This design comes from an exercise in tuning for small area and a short achievable clock period on the open sky130 flow, not from production work. Function was checked by simulation only, so behaviour that the tests miss may differ from the original. The series may have gaps, and a smaller design here may also do less where the tests do not look. Power and IR drop assume default switching activity.

==> run_1/layout.png <==
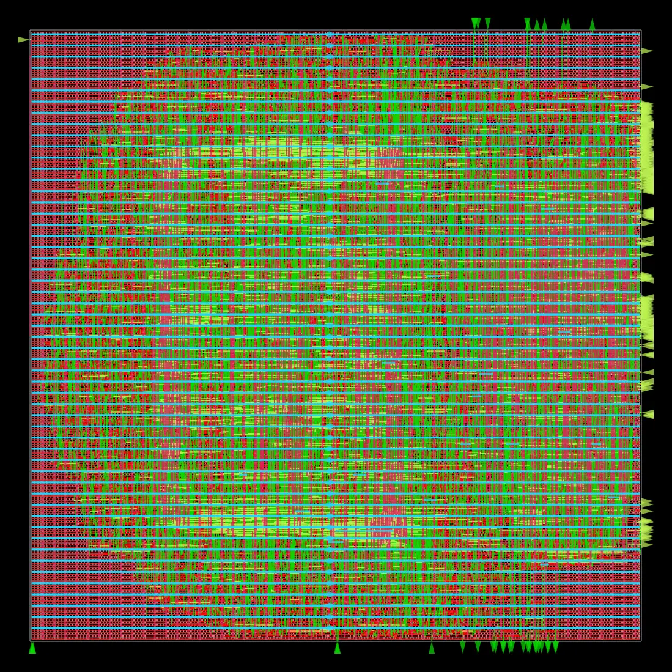
==> run_1/wires.png <==
The bar under the picture is 200 microns long. Only two layers are drawn.
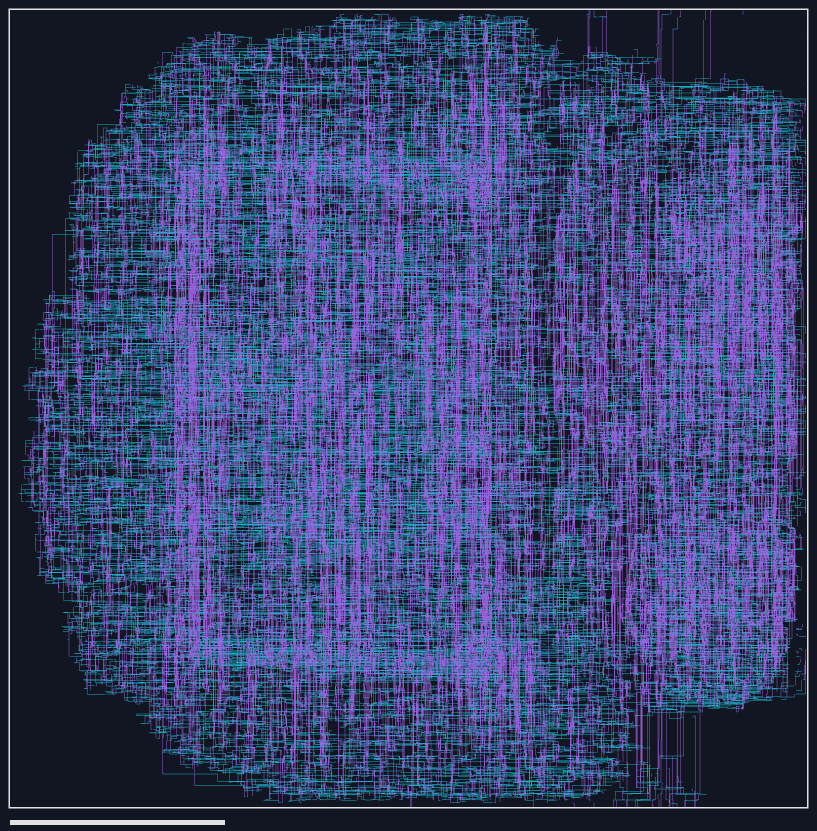
==> run_1/flops_by_reg.png <==
Other sequential cells in the stronger grey, the rest of the logic in the fainter grey.
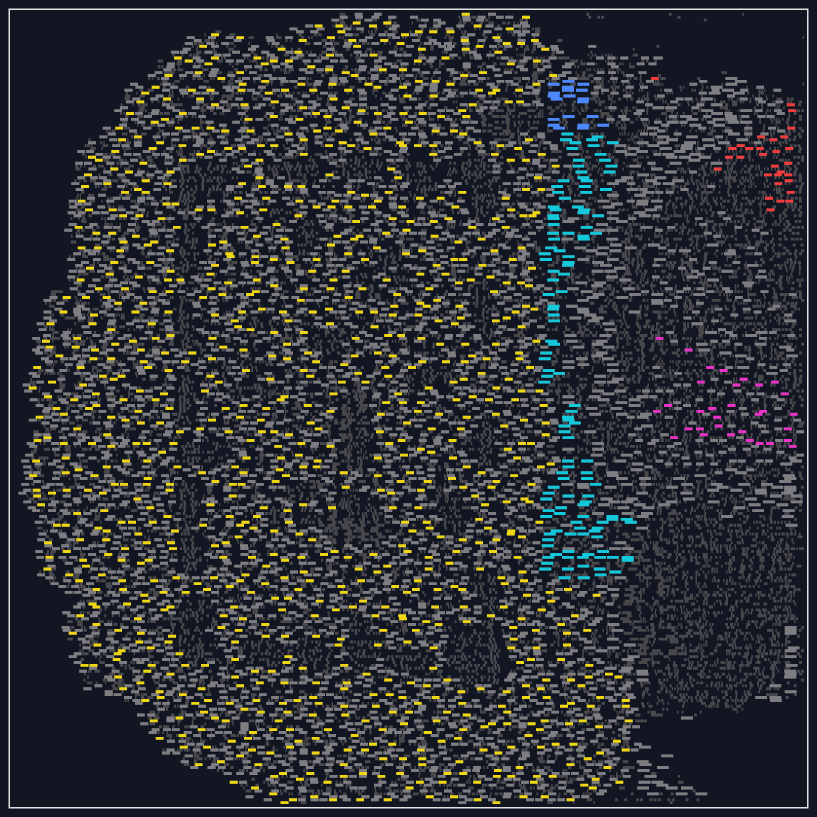
==> run_1/layer_met1.png <==
Supply wires on this layer in grey.
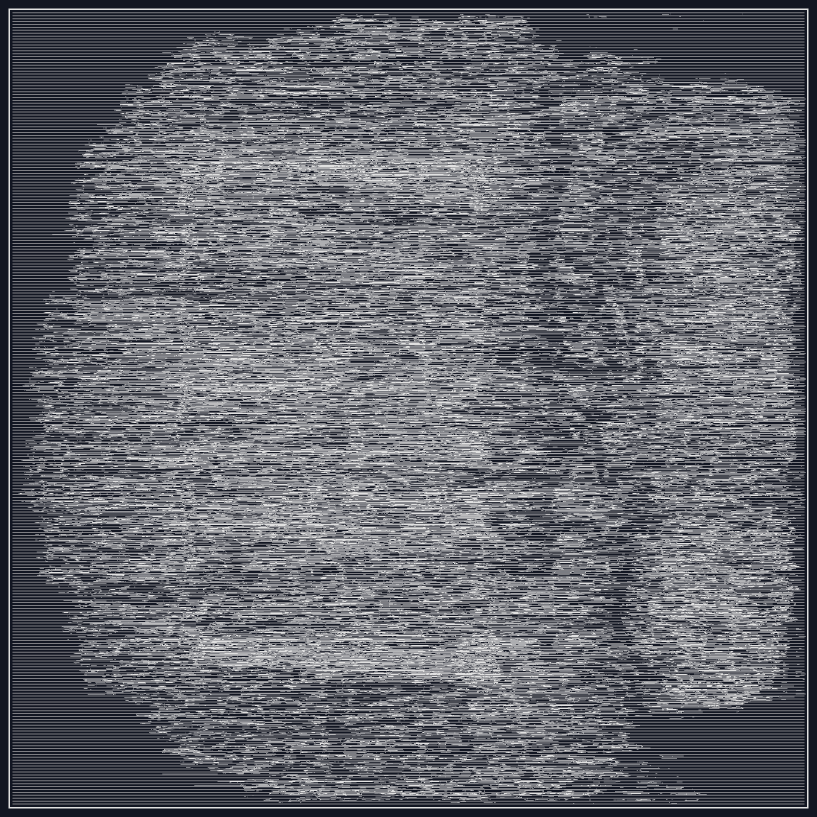
==> design.v <==
module t5_rv32i ( 
   mpc, iwb_wre, iwb_stb, iwb_sel, iwb_adr, dwb_wre, dwb_stb, dwb_sel,
   dwb_dto, dwb_adr,
   sys_rst, sys_ena, sys_clk, sexe, iwb_dat, dwb_dti, dwb_ack
   );
   parameter XLEN = 32;   
   output [31:2]	dwb_adr;		 
   output [31:0]	dwb_dto;		 
   output [3:0]		dwb_sel;		 
   output		dwb_stb;		 
   output		dwb_wre;		 
   output [31:2]	iwb_adr;		 
   output [3:0]		iwb_sel;		 
   output		iwb_stb;		 
   output		iwb_wre;		 
   output [31:2]	mpc;			 
   input		dwb_ack;		 
   input [31:0]		dwb_dti;		 
   input [31:0]		iwb_dat;		 
   input		sexe;			 
   input		sys_clk;		 
   input		sys_ena;		 
   input		sys_rst;		 
   wire			dbra;			 
   wire [31:0]		dcp1;			 
   wire [31:0]		dcp2;			 
   wire			dcsr;			 
   wire			dexc;			 
   wire [14:12]		dfn3;			 
   wire [31:25]		dfn7;			 
   wire [1:0]		dhart;			 
   wire			djmp;			 
   wire [31:0]		dop1;			 
   wire [31:0]		dop2;			 
   wire [6:2]		dopc;			 
   wire			dsub;			 
   wire [1:0]		fhart;			 
   wire [3:0]		fsel;			 
   wire [15:0]		rsel;			 
   wire [1:0]		ph;			 
   wire [31:0]		fpc;			 
   wire [31:0]		mald;			 
   wire [31:0]		mepc;			 
   wire [1:0]		mhart;			 
   wire [31:0]		mtvec;			 
   wire			mwre;			 
   wire [4:0]		rd0a;			 
   wire [31:0]		rd0d;			 
   wire [4:0]		rs1a;			 
   wire [XLEN-1:0]	rs1d;			 
   wire [4:0]		rs2a;			 
   wire [XLEN-1:0]	rs2d;			 
   wire			sclk;			 
   wire			sena;			 
   wire			istb;			 
   wire			srst;			 
   wire [31:2]		xbpc;			 
   wire [1:0]		xbra;			 
   wire [31:0]		xdat;			 
   wire [31:2]		xepc;			 
   wire [14:12]		xfn3;			 
   wire [6:2]		xopc;			 
   wire [31:2]		xpc;			 
   wire [3:0]		xsel;			 
   wire [1:0]		xstb;			 
   wire			xwre;			 
   t5_sysc #( 
	     .XLEN			(XLEN))
   csys ( 
	 .sclk				(sclk),
	 .srst				(srst),
	 .sena				(sena),
	 .istb				(istb),
	 .sys_clk			(sys_clk),
	 .sys_rst			(sys_rst),
	 .sys_ena			(sys_ena),
	 .xstb				(xstb[1:0]),
	 .dwb_ack			(dwb_ack));
   t5_regs #( 
	     .XLEN			(XLEN))
   regs ( 
	 .rs1d				(rs1d[XLEN-1:0]),
	 .rs2d				(rs2d[XLEN-1:0]),
	 .fsel				(fsel[3:0]),
	 .rsel				(rsel[15:0]),
	 .ph				(ph[1:0]),
	 .srst				(srst),
	 .mhart				(mhart[1:0]),
	 .mwre				(mwre),
	 .rd0a				(rd0a[4:0]),
	 .rd0d				(rd0d[XLEN-1:0]),
	 .rs1a				(rs1a[4:0]),
	 .rs2a				(rs2a[4:0]),
	 .sclk				(sclk));
   t5_back #( 
	     .XLEN			(XLEN))
   back ( 
	 .rd0d				(rd0d[31:0]),
	 .rd0a				(rd0a[4:0]),
	 .mwre				(mwre),
	 .iwb_dat			(iwb_dat[11:7]),
	 .xopc				(xopc[6:2]),
	 .xfn3				(xfn3[14:12]),
	 .xstb				(xstb[1:0]),
	 .dwb_dti			(dwb_dti[31:0]),
	 .xsel				(xsel[3:0]),
	 .mald				(mald[31:0]),
	 .srst				(srst),
	 .sclk				(sclk),
	 .sena				(sena));
   t5_inst #( 
	     .XLEN			(XLEN))
   inst ( 
	 .fpc				(fpc[31:0]),
	 .iwb_adr			(iwb_adr[31:2]),
	 .iwb_wre			(iwb_wre),
	 .iwb_stb			(iwb_stb),
	 .iwb_sel			(iwb_sel[3:0]),
	 .fhart				(fhart[1:0]),
	 .fsel				(fsel[3:0]),
	 .rsel				(rsel[15:0]),
	 .ph				(ph[1:0]),
	 .mhart				(mhart[1:0]),
	 .dhart				(dhart[1:0]),
	 .xbpc				(xbpc[31:2]),
	 .xpc				(xpc[31:2]),
	 .xbra				(xbra[1:0]),
	 .xsel				(xsel[3:0]),
	 .xstb				(xstb[1:0]),
	 .sclk				(sclk),
	 .sena				(sena),
	 .istb				(istb),
	 .srst				(srst),
	 .sys_rst			(sys_rst),
	 .mtvec				(mtvec[31:0]),
	 .mepc				(mepc[31:0]));
   t5_data #( 
	     .XLEN			(XLEN))
   data ( 
	 .dwb_adr			(dwb_adr[31:2]),
	 .dwb_dto			(dwb_dto[31:0]),
	 .dwb_sel			(dwb_sel[3:0]),
	 .dwb_wre			(dwb_wre),
	 .dwb_stb			(dwb_stb),
	 .xsel				(xsel[3:0]),
	 .xstb				(xstb[1:0]),
	 .xwre				(xwre),
	 .xbpc				(xbpc[31:2]),
	 .xdat				(xdat[31:0]),
	 .dopc				(dopc[6:2]),
	 .dfn3				(dfn3[14:12]),
	 .dcp1				(dcp1[1:0]),
	 .dcp2				(dcp2[1:0]),
	 .sclk				(sclk),
	 .srst				(srst),
	 .sena				(sena));
   t5_aslu #( 
	     .XLEN			(XLEN))
   aslu ( 
	 .xfn3				(xfn3[14:12]),
	 .mald				(mald[31:0]),
	 .xbpc				(xbpc[31:2]),
	 .xbra				(xbra[1:0]),
	 .xstb				(xstb[1:0]),
	 .xdat				(xdat[31:0]),
	 .xopc				(xopc[6:2]),
	 .mtvec				(mtvec[31:0]),
	 .mepc				(mepc[31:0]),
	 .xepc				(xepc[31:2]),
	 .dop1				(dop1[31:0]),
	 .dop2				(dop2[31:0]),
	 .dcp1				(dcp1[31:0]),
	 .dcp2				(dcp2[31:0]),
	 .dopc				(dopc[6:2]),
	 .dfn7				(dfn7[31:25]),
	 .dfn3				(dfn3[14:12]),
	 .xpc				(xpc[31:2]),
	 .dhart				(dhart[1:0]),
	 .xwre				(xwre),
	 .dexc				(dexc),
	 .dcsr				(dcsr),
	 .dsub				(dsub),
	 .dbra				(dbra),
	 .djmp				(djmp),
	 .sclk				(sclk),
	 .srst				(srst),
	 .sena				(sena));
   t5_ctrl #( 
	     .XLEN			(XLEN))
   ctrl ( 
	 .dfn3				(dfn3[14:12]),
	 .dfn7				(dfn7[31:25]),
	 .dop1				(dop1[31:0]),
	 .dop2				(dop2[31:0]),
	 .dcp1				(dcp1[31:0]),
	 .dcp2				(dcp2[31:0]),
	 .mpc				(mpc[31:2]),
	 .xpc				(xpc[31:2]),
	 .dopc				(dopc[6:2]),
	 .xepc				(xepc[31:2]),
	 .dexc				(dexc),
	 .dcsr				(dcsr),
	 .dsub				(dsub),
	 .dbra				(dbra),
	 .djmp				(djmp),
	 .rs1a				(rs1a[4:0]),
	 .rs2a				(rs2a[4:0]),
	 .fpc				(fpc[31:2]),
	 .iwb_dat			(iwb_dat[31:0]),
	 .rs2d				(rs2d[31:0]),
	 .rs1d				(rs1d[31:0]),
	 .fhart				(fhart[1:0]),
	 .sclk				(sclk),
	 .srst				(srst),
	 .sena				(sena),
	 .sexe				(sexe));
endmodule  
module t5_sysc( 
   sclk, srst, sena, istb,
   sys_clk, sys_rst, sys_ena, xstb, dwb_ack
   );
   parameter XLEN = 32;
   output sclk;
   output srst;
   output sena;
   output istb;
   input  sys_clk;
   input  sys_rst;
   input  sys_ena;
   input [1:0] xstb;
   input  dwb_ack;   
   assign sclk = sys_clk;
   reg [3:0] rst;
   assign srst = rst[3];
   reg 	     ena;
   assign sena = sys_ena & ena & !(xstb[1] ^ dwb_ack);
   wire      idle = ena & !xstb[1];
   assign istb = (sys_ena & idle) | (sys_ena & ena & dwb_ack);
   always @(posedge sys_clk)
     if (sys_rst) begin
	rst <= 4'hF;	
     end else begin
	rst <= {rst[2:0],sys_rst};	
     end
   always @(posedge sys_clk)
     if (srst) begin
	ena <= 1'h0;
     end else begin
	ena <= 1'b1;	
     end
endmodule  
module t5_regs ( 
   rs2d, rs1d,
   sclk, srst, rs2a, rs1a, rd0d, rd0a, mwre, mhart, fsel, rsel, ph
   );
   parameter XLEN = 32;
   output [XLEN-1:0]	rs1d;			 
   output [XLEN-1:0]	rs2d;			 
   input [3:0]		fsel;			 
   input [15:0]		rsel;			 
   input [1:0]		ph;			 
   input		srst;			 
   input [1:0]		mhart;			 
   input		mwre;			 
   input [4:0]		rd0a;			 
   input [XLEN-1:0]	rd0d;			 
   input [4:0]		rs1a;			 
   input [4:0]		rs2a;			 
   input		sclk;			 
   t5_gprf
     #( 
       .XLEN				(XLEN))
   gprf
     ( 
      .rs1d				(rs1d[XLEN-1:0]),
      .rs2d				(rs2d[XLEN-1:0]),
      .fsel				(fsel[3:0]),
      .rsel				(rsel[15:0]),
      .ph				(ph[1:0]),
      .srst				(srst),
      .mhart				(mhart[1:0]),
      .mwre				(mwre),
      .rd0a				(rd0a[4:0]),
      .rd0d				(rd0d[XLEN-1:0]),
      .rs1a				(rs1a[4:0]),
      .rs2a				(rs2a[4:0]),
      .sclk				(sclk));
endmodule  
module t5_gprf(
   rs2d, rs1d,
   sclk, srst, rs2a, rs1a, rd0d, rd0a, mwre, mhart, fsel, rsel, ph
   );
   parameter XLEN = 32;
   output [XLEN-1:0] rs1d;
   output [XLEN-1:0] rs2d;
   input [3:0]       fsel;	 
   input [15:0]      rsel;	 
   input [1:0]       ph;	 
   input [1:0]       mhart;
   input             mwre;
   input [4:0]       rd0a;
   input [XLEN-1:0]  rd0d;
   input [4:0]       rs1a;
   input [4:0]       rs2a;
   input             sclk, srst;
   reg [3:0]         pv;
   reg [4:0]         prd [0:3];
   reg [XLEN-1:0]    pdat [0:3];
   wire              wen = mwre & |rd0a & !srst;
   wire [3:0]        wsel = {mhart == 2'd3, mhart == 2'd2, mhart == 2'd1, mhart == 2'd0};
   wire [1:0]        ha = 2'd3 - ph;
   wire              cmv = pv[ha];
   wire [4:0]        crd = prd[ha];
   wire [XLEN-1:0]   cdat = pdat[ha];
   integer h;
   always @(posedge sclk) begin
      for (h = 0; h < 4; h = h + 1) begin
         if (wen & wsel[h]) begin
            pv[h] <= 1'b1;
            prd[h] <= rd0a;
            pdat[h] <= rd0d;
         end else if (ha == h) begin
            pv[h] <= 1'b0;
         end
      end
   end
   wire [XLEN-1:0] cur [0:31];
   assign cur[0] = {XLEN{1'b0}};
   genvar r;
   generate
      for (r = 1; r < 32; r = r + 1) begin : g
         wire           hit = cmv & (crd == r);
         reg [XLEN-1:0] s0, s1, s2, s3;
         always @(posedge sclk) begin
            s0[7:0] <= hit ? cdat[7:0] : s3[7:0];
            s1[7:0] <= s0[7:0];
            s2[7:0] <= s1[7:0];
            s3[7:0] <= s2[7:0];
            s0[15:8] <= s3[15:8];
            s1[15:8] <= hit ? cdat[15:8] : s0[15:8];
            s2[15:8] <= s1[15:8];
            s3[15:8] <= s2[15:8];
            s0[23:16] <= s3[23:16];
            s1[23:16] <= s0[23:16];
            s2[23:16] <= hit ? cdat[23:16] : s1[23:16];
            s3[23:16] <= s2[23:16];
            s0[31:24] <= s3[31:24];
            s1[31:24] <= s0[31:24];
            s2[31:24] <= s1[31:24];
            s3[31:24] <= hit ? cdat[31:24] : s2[31:24];
         end
         genvar q;
         for (q = 0; q < 4; q = q + 1) begin : b
            assign cur[r][8*q+7:8*q] =
               ({8{rsel[4*q]}} & s0[8*q+7:8*q]) | ({8{rsel[4*q+1]}} & s1[8*q+7:8*q]) |
               ({8{rsel[4*q+2]}} & s2[8*q+7:8*q]) | ({8{rsel[4*q+3]}} & s3[8*q+7:8*q]);
         end
      end
   endgenerate
   reg              bv;
   reg [4:0]        brd;
   reg [XLEN-1:0]   bdat;
   always @* begin
      bv = 1'b0;
      brd = 5'd0;
      bdat = {XLEN{1'b0}};
      for (h = 0; h < 4; h = h + 1) begin
         bv = bv | (fsel[h] & pv[h]);
         brd = brd | ({5{fsel[h]}} & prd[h]);
         bdat = bdat | ({XLEN{fsel[h]}} & pdat[h]);
      end
   end
   reg [XLEN-1:0] rs1x, rs2x;
   integer i;
   always @* begin
      rs1x = {XLEN{1'b0}};
      rs2x = {XLEN{1'b0}};
      for (i = 1; i < 32; i = i + 1) begin
         rs1x = rs1x | ({XLEN{rs1a == i}} & cur[i]);
         rs2x = rs2x | ({XLEN{rs2a == i}} & cur[i]);
      end
   end
   assign rs1d = (bv & (brd == rs1a)) ? bdat : rs1x;
   assign rs2d = (bv & (brd == rs2a)) ? bdat : rs2x;
endmodule
module dpram ( 
   dat_o, xdat_o,
   adr_i, dat_i, wre_i, xadr_i, clk_i, ena_i
   ) ;
   parameter AW = 5;  
   parameter DW = 2;  
   output [DW-1:0] dat_o;  
   input [AW-1:0]  adr_i;
   input [DW-1:0]  dat_i;
   input 	   wre_i;
   output [DW-1:0] xdat_o;  
   input [AW-1:0]  xadr_i;
   input 	   clk_i, 
		   ena_i;
   reg [DW-1:0]    rRAM [(1<<AW)-1:0];
   always @(posedge clk_i)
     if (wre_i & ena_i) rRAM[adr_i] <= dat_i;	
   assign 	   dat_o = rRAM[adr_i];
   assign 	   xdat_o = rRAM[xadr_i];   
endmodule  
module t5_back(
   rd0d, rd0a, mwre,
   iwb_dat, xopc, xfn3, xstb, dwb_dti, xsel, mald, srst, sclk, sena
   );
   parameter XLEN = 32;
   output [31:0] rd0d;
   output [4:0]      rd0a;
   output 	     mwre;
   input [11:7]      iwb_dat;   
   input [6:2] 	     xopc;
   input [14:12]     xfn3;   
   input [1:0] 	     xstb;
   input [31:0]      dwb_dti;
   input [3:0] 	     xsel;   
   input [31:0]      mald;   
   input 	     srst, sclk, sena;   
   wire 	     btype = xopc[6] & !xopc[4] & !xopc[2]; 
   wire 	     stype = !xopc[6] & xopc[5] & !xopc[4];  
   assign rd0a = mrd;
   reg [XLEN-1:0]    dext;
   always @* begin
	case (xsel)
	  4'h1: begin
	     dext[7:0] = dwb_dti[7:0];
	     dext[XLEN-1:8] = (xfn3[14]) ? 24'd0 : {24{dwb_dti[7]}};	   
	  end
	  4'h2: begin
	     dext[7:0] = dwb_dti[15:8];
	     dext[XLEN-1:8] = (xfn3[14]) ? 24'd0 : {24{dwb_dti[15]}};	   
	  end
	  4'h4: begin
	     dext[7:0] = dwb_dti[23:16];
	     dext[XLEN-1:8] = (xfn3[14]) ? 24'd0 : {24{dwb_dti[23]}};	   
	  end
	  4'h8: begin
	     dext[7:0] = dwb_dti[31:24];
	     dext[XLEN-1:8] = (xfn3[14]) ? 24'd0 : {24{dwb_dti[31]}};	   
	  end
	  4'h3: begin
	     dext[15:0] = dwb_dti[15:0];
	     dext[XLEN-1:16] = (xfn3[14]) ? 16'd0 : {16{dwb_dti[15]}}; 
	  end
	  4'hC: begin
	     dext[15:0] = dwb_dti[31:16];
	     dext[XLEN-1:16] = (xfn3[14]) ? 16'd0 : {16{dwb_dti[31]}}; 
	  end
	  4'hF: begin
	     dext = dwb_dti;	   
	  end
	  default: dext = 32'h0;	
	endcase
   end
   reg [XLEN-1:0] mres;
   assign rd0d = mres;   
   always @(posedge sclk)
     if (sena) begin
	mres <= (xopc == 5'd0) ? dext : mald;
     end
   reg [4:0] 	     drd, xrd, mrd;   
   always @(posedge sclk)
     if (srst) begin
	drd <= 5'h0;
	mrd <= 5'h0;
	xrd <= 5'h0;
     end else if (sena) begin
	mrd <= xrd;
	xrd <= drd;
	drd <= iwb_dat[11:7];	
     end
   reg mwre;   
   always @(posedge sclk)
     if (srst) begin
	mwre <= 1'b1;	
     end else if (sena) begin
	mwre <= ~&xstb & |xrd & !stype & !btype;	
     end
endmodule  
module t5_inst( 
   fpc, iwb_adr, iwb_wre, iwb_stb, iwb_sel, fhart, fsel, rsel, ph, mhart, dhart,
   xbpc, xpc, xbra, xsel, xstb, sclk, sena, istb, srst, sys_rst, mtvec,
   mepc
   );
   parameter XLEN = 32;
   output [31:0] fpc;   
   output [31:2] iwb_adr;
   output 	 iwb_wre;
   output 	 iwb_stb;   
   output [3:0]  iwb_sel;
   output [1:0]  fhart, mhart, dhart;
   output [3:0]  fsel;	 
   output [15:0] rsel;	 
   output [1:0]  ph;	 
   input [31:2]  xbpc, xpc;   
   input [1:0] 	 xbra;
   input [3:0] 	 xsel;
   input [1:0]	 xstb;
   input 	 sclk, sena, istb, srst, sys_rst;
   input [31:0]  mtvec,mepc;   
   assign iwb_sel = 4'hF;
   assign iwb_wre = 1'b0;
   reg [1:0] 	     hart;
   wire [1:0] 	     dhart = ~hart;
   wire [1:0] 	     whart = {hart[0],!hart[1]};   
   assign mhart = hart;   
   always @(posedge sclk)     
     if (sys_rst) begin
	hart <= 2'h0;
     end else if (sena|srst) begin
	hart <= whart;  
     end
   reg [31:0]    fpc;
   reg [3:0] 	 fsel;
   assign fhart = fpc[1:0];
   always @(posedge sclk)
     if (srst) begin
	fpc <= 32'h0;
	fsel <= 4'h1;
     end else if (sena) begin 
	fpc <= {iwb_adr, hart};
	fsel <= {hart == 2'd3, hart == 2'd2, hart == 2'd1, hart == 2'd0};
     end
   reg [1:0] 	 ph;
   reg [15:0] 	 rsel;
   wire [1:0] 	 fh_n = srst ? 2'd0 : sena ? hart : fpc[1:0];
   wire [1:0] 	 rs_n = fh_n + ph + 2'd1;
   always @(posedge sclk) begin
      ph <= ph + 2'd1;
      rsel[3:0] <= {rs_n == 2'd3, rs_n == 2'd2, rs_n == 2'd1, rs_n == 2'd0};
      rsel[7:4] <= {rs_n == 2'd2, rs_n == 2'd1, rs_n == 2'd0, rs_n == 2'd3};
      rsel[11:8] <= {rs_n == 2'd1, rs_n == 2'd0, rs_n == 2'd3, rs_n == 2'd2};
      rsel[15:12] <= {rs_n == 2'd0, rs_n == 2'd3, rs_n == 2'd2, rs_n == 2'd1};
   end
   reg [31:2]    iwb_adr;
   assign iwb_stb = istb;	 
   always @(posedge sclk)
     if (srst) begin
       iwb_adr <= 30'h0;
     end else if (sena) begin
	case ({xbra,&xstb})
	  3'b110,3'b001: iwb_adr <= mtvec[31:2];  
	  3'b010: iwb_adr <= mepc[31:2]; 	  
	  3'b100: iwb_adr <= xbpc[31:2];  
	  default: iwb_adr <= xpc[31:2];  
	endcase  
     end
endmodule  
module t5_data ( 
   dwb_adr, dwb_dto, dwb_sel, dwb_wre, dwb_stb, xsel, xstb, xwre,
   xbpc, xdat, dopc, dfn3, dcp1, dcp2, sclk, srst, sena
   );
   parameter XLEN = 32;
   output [31:2] dwb_adr;
   output [31:0] dwb_dto;
   output [3:0]  dwb_sel;
   output 	 dwb_wre,
		 dwb_stb;
   output [3:0]  xsel;
   output [1:0]  xstb;   
   output 	 xwre;   
   input [31:2]  xbpc;
   input [31:0]  xdat;
   input [6:2] 	 dopc;
   input [14:12] dfn3;
   input [1:0] 	 dcp1, dcp2;		    
   input 	 sclk,
		 srst,
		 sena;   
   reg [3:0] 	 xsel;
   wire [1:0] 	 xoff = dcp1 + dcp2;   
   assign dwb_sel = xsel;
   always @(posedge sclk)
     if (sena) begin
	case ({dfn3[13:12],xoff[1:0]})
	  4'h0: xsel <= 4'h1; 
	  4'h1: xsel <= 4'h2; 
	  4'h2: xsel <= 4'h4; 
	  4'h3: xsel <= 4'h8; 
	  4'h4: xsel <= 4'h3; 
	  4'h6: xsel <= 4'hC; 
	  4'h8: xsel <= 4'hF; 
	  default: xsel <= 4'h0;  
	endcase  
     end
   reg [1:0]		    xstb;
   reg 			    xwre;
   assign dwb_stb = xstb[1];
   assign dwb_wre = xwre;
   always @(posedge sclk)
     if (srst) begin
	xstb[1] <= 1'h0;
     end else if (sena) begin
	xstb[1] <= !dopc[6] & !dopc[4] & !dopc[2];
     end
   always @(posedge sclk)
     if (sena) begin
	case ({dfn3[13:12],xoff[1:0]})
	  4'h0, 4'h1, 4'h2, 4'h3, 4'h4, 4'h6, 4'h8: begin
	     xstb[0] <= 1'b0;
	  end
	  default: begin  
	     xstb[0] <= 1'b1;
	  end
	endcase  
	xwre <= dopc[5];
     end
   assign dwb_adr = xbpc[31:2];
   assign dwb_dto = xdat[31:0];   
endmodule  
module t5_aslu (
   xfn3, mald, xbpc, xbra, xstb, xdat, xopc, mtvec, mepc,
   xepc, dop1, dop2, dcp1, dcp2, dopc, dfn7, dfn3, xpc, dhart, xwre,
   dexc, dcsr, dsub, dbra, djmp, sclk, srst, sena
   );
   parameter XLEN = 32;
   output [14:12] xfn3;
   output [31:0]  mald;	 
   output [31:2]  xbpc;
   output [1:0]	  xbra;
   input [1:0]	  xstb;
   output [31:0]  xdat;
   output [6:2]   xopc;
   output [31:0]  mtvec,mepc;   
   input [31:2]   xepc;   
   input [31:0]   dop1, dop2;
   input [31:0]   dcp1, dcp2;
   input [6:2] 	  dopc;
   input [31:25]  dfn7;
   input [14:12]  dfn3;
   input [31:2]   xpc;
   input [1:0] 	  dhart;
   input 	  xwre;
   input 	  dexc, dcsr, dsub, dbra, djmp;
   input 	  sclk, srst, sena;
   reg [6:2] 	  xopc;
   reg [14:12] 	  xfn3;
   always @(posedge sclk)
     if (srst) begin
	xopc <= 5'h0D;	
     end else if (sena) begin
	xopc <= dopc;
     end
   always @(posedge sclk)
     if (sena) begin
	xfn3 <= dfn3;	
     end
   wire [31:0] xadr = dcp1 + dcp2;
   wire [31:0] xadd = dsub ? dop1 - dop2 : dop1 + dop2;
   wire        xuns = &dfn3[14:13] | &dfn3[13:12];
   wire        xlt = {dop1[31] ^ !xuns, dop1[30:0]} < {dop2[31] ^ !xuns, dop2[30:0]};
   wire        xeq = dop1 == dop2;
   reg [31:0]    xlog;
   always @*
     case (dfn3[13:12])
       2'b00: xlog = dop1 ^ dop2;  
       2'b10: xlog = dop1 | dop2;  
       2'b11: xlog = dop1 & dop2;  
       default: xlog = 32'h0;       
     endcase
   wire        sleft = !dfn3[14];
   wire        sarith = dfn3[14] & dfn7[30];
   reg [31:0]  sin, sout, xshf;
   integer     k;
   always @* begin
      for (k = 0; k < 32; k = k + 1) sin[k] = sleft ? dop1[31-k] : dop1[k];
      sout = sin;
      if (dop2[0]) sout = {{1{sarith & sin[31]}}, sout[31:1]};
      if (dop2[1]) sout = {{2{sarith & sin[31]}}, sout[31:2]};
      if (dop2[2]) sout = {{4{sarith & sin[31]}}, sout[31:4]};
      if (dop2[3]) sout = {{8{sarith & sin[31]}}, sout[31:8]};
      if (dop2[4]) sout = {{16{sarith & sin[31]}}, sout[31:16]};
      for (k = 0; k < 32; k = k + 1) xshf[k] = sleft ? sout[31-k] : sout[k];
   end
   reg xcmp;
   always @*
     case (dfn3)
       3'o0: xcmp = xeq;  
       3'o1: xcmp = !xeq;  
       3'o5: xcmp = !xlt;  
       3'o7: xcmp = !xlt;  
       default: xcmp = xlt;
     endcase
   reg [31:0] rcsr, wcsr;   
   wire [31:0] 	  mask = (dfn3[14]) ? {27'd0,dcp2[19:15]} : dop1;   
   wire 	  wecsr = dcsr;
   always @*
     case(dfn3[13:12])
       default: wcsr = 32'h0;       
       2'd1: wcsr = mask;  
       2'd2: wcsr = rcsr | mask;  
       2'd3: wcsr = rcsr & ~mask;  
     endcase
   localparam [11:0]
     CSR_ECALL = 12'h000,
     CSR_MSTATUS = 12'h300,
     CSR_MISA = 12'h301,
     CSR_MEDELEG = 12'h302,
     CSR_MIDELEG = 12'h303,
     CSR_MIE = 12'h304,
     CSR_MIP = 12'h344,
     CSR_MTVEC = 12'h305,
     CSR_MTVAL = 12'h343,
     CSR_MCAUSE = 12'h342,
     CSR_MSCRATCH = 12'h340,
     CSR_MEPC = 12'h341,
     CSR_MHARTID = 12'hF14;
   reg [31:2] mepc_r;
   reg [3:0]  mcause;   
   reg [31:0] medeleg, mtval;
   reg [31:0] mtvec;
   reg [31:0] mscratch;
   reg 	      mie, mpie;
   assign mepc = {mepc_r, 2'b00};
   always @(posedge sclk)
     if (srst)  begin
	medeleg <= 32'h0;
	mscratch <= 32'h0;
	mtvec <= 32'h0;
     end else if (sena & wecsr) begin
	if (dcp2[31:20] == CSR_MEDELEG) medeleg <= wcsr;
	if (dcp2[31:20] == CSR_MSCRATCH) mscratch <= wcsr;
	if (dcp2[31:20] == CSR_MTVEC) mtvec <= wcsr;
     end
   always @*
     case (dcp2[31:20])
       CSR_MHARTID: rcsr = {30'd0,dhart};
       CSR_MISA: rcsr = 32'h40000100;
       CSR_MSCRATCH: rcsr = mscratch;       
       CSR_MEDELEG: rcsr = medeleg;
       CSR_MEPC: rcsr = mepc;
       CSR_MTVAL: rcsr = mtval;
       CSR_MTVEC: rcsr = mtvec;
       CSR_MIE,
       CSR_MIP : rcsr = 32'h00000080;  
       CSR_MCAUSE: rcsr = {28'd0,mcause};
       CSR_MSTATUS: rcsr = {21'd3,3'o0,mpie,3'o0,mie,3'o0};       
       default: rcsr = {(XLEN){1'b0}};	  
     endcase
   wire 	  wbra = (dopc[6] & dopc[5] & !dopc[4] & (dopc[2] | xcmp));  
   wire 	  balign = (|xadr[1:0] & dbra & xcmp) | (djmp & xadr[1]);  
   reg [1:0]	  xbra;
   always @(posedge sclk)
     if (srst) begin
	xbra <= 2'h0;
     end else if (sena) begin
	xbra <= {wbra|(dexc & !dcp2[21]),balign|dexc};	
     end
   reg [31:2] xbpc;
   reg [31:0] xdat;   
   reg [31:0] xres;
   wire       dlui = !dopc[6] & dopc[5] & dopc[4] & dopc[2];
   wire       dsys = dopc[6] & dopc[5] & dopc[4] & !dopc[2];
   always @(posedge sclk)
     if (sena) begin
	case ({dexc,dcp2[21]})
	  2'b11: xbpc <= mepc[31:2];  
	  default: xbpc <= {xadr[31:2]};
	endcase
	case (dfn3[13:12]) 
	  2'o0: xdat <= {4{dop2[7:0]}};
	  2'o1: xdat <= {2{dop2[15:0]}};
	  2'o2: xdat <= dop2[31:0];
	  default: xdat <= 32'h0;       
	endcase
	if (dlui) xres <= xadd;
	else if (dsys) xres <= rcsr;
	else case (dfn3)
	  3'o0: xres <= xadd[31:0];
	  3'o1: xres <= xshf;
	  3'o2: xres <= {31'd0, xlt};
	  3'o3: xres <= {31'd0, xlt};
	  3'o5: xres <= xshf;
	  default: xres <= xlog;
	endcase
     end
   reg [31:0] mald;
   always @*
     case ({xopc[6],xopc[5],xopc[4],xopc[2]})
       4'b0111, 4'b0010, 4'b0110, 4'b1110: mald = xres;
       4'b1101: mald = {xpc[31:2],2'd0};  
       4'b0011: mald = {xbpc[31:2],2'd0};  
       default: mald = 32'h0;       
     endcase
   reg [1:0] 	  xoff;
   reg 		  xexc;
   wire 	  wtval = (dcp2[31:20] == CSR_MTVAL) & wecsr;   
   wire 	  wepc = (dcp2[31:20] == CSR_MEPC) & wecsr;
   wire 	  wcause =  (dcp2[31:20] == CSR_MCAUSE) & wecsr;
   wire 	  wstatus = (dcp2[31:20] == CSR_MSTATUS) & wecsr;
   wire 	  xbrk = xbpc[20];
   always @(posedge sclk)
     if (srst) begin
	mcause <= 4'h0;
	mepc_r <= 30'h0;
	mie <= 1'h0;
	mpie <= 1'h0;
	mtval <= 32'h0;
	xexc <= 1'h0;
     end else if (sena) begin
	case({xbra,wstatus})
	  3'b110: {mpie,mie} <= {mie,1'b0};
	  3'b010: {mpie,mie} <= {1'b1,mpie};	  
	  default: if (wstatus) {mpie, mie} <= {wcsr[7],wcsr[3]};	  
	endcase
	case({&xbra|wepc,&xstb|wepc})
	  2'b11: mepc_r <= wcsr[31:2];	  
	  2'b10,2'b01: mepc_r <= xepc;
	  default: mepc_r <= mepc_r;	  
	endcase
	case({xexc,&xbra|wcause,&xstb|wcause})
	  3'b011: mcause <= wcsr[3:0];  
	  3'b010: mcause <= 4'h0;  
	  3'b110: mcause <= {!xbrk,3'o3};  
	  3'b001: mcause <= {2'o1, xwre, 1'b0};	 
	  default: mcause <= mcause;	  
	endcase
	case({&xbra|wtval,&xstb|wtval})
	  2'b11: mtval <= wcsr;	  
	  2'b10, 2'b01: mtval <= {xbpc, xoff};
	  default: mtval <= mtval;	  
	endcase
	xexc <= dexc;
     end
   always @(posedge sclk)
     if (sena) begin
	xoff <= (djmp) ? {xadr[1],1'b0} : xadr[1:0];
     end
endmodule  
module t5_ctrl ( 
   dfn3, dfn7, dop1, dop2, dcp1, dcp2, mpc, xpc, dopc, xepc, dexc,
   dcsr, dsub, dbra, djmp, rs1a, rs2a,
   fpc, iwb_dat, rs2d, rs1d, fhart, sclk, srst, sena, sexe
   );
   parameter XLEN = 32;
   output [14:12] dfn3;
   output [31:25] dfn7;   
   output [31:0]  dop1, dop2;
   output [31:0]  dcp1, dcp2;
   output [31:2]  mpc, xpc;
   output [6:2]   dopc;
   output [31:2]  xepc;   
   output 	  dexc, dcsr, dsub, dbra, djmp;		  
   output [4:0]   rs1a, rs2a;   
   input [31:2]   fpc;
   input [31:0]   iwb_dat;
   input [31:0]   rs2d, rs1d;
   input [1:0] 	  fhart;
   input 	  sclk, srst, sena, sexe;
   wire [31:0] 	  ireg = iwb_dat;
   wire [6:2] 	  opc = ireg[6:2];
   wire 	  rv32 = ireg[1] & ireg[0];
   wire 	  btype = opc[6] & !opc[4] & !opc[2]; 
   wire 	  stype = !opc[6] & opc[5] & !opc[4];  
   wire 	  utype = !opc[6] & !opc[3] & opc[2];  
   wire 	  jtype = opc[6] & opc[3] & opc[2];  
   wire 	  rtype = !opc[6] & opc[5] & opc[4] & !opc[2];
   wire 	  itype = (!opc[5] & !opc[2]) | (opc == 5'b11001);
   wire 	  ctype = opc[6] & opc[4] & |ireg[13:12];
   wire 	  etype = opc[6] & opc[4] & ~|ireg[13:12];
   reg 		  dexc, dcsr, dsub, dbra, djmp;   
   always @(posedge sclk)
     if (srst) begin
	dbra <= 1'h0;
	dcsr <= 1'h0;
	dexc <= 1'h0;
	djmp <= 1'h0;
     end else if (sena) begin
	dexc <= etype;
	dcsr <= ctype;
	dbra <= btype;
	djmp <= jtype | (itype & opc[6]);	
     end
   assign rs1a = ireg[19:15];
   assign rs2a = ireg[24:20];   
   reg [31:0]    imm;
   always @( btype or ireg or itype or jtype or stype
	    or utype) begin
      case ({itype,stype})
	2'b10: imm[0] = ireg[20];
	2'b01: imm[0] = ireg[7];
	2'b00: imm[0] = 1'b0;
	default: imm[0] = 1'b0;
      endcase  
      case ({(itype|jtype),(stype|btype)})
	2'b10: imm[4:1] = ireg[24:21];
	2'b01: imm[4:1] = ireg[11:8];
	2'b00: imm[4:1] = 4'h0;	
	default: imm[4:1] = 4'h0;	
      endcase  
      case (utype)
	1'b1: imm[10:5] = 6'd0;
	default: imm[10:5] = ireg[30:25];	
      endcase  
      case ({(utype|jtype),(utype|btype)})
	2'b10: imm[11] = ireg[20];  
	2'b01: imm[11] = ireg[7];  
	2'b11: imm[11] = 1'b0;	 
	default: imm[11] = ireg[31]; 
      endcase  
      case (utype|jtype)
	1'b1: imm[19:12] = ireg[19:12];
	default: imm[19:12] = {8{ireg[31]}};	
      endcase  
      case(utype)
	1'b1: imm[30:20] = ireg[30:20];
	default: imm[30:20] = {11{ireg[31]}};	
      endcase  
      imm[31] = ireg[31];            
   end
   reg [31:0]    dop1, dop2;
   reg [31:0] 	 dcp1, dcp2;
   always @(posedge sclk)
     if (sena) begin
	dsub <= btype | (rtype & (ireg[13] | ireg[30])) | (itype & ireg[13]);
	dcp1 <= (stype | itype | etype) ? rs1d : {fpc,2'd0};
	dcp2 <= (ctype | etype) ? {ireg[31:15],15'h0} : imm;  
	dop1 <= (rtype | itype | btype | ctype) ? rs1d : 32'd0;	
	dop2 <= (rtype | stype | btype) ? rs2d : imm;		
     end
   reg [14:12] dfn3;
   reg [31:25] dfn7;
   reg [6:2]   dopc;
   always @(posedge sclk)
     if (srst) begin
	dopc <= 5'h0D;	
     end else if (sena) begin
	dopc <= ireg[6:2];
     end
   always @(posedge sclk)
     if (sena) begin
	dfn3 <= ireg[14:12];
	dfn7 <= ireg[31:25];
     end
   reg [31:2]    mpc;
   reg [31:2]    xepc, depc;
   reg 		 dz, xz;
   assign xpc = xz ? 30'h0 : xepc + 30'd1;
   always @(posedge sclk)
     if (srst) begin
	mpc <= 30'h0;
	dz <= 1'b1;
	xz <= 1'b1;
     end else if (sena) begin
	mpc <= xpc;
	dz <= 1'b0;
	xz <= dz;
     end
   always @(posedge sclk)
     if (sena) begin
	xepc <= depc;
	depc <= fpc[31:2];
     end
endmodule  
==> flow/run.sh <==
#!/bin/bash
# The standard layout (standard.sh: the standard flow's synthesis, floorplan, placement,
# CTS and routing), with two changes:
#  - the port buffers that global placement inserts are buf_4 cells, which
#    repair can resize, instead of the delay cell buffer_ports picks itself;
#  - timing repair aims for a setup slack of SETUP_MARGIN ns at the 10 ns clock.
set -euo pipefail
SETUP_MARGIN=5.5
export BUFFER_PORTS_ARGS="-buffer_cell sky130_fd_sc_hd__buf_4"
bash standard.sh SETUP_SLACK_MARGIN=$SETUP_MARGIN finish > standard.log 2>&1
==> standard.sh <==
#!/bin/bash
# synth_recipe.tcl (not shown) runs the flow's synth.tcl, then flattens the netlist and writes it again
# the make line also repeats each setting of config.mk as NAME=value (left out here)
make -C /OpenROAD-flow-scripts/flow DESIGN_CONFIG=/design/flow/config.mk WORK_HOME=/design/flow/orfs CLKGATE_MAP_FILE= SYNTH_SCRIPT=/design/flow/synth_recipe.tcl "${@:-finish}"
==> config.mk <==
export PLATFORM = sky130hd
export DESIGN_NAME = t5_rv32i
export DESIGN_NICKNAME = t5_rv32i
export VERILOG_FILES = /design/flow/design.v
export SDC_FILE = /design/flow/constraint.sdc
export NUM_CORES = 4
export LEC_CHECK = 0
export CAP_MARGIN = 20
export CELL_PAD_IN_SITES_DETAIL_PLACEMENT = 1
export CORE_MARGIN = 2
export CORE_UTILIZATION = 30
export CTS_BUF_LIST = sky130_fd_sc_hd__clkbuf_8
export GPL_ROUTABILITY_DRIVEN = 1
export PLACE_DENSITY = 0.38
export SLEW_MARGIN = 20
==> constraint.sdc <==
create_clock -name core_clock -period 10.0 [get_ports {sys_clk}]
set_input_delay 2.0000 -clock core_clock [delete_from_list [all_inputs] [get_ports {sys_clk}]]
set_output_delay 2.0000 -clock core_clock [all_outputs]
set_load 0.01 [all_outputs]
==> impl_metrics.env, run 1 <==
export IMPL_cts_setup_buffers=16
export IMPL_tns_ns=0
export IMPL_syn_area_sq_mm=0.1636
export IMPL_n_tap_cell=7234
export IMPL_power_frac_comb_pct=1.5
export IMPL_p_total_mw=37.99
export IMPL_start_util_pct=30.08
export IMPL_synth_main_ff_cell="dfxtp_1"
export IMPL_largestClassByArea="flip-flops and latches"
export IMPL_status="complete, no violations"
export IMPL_clkTransAtPathRegs_ns=0.06
export IMPL_startpoint="iwb_dat[20]"
export IMPL_critical_path_depth=10
export IMPL_synth_top_family_by_area="compound AO/OA/AOI/OAI gates"
export IMPL_synthTopCellsByArea="dfxtp_1 52%, edfxtp_1 8.7%, a221oi_1 5.1%, a22o_1 5.0%, nand2_1 4.5%"
export IMPL_grt_ovfl_total=0
export IMPL_multi_input_area_share_pct=31.52
export IMPL_cp_max_fo=18
export IMPL_crit_chain="buf_4 > nor2_1 > and2_1 > nand2_4 > buf_8 > o22ai_1 > nor4_1 > nand4_1 > o211ai_1 > o31ai_1"
export IMPL_yosys_area_top_type="dfxtp_1"
export IMPL_dpl_cell_area_sq_mm=0.1738
export IMPL_place_congestion=0.9109
export IMPL_vias_per_cell=5.818
export IMPL_drc=0
export IMPL_grt_use_total_pct=29.54
export IMPL_p_per_area_mw_per_mm2=196.7
export IMPL_stdcell_area_sq_mm=0.1932
export IMPL_grt_max_degree=141
export IMPL_numCtsBuffers=810
export IMPL_worstReg2RegStart="inst.rsel[10]$_DFF_P_"
export IMPL_fmax_mhz=207.8
export IMPL_skew_ns=0.1082
export IMPL_p_int_mw=28.79
export IMPL_drive_above_1_share_pct=14.39
export IMPL_pwr_share_seq_pct=50.7
export IMPL_ys_types=105
export IMPL_synth_compound_area_share_pct=23.85
export IMPL_tightestPinTransition_ns=1.332
export IMPL_firstDrtPassIters=9
export IMPL_ant_nets=0
export IMPL_fin_crit_ns=4.811
export IMPL_met1_usage_pct=37.40
export IMPL_power_leakage_nw=68.62
export IMPL_multi_input_area_sq_mm=0.06090
export IMPL_seq_cell_power_mw=19.3
export IMPL_synth_xor_area_share_pct=0.5300
export IMPL_antenna_found_initial=94
## Picture notes: layout.png
Die X: 742.4 microns
num rows: 271
Die Area: 0.5512 sq mm
I/O pin total: 203
DRT Wirelength: 851.1 mm

## Picture notes: wires.png
| colour | layer | wire length |
|---|---|---|
| cyan | metal 1 | 348 mm |
| purple | metal 2 | 380 mm |
Vias: 137,100
routed len/inst: 36.11 microns

## Picture notes: flops_by_reg.png
| colour | signal | placed flops |
|---|---|---|
| red | ctrl.mpc | 30 |
| magenta | aslu.mtval | 32 |
| blue | regs.gprf.prd | 20 |
| cyan | regs.gprf.pdat | 128 |
| yellow | regs.gprf.g.s2 | 992 |
sequential share of cell area: 51.77%
FF/Latch Area: 0.1000 sq mm

## Picture notes: layer_met1.png
wire length on this layer: 348 mm
longest straight run: 287 microns

==> run_1/by_instance.png <==
Other sequential cells in the stronger grey, the rest of the logic in the fainter grey.
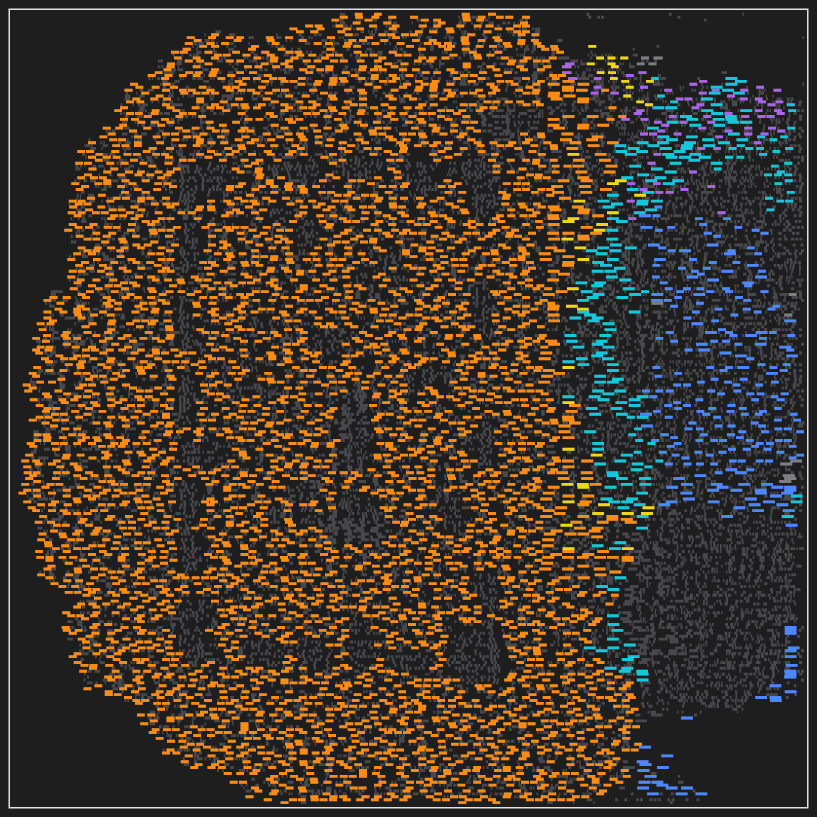

==> run 2: changes to the inputs <==
--- a/config.mk
+++ b/config.mk
@@ -11,4 +11,6 @@
 export CORE_UTILIZATION = 30
 export CTS_BUF_LIST = sky130_fd_sc_hd__clkbuf_8
+export CTS_CLUSTER_DIAMETER = 100
+export CTS_CLUSTER_SIZE = 12
 export GPL_ROUTABILITY_DRIVEN = 1
 export PLACE_DENSITY = 0.38
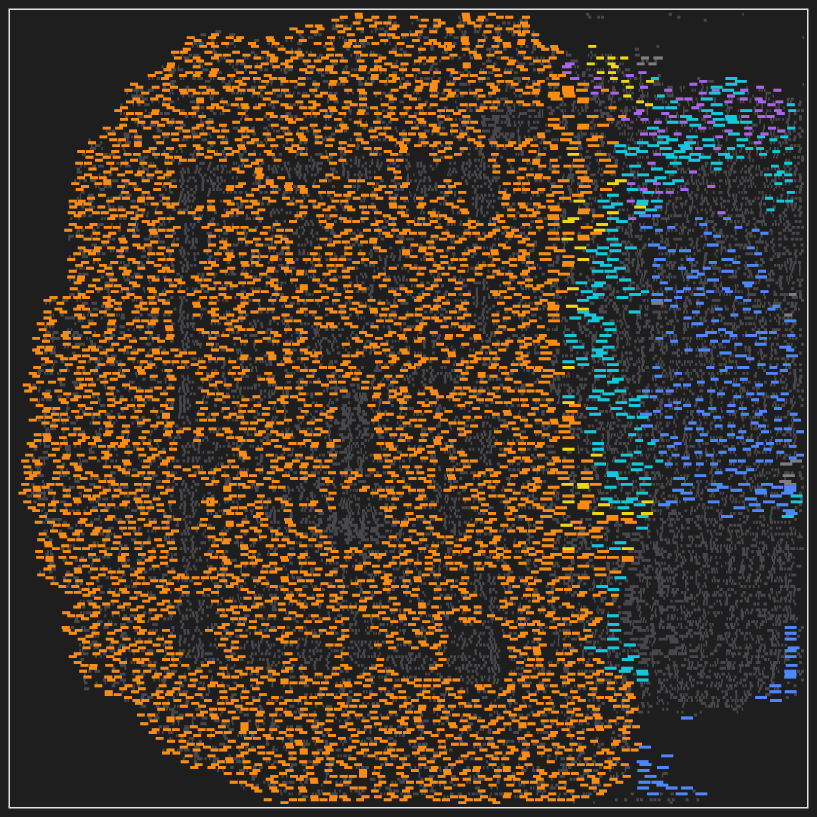
(run_2/by_instance.png)
Other sequential cells in the stronger grey, the rest of the logic in the fainter grey.
| colour | scope | placed flops |
|---|---|---|
| orange | regs | 4,120 |
| yellow | back | 48 |
| blue | aslu | 269 |
| cyan | ctrl | 234 |
| purple | inst | 74 |
not coloured: 12

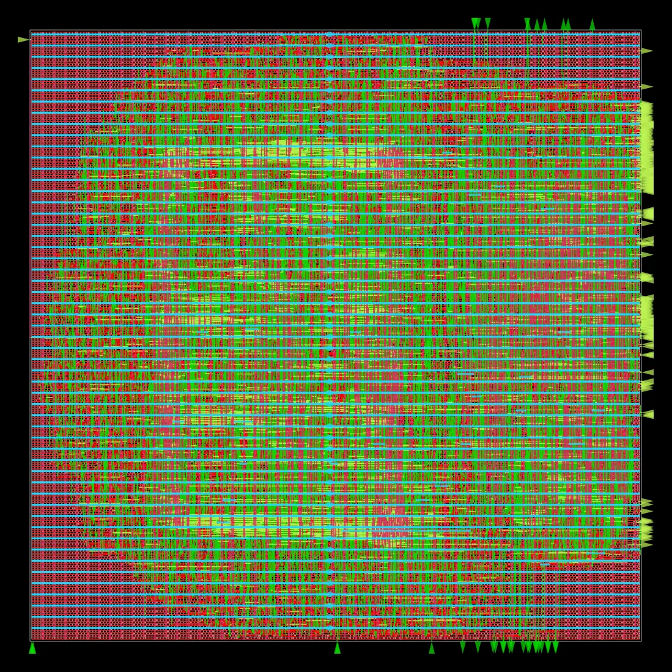
(run_2/layout.png)
DRT Wirelength: 842.1 mm
Chip Height: 742.4 microns

==> run 2 against run 1 <==
- total power decreased by 19%
- fmax is 1.2% lower
- first-iteration DRC count fell by 0.11%
- global-route usage fell by 0.23 points
- sequential share of layout area up 2.9 points
- critical path depth fell by 1
- non-clock buffer count down 8
- clock power is about 40% lower
- critical endpoint is now ctrl.dcp1[17]$_DFFE_PP_
- largest power group unchanged
==> impl_metrics.env, run 2 <==
export IMPL_status="complete, no violations"
export IMPL_met1_usage_pct=37.30
export IMPL_drive_above_1_share_pct=10.96
export IMPL_tightestPinTransition_ns=1.313
export IMPL_io_pins=203
export IMPL_seq_share_pct=54.62
export IMPL_skew_ns=0.1469
export IMPL_worstReg2RegStart="inst.rsel[10]$_DFF_P_"
export IMPL_drt_wirelength_per_cell_microns=37.21
export IMPL_startpoint="iwb_dat[15]"
export IMPL_grt_max_degree=141
export IMPL_numCtsBuffers=440
export IMPL_die_area_sq_mm=0.5512
export IMPL_n_tap_cell=7234
export IMPL_stdcell_area_sq_mm=0.1831
export IMPL_seqCellArea_sq_mm=0.1000
export IMPL_largestClassByArea="flip-flops and latches"
export IMPL_cts_setup_buffers=12
export IMPL_tns_ns=0
export IMPL_synth_compound_area_share_pct=23.85
export IMPL_ant_nets=0
export IMPL_cp_max_fo=23
export IMPL_grt_ovfl_total=0
export IMPL_place_congestion=0.9109
export IMPL_multi_input_area_sq_mm=0.06101
export IMPL_p_per_area_mw_per_mm2=168.1
export IMPL_p_int_mw=23.39
export IMPL_fmax_mhz=205.4
export IMPL_dpl_cell_area_sq_mm=0.1738
export IMPL_start_util_pct=30.08
export IMPL_syn_area_sq_mm=0.1636
export IMPL_antenna_found_initial=90
export IMPL_grt_use_total_pct=29.31
export IMPL_synthTopCellsByArea="dfxtp_1 52%, edfxtp_1 8.7%, a221oi_1 5.1%, a22o_1 5.0%, nand2_1 4.5%"
export IMPL_synth_xor_area_share_pct=0.5300
export IMPL_clkTransAtPathRegs_ns=0.10
==> run_2/wires.png <==
The bar under the picture is 200 microns long. Only two layers are drawn.
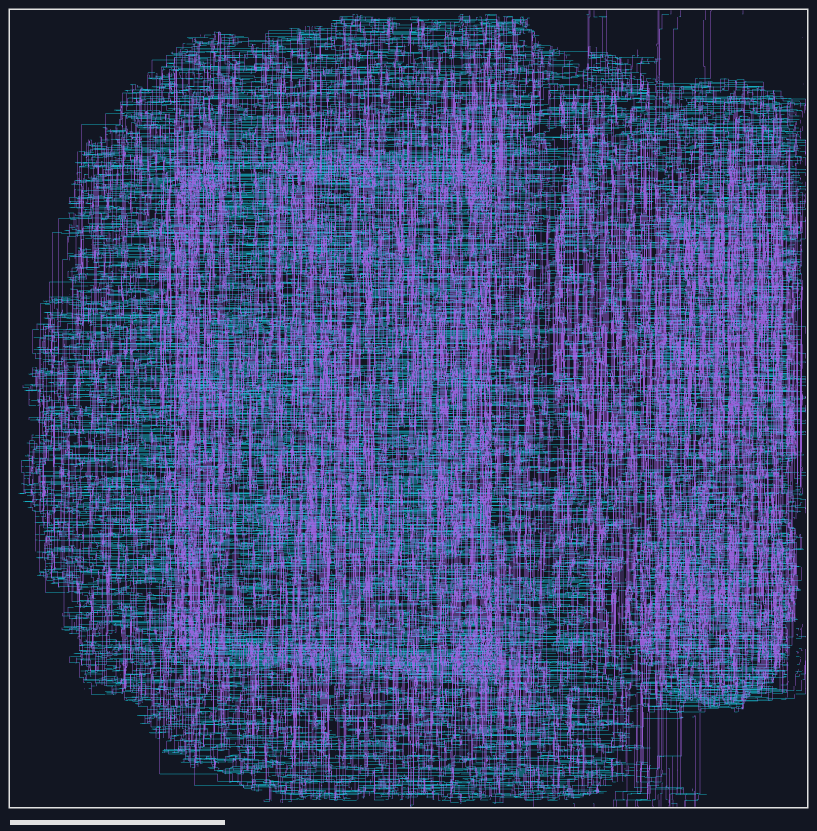

==> run 3: changes to the inputs <==
--- a/config.mk
+++ b/config.mk
@@ -15,3 +15,3 @@
 export GPL_ROUTABILITY_DRIVEN = 1
 export PLACE_DENSITY = 0.38
-export SLEW_MARGIN = 20
+export SLEW_MARGIN = 40
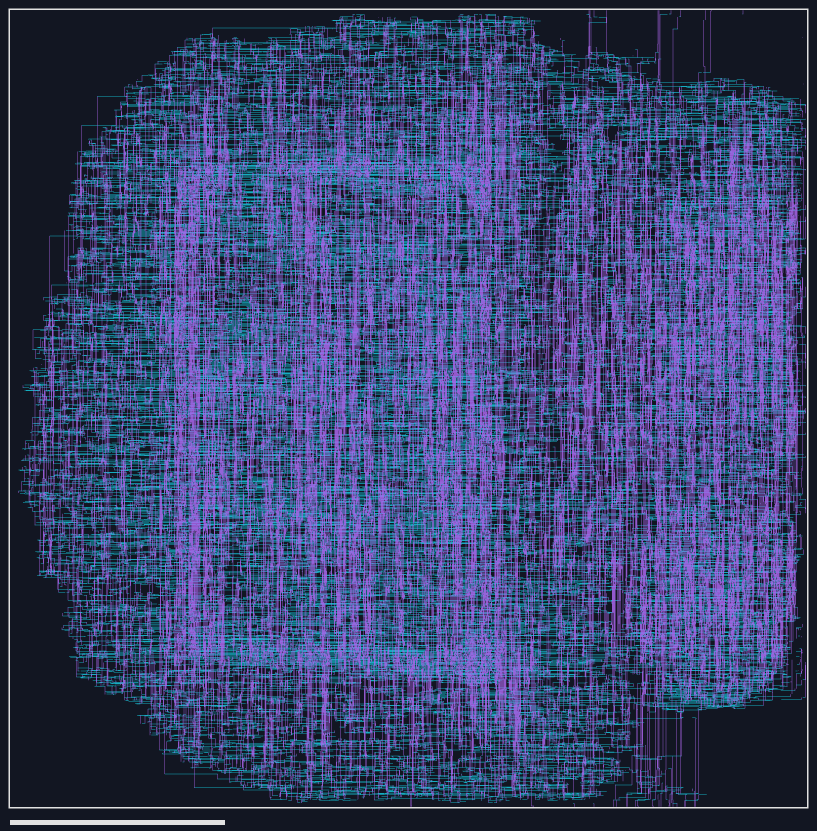
(run_3/wires.png)
The bar under the picture is 200 microns long. Only two layers are drawn.
| colour | layer | wire length |
|---|---|---|
| purple | metal 2 | 378 mm |
| cyan | metal 1 | 349 mm |
DRT Wirelength: 843.0 mm
routed len/inst: 37.11 microns
Vias: 134,200
Global Route Usage Sum: 29.33%

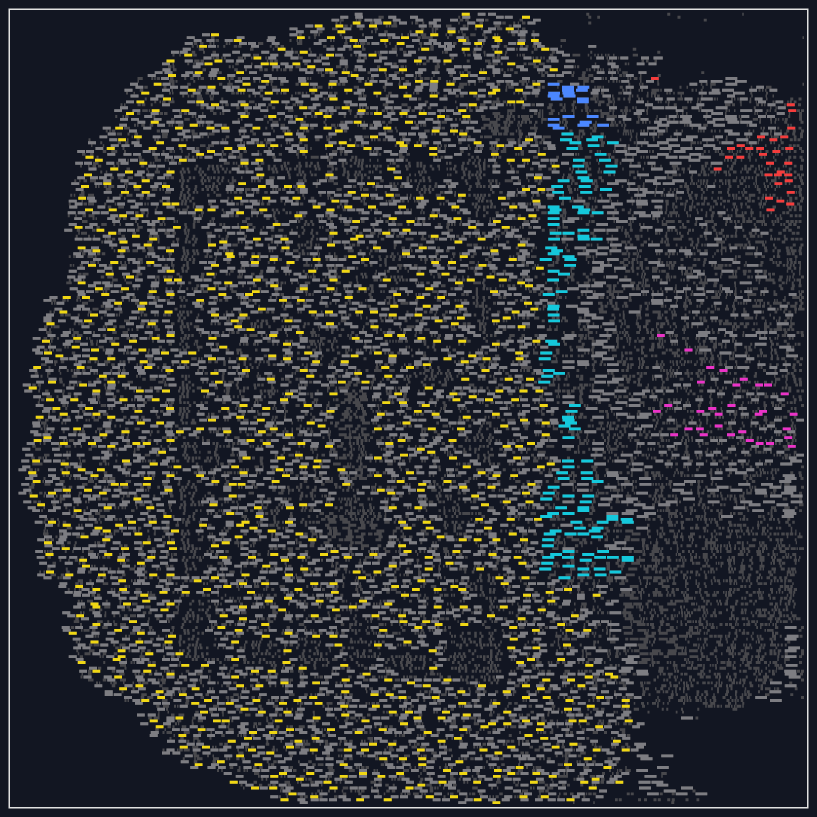
(run_3/flops_by_reg.png)
Other sequential cells in the stronger grey, the rest of the logic in the fainter grey.
| colour | signal | placed flops |
|---|---|---|
| yellow | regs.gprf.g.s2 | 992 |
| cyan | regs.gprf.pdat | 128 |
| red | ctrl.mpc | 30 |
| blue | regs.gprf.prd | 20 |
| magenta | aslu.mtval | 32 |

==> run 3 against run 2 <==
- hold slack gained 0.023 ns
- setup slack lost 0.13 ns
- synthesized cell count is the same
- synthesized area is the same
- clock-buffer cell count grew 1
- wire length grew 0.11%
- total power shrank 0.15%
- clock skew shrank 0.0087 ns
- clock power is essentially flat
- core utilization grew 0.075 points
- combinational power is essentially flat
- first-iteration DRC count shrank 2.4%
- largest cell class unchanged
- largest power group unchanged
==> impl_metrics.env, run 3 <==
export IMPL_status="complete, no violations"
export IMPL_die_h_microns=742.4
export IMPL_buf_share_pct=3.386
export IMPL_vdd_drop_max_mv=0.1044
export IMPL_antenna_found_initial=77
export IMPL_tightestPinTransition_ns=1.060
export IMPL_place_congestion=0.9109
export IMPL_n_tap_cell=7234
export IMPL_synth_xor_area_share_pct=0.5300
export IMPL_grt_most_used_layer="met2"
export IMPL_grt_pass1_wl_mm=1137
export IMPL_seq_cell_power_mw=19.2
export IMPL_min_to="regs.gprf.g[1].s3[8]$_DFF_P_"
export IMPL_synthSimpleGateAreaFrac_pct=8.441
export IMPL_grt_pass1_vias=131000
export IMPL_largestClassByArea="flip-flops and latches"
export IMPL_synth_compound_area_share_pct=23.85
export IMPL_worstReg2RegStart="inst.rsel[10]$_DFF_P_"
export IMPL_die_area_sq_mm=0.5512
export IMPL_port_buffers=194
export IMPL_skew_ns=0.1382
export IMPL_stdcell_area_sq_mm=0.1835
export IMPL_ys_types=105
export IMPL_grt_max_degree=141
export IMPL_crit_type="input pin to register"
export IMPL_cts_root_buf="clkbuf_8"
export IMPL_syn_area_sq_mm=0.1636
export IMPL_n_sequential_cell=4757
export IMPL_seq_share_pct=54.50
export IMPL_grt_ovfl_total=0
export IMPL_maxCapViolCount=0
export IMPL_p_per_area_mw_per_mm2=167.5
export IMPL_drive_above_1_share_pct=11.37
export IMPL_fmax_mhz=199.9
export IMPL_critPathMaxStageDelay_ns=0.73
export IMPL_met1_usage_pct=37.18
export IMPL_synth_most_common_cell="dfxtp_1"
export IMPL_cp_max_fo=20
export IMPL_numCtsBuffers=439
export IMPL_p_int_mw=23.36
export IMPL_slew_headroom_pct=29.33
export IMPL_ys_seq_area_share_pct=61.13
export IMPL_ant_nets=0
export IMPL_hold_start="regs.gprf.g[1].s2[8]$_DFF_P_"
export IMPL_cts_setup_buffers=15
export IMPL_start_util_pct=30.08
export IMPL_seqCellArea_sq_mm=0.1000
export IMPL_signal_buffers=741
export IMPL_dpl_cell_area_sq_mm=0.1747
export IMPL_io_pins=203
export IMPL_startpoint="iwb_dat[15]"
export IMPL_synthTopCellsByArea="dfxtp_1 52%, edfxtp_1 8.7%, a221oi_1 5.1%, a22o_1 5.0%, nand2_1 4.5%"
export IMPL_tns_ns=0
==> run_3/layout.png <==
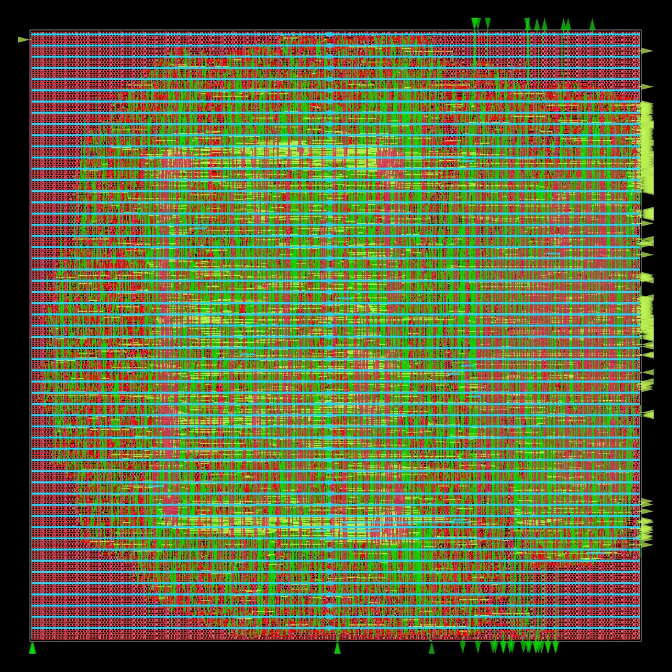

==> run 4: changes to the inputs <==
--- a/config.mk
+++ b/config.mk
@@ -14,4 +14,4 @@
 export CTS_CLUSTER_SIZE = 12
 export GPL_ROUTABILITY_DRIVEN = 1
-export PLACE_DENSITY = 0.38
+export PLACE_DENSITY = 0.46
 export SLEW_MARGIN = 40
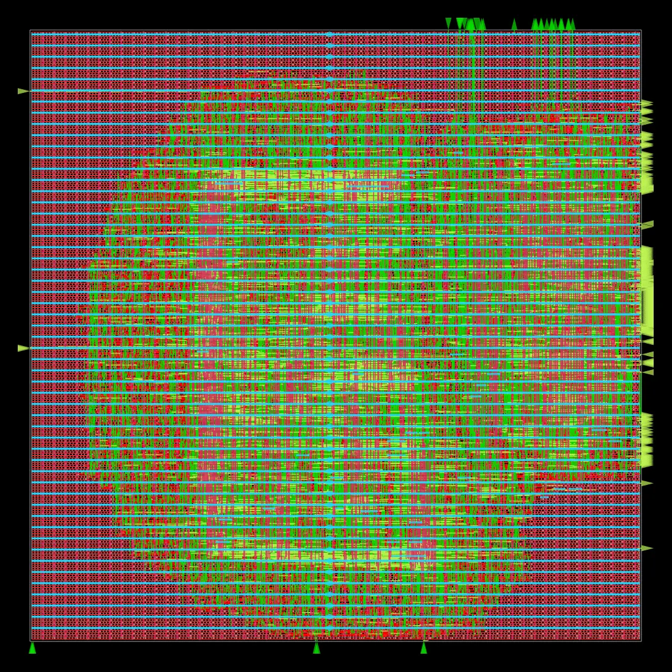
(run_4/layout.png)
Final Non-Filler Cells: 22,680
cell area after layout: 0.1829 sq mm
Final Core Density: 33.64%
DRT Wirelength: 778.8 mm

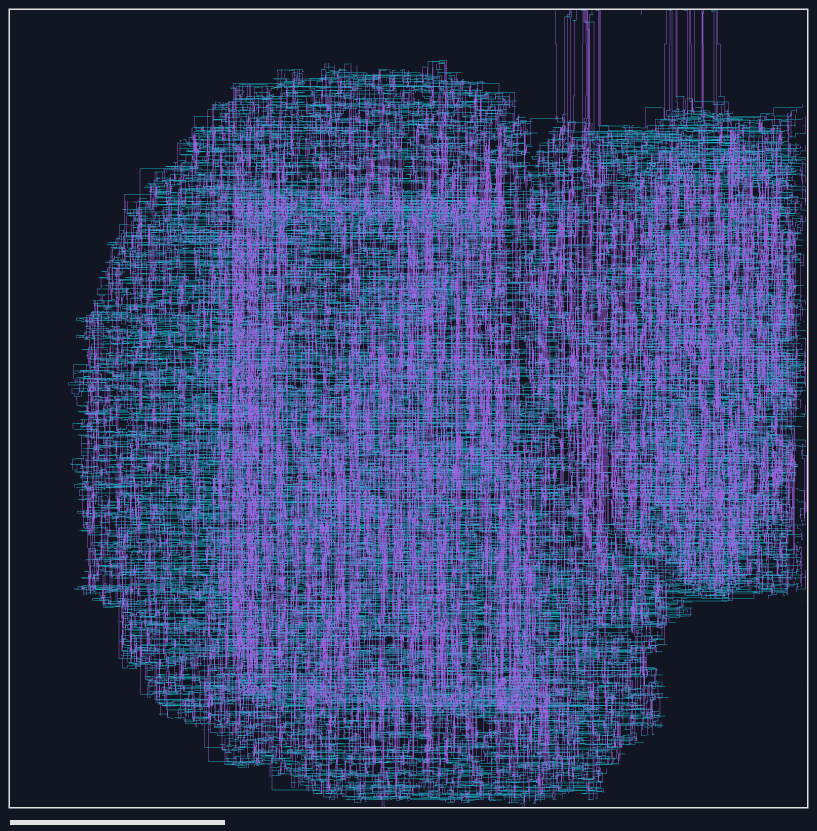
(run_4/wires.png)
The bar under the picture is 200 microns long. Only two layers are drawn.
| colour | layer | wire length |
|---|---|---|
| cyan | metal 1 | 317 mm |
| purple | metal 2 | 333 mm |
Global Route Usage Sum: 26.82%
routed len/inst: 34.34 microns
Vias: 136,200

==> run 4 against run 3 <==
- fmax rose by 4.3%
- sequential power barely moved
- critical endpoint is now ctrl.dop2[6]$_DFFE_PP_
- still clean
- synthesized cell count did not move
- total power fell by 0.31%
- sequential cell count did not move
- hold slack got worse by 0.011 ns
- critical path type unchanged
==> impl_metrics.env, run 4 <==
export IMPL_status="complete, no violations"
export IMPL_cts_setup_buffers=14
export IMPL_met1_usage_pct=35.04
export IMPL_ys_types=105
export IMPL_cp_max_fo=18
export IMPL_n_sequential_cell=4757
export IMPL_critPathMaxStageDelay_ns=0.82
export IMPL_synth_compound_area_share_pct=23.85
export IMPL_largestClassByArea="flip-flops and latches"
export IMPL_start_util_pct=30.08
export IMPL_startpoint="iwb_dat[20]"
export IMPL_die_area_sq_mm=0.5512
export IMPL_port_buffers=194
export IMPL_synth_xor_area_share_pct=0.5300
export IMPL_antenna_found_initial=98
export IMPL_slew_headroom_pct=21.90
export IMPL_crit_type="input pin to register"
export IMPL_vdd_drop_max_mv=0.1118
export IMPL_n_tap_cell=7234
export IMPL_ys_seq_area_share_pct=61.13
export IMPL_min_to="regs.gprf.g[16].s0[26]$_DFF_P_"
export IMPL_seq_share_pct=54.67
export IMPL_io_pins=203
export IMPL_die_h_microns=742.4
export IMPL_fmax_mhz=208.4
export IMPL_numCtsBuffers=439
export IMPL_synth_most_common_cell="dfxtp_1"
==> run_4/flops_by_reg.png <==
Other sequential cells in the stronger grey, the rest of the logic in the fainter grey.
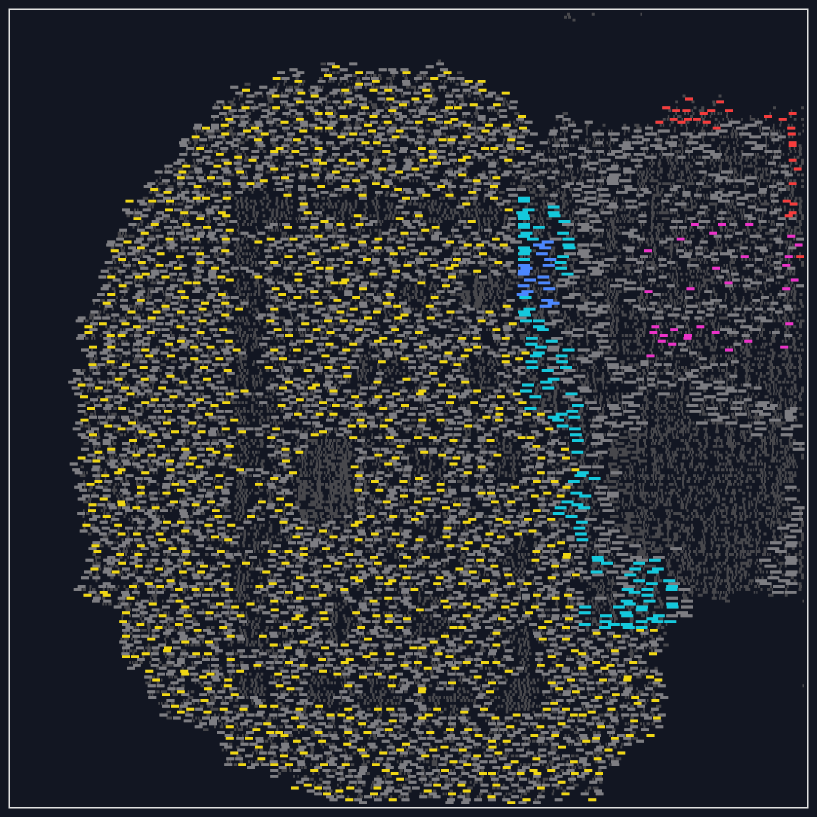

==> run 5: changes to the inputs <==
--- a/config.mk
+++ b/config.mk
@@ -15,3 +15,3 @@
 export GPL_ROUTABILITY_DRIVEN = 1
 export PLACE_DENSITY = 0.46
-export SLEW_MARGIN = 40
+export SLEW_MARGIN = 20
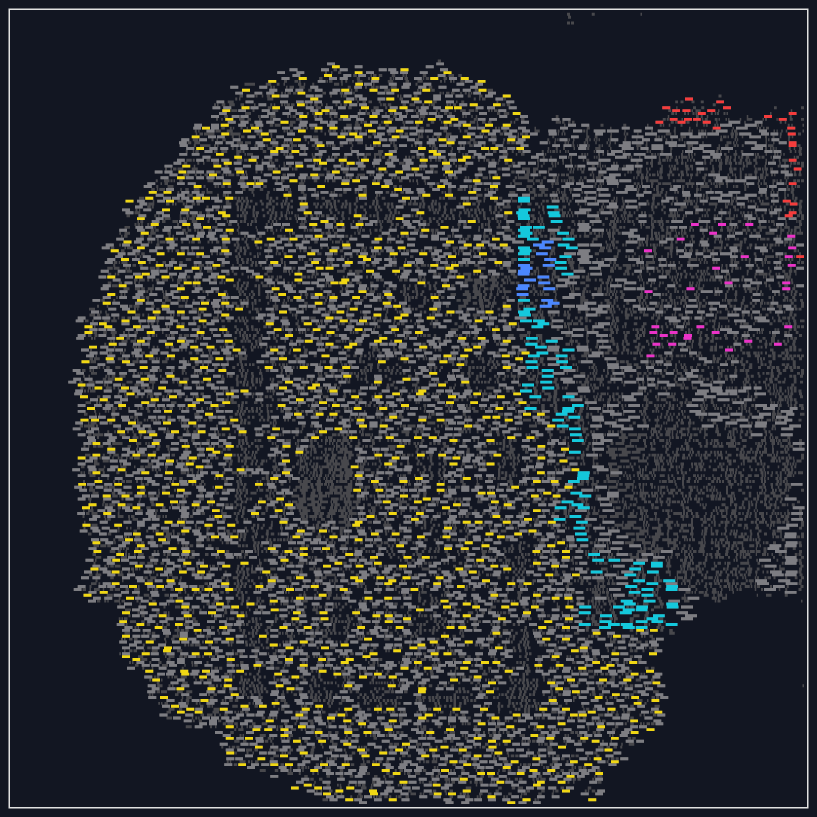
(run_5/flops_by_reg.png)
Other sequential cells in the stronger grey, the rest of the logic in the fainter grey.
| colour | signal | placed flops |
|---|---|---|
| red | ctrl.mpc | 30 |
| blue | regs.gprf.prd | 20 |
| magenta | aslu.mtval | 32 |
| cyan | regs.gprf.pdat | 128 |
| yellow | regs.gprf.g.s2 | 992 |
not coloured: 3,555
sequential share of cell area: 54.70%
Final Core Density: 33.62%
sequential power: 19.2 mW

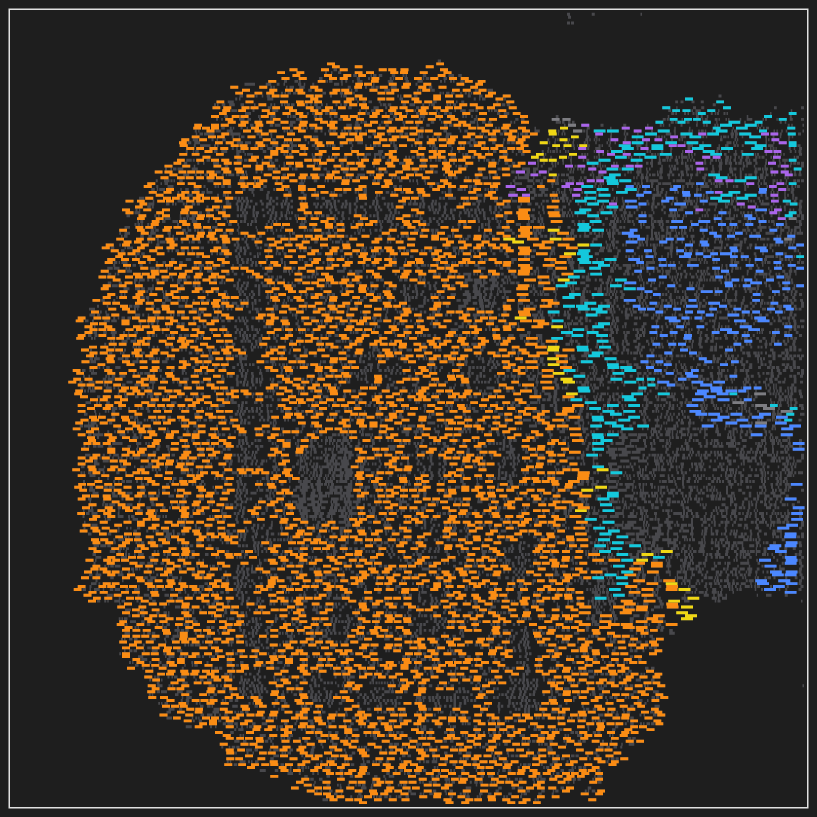
(run_5/by_instance.png)
Other sequential cells in the stronger grey, the rest of the logic in the fainter grey.
| colour | scope | placed flops |
|---|---|---|
| yellow | back | 48 |
| orange | regs | 4,120 |
| blue | aslu | 269 |
| cyan | ctrl | 234 |
| purple | inst | 74 |
not coloured: 12

==> run 5 against run 4 <==
- core utilization about the same
- cell area about the same
- first-iteration DRC count increased by 2.9%
- clock-buffer cell count unchanged
- wire length increased by 0.15%
- critical path type unchanged
- largest power group unchanged
==> impl_metrics.env, run 5 <==
export IMPL_ys_seq_area_share_pct=61.13
export IMPL_antenna_found_initial=98
export IMPL_tns_ns=0
export IMPL_min_to="regs.gprf.g[19].s2[6]$_DFF_P_"
export IMPL_io_pins=203
export IMPL_numCtsBuffers=438
export IMPL_grt_use_total_pct=26.81
export IMPL_num_vias=135900
export IMPL_critPathMaxStageDelay_ns=0.73
export IMPL_drt_wirelength_per_cell_microns=34.48
export IMPL_cts_setup_buffers=20
export IMPL_port_buffers=194
export IMPL_crit_chain="buf_4 > nor3_2 > nand2_4 > buf_4 > o22ai_1 > a221oi_1 > nand4_1 > o31ai_1 > nor2_1"
export IMPL_status="complete, no violations"
export IMPL_clock_buffers=442
export IMPL_fmax_mhz=207.7
export IMPL_cp_max_fo=15
export IMPL_n_sequential_cell=4757
export IMPL_syn_to_final_growth_pct=11.77
export IMPL_finalWirelength_mm=780.0
export IMPL_ys_types=105
export IMPL_synth_compound_area_share_pct=23.85
export IMPL_startpoint="iwb_dat[17]"
export IMPL_synth_commonest_cells="4,281 x dfxtp_1, 1,982 x nand2_1, 1,323 x o21ai_0"
export IMPL_stdcell_area_sq_mm=0.1828
export IMPL_place_congestion=0.9503
export IMPL_vdd_drop_max_mv=0.1163
export IMPL_final_instance_count_excl_fill=22620
export IMPL_cpMaxStageDelayCell="o31ai_1"
export IMPL_slew_headroom_pct=15.28
export IMPL_n_tap_cell=7234
export IMPL_fin_ws_ns=5.186
export IMPL_synth_xor_area_share_pct=0.5300
export IMPL_wl_met3_mm=72.94
export IMPL_synth_main_ff_cell="dfxtp_1"
export IMPL_crit_type="input pin to register"
export IMPL_met1_usage_pct=34.89
export IMPL_start_util_pct=30.08
export IMPL_pwr_share_seq_pct=62.9
export IMPL_largestClassByArea="flip-flops and latches"
export IMPL_synth_most_common_cell="dfxtp_1"
export IMPL_die_area_sq_mm=0.5512
export IMPL_fp_dieW_microns=742.4
==> run_5/layout.png <==
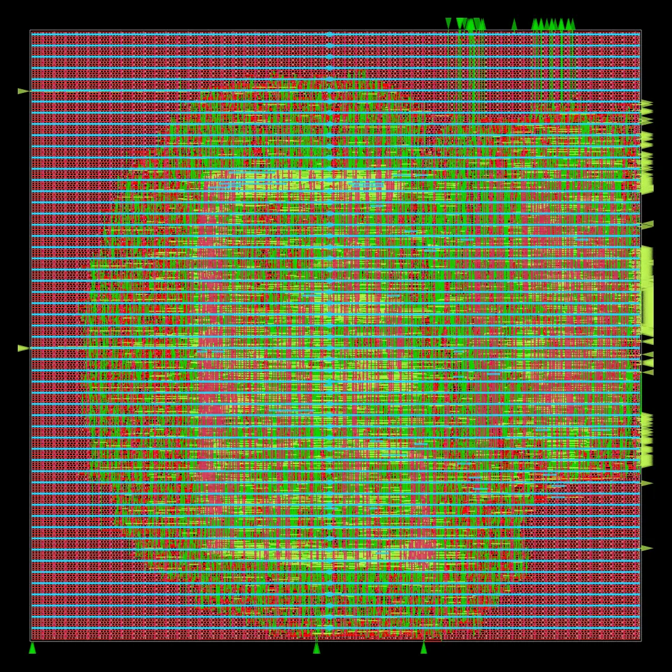

==> run 6: changes to the inputs <==
--- a/config.mk
+++ b/config.mk
@@ -14,4 +14,4 @@
 export CTS_CLUSTER_SIZE = 12
 export GPL_ROUTABILITY_DRIVEN = 1
-export PLACE_DENSITY = 0.46
+export PLACE_DENSITY = 0.55
 export SLEW_MARGIN = 20
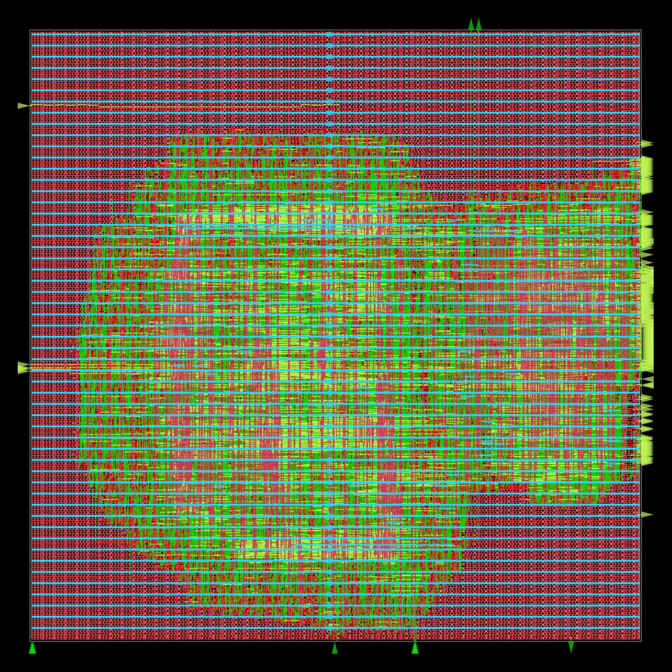
(run_6/layout.png)
cell area after layout: 0.1815 sq mm
Final Core Density: 33.37%
Final Non-Filler Cells: 22,570
DRT Wirelength: 735.8 mm

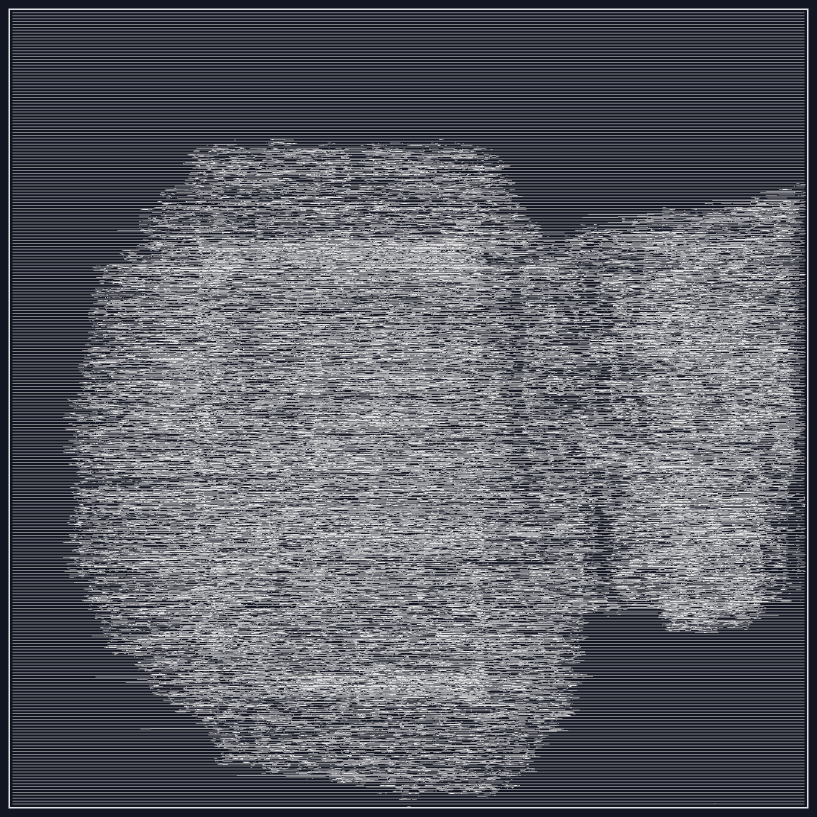
(run_6/layer_met1.png)
Supply wires on this layer in grey.
share of all routed wire: 39%
longest straight run: 179 microns

==> run 6 against run 5 <==
- still clean on timing, DRC and antenna
- critical path depth up 1
- fmax down 0.21%
- combinational power down 3%
- clock-buffer cell count down 3
- setup slack worse by 0.010 ns
- first-iteration DRC count up 7.6%
- sequential cell count unchanged
- global-route usage down 1.5 points
- synthesized cell count unchanged
- clock power about the same
==> impl_metrics.env, run 6 <==
export IMPL_status="complete, no violations"
export IMPL_place_congestion=0.9769
export IMPL_vdd_drop_max_mv=0.1206
export IMPL_async_reset_ff_share_pct=0
export IMPL_synth_xor_area_share_pct=0.5300
export IMPL_die_area_sq_mm=0.5512
export IMPL_drive_above_1_share_pct=9.670
export IMPL_fp_dieW_microns=742.4
export IMPL_synth_most_common_cell="dfxtp_1"
export IMPL_num_vias=138300
export IMPL_tns_ns=0
export IMPL_syn_to_final_growth_pct=10.94
export IMPL_synth_commonest_cells="4,281 x dfxtp_1, 1,982 x nand2_1, 1,323 x o21ai_0"
export IMPL_fin_crit_ns=4.824
export IMPL_drt_wirelength_per_cell_microns=32.61
export IMPL_slew_headroom_pct=10.31
export IMPL_n_sequential_cell=4757
export IMPL_met1_usage_pct=32.51
export IMPL_fillerInstances=60460
export IMPL_p_clk_mw=10.6
export IMPL_grt_pass1_wl_mm=1015
export IMPL_start_util_pct=30.08
export IMPL_synth_compound_area_share_pct=23.85
export IMPL_cpMaxStageDelayCell="nand4_1"
export IMPL_critPathMaxStageDelay_ns=0.87
export IMPL_n_tap_cell=7234
export IMPL_synth_main_ff_cell="dfxtp_1"
export IMPL_ys_types=105
export IMPL_cts_setup_buffers=11
export IMPL_pwr_share_seq_pct=63.2
export IMPL_grt_use_total_pct=25.34
export IMPL_seq_share_pct=55.11
export IMPL_fmax_mhz=207.3
export IMPL_antenna_found_initial=104
export IMPL_crit_type="input pin to register"
export IMPL_wl_met3_mm=86.62
export IMPL_cp_max_fo=15
export IMPL_crit_chain="buf_6 > nor3b_2 > nand2_4 > buf_6 > o22ai_1 > nor4_1 > nand4_1 > o21ai_4 > buf_4 > o21ai_1"
export IMPL_min_to="regs.gprf.g[18].s3[12]$_DFF_P_"
export IMPL_fin_ws_ns=5.176
export IMPL_clock_buffers=439
export IMPL_ys_seq_area_share_pct=61.13

## what the ideal ports hide
No port has a modelled driver above. Below, the same layouts with a new extraction and two added sets of constraints.
Step 1 sets driving cells, clkbuf_16 on the clock port and buf_2 on the other inputs (assumed; they add their load-dependent delay and slew).
Step 2, shift: input delay + t, output delay - t, t = (earliest + latest rising clock arrival at the registers) / 2. This alone moves slack from input paths to output paths.
a / b / c = ideal ports / drivers / drivers and shift; a / b = the first two.
run	t, ns	setup WS [ns]	clock arrival spread, ns	worst data-port slew with drivers (ns)	cell pins on the clock port's net
run 1	1.471	5.189 / 5.095 / 3.624	0.123 / 0.124	0.26	1
run 2	1.388	5.131 / 5.177 / 3.789	0.192 / 0.192	0.24	1
run 3	1.397	4.997 / 5.096 / 3.699	0.155 / 0.155	0.23	1
run 4	1.361	5.201 / 5.147 / 3.786	0.134 / 0.134	0.24	1
run 5	1.361	5.186 / 5.133 / 3.773	0.149 / 0.149	0.22	1
run 6	1.348	5.176 / 5.107 / 3.759	0.181 / 0.180	0.24	1
After both steps every run listed still meets setup and hold. For run 1, which loses most, drivers alone change the setup slack by -0.094 ns; drivers and shift together by -1.565 ns.
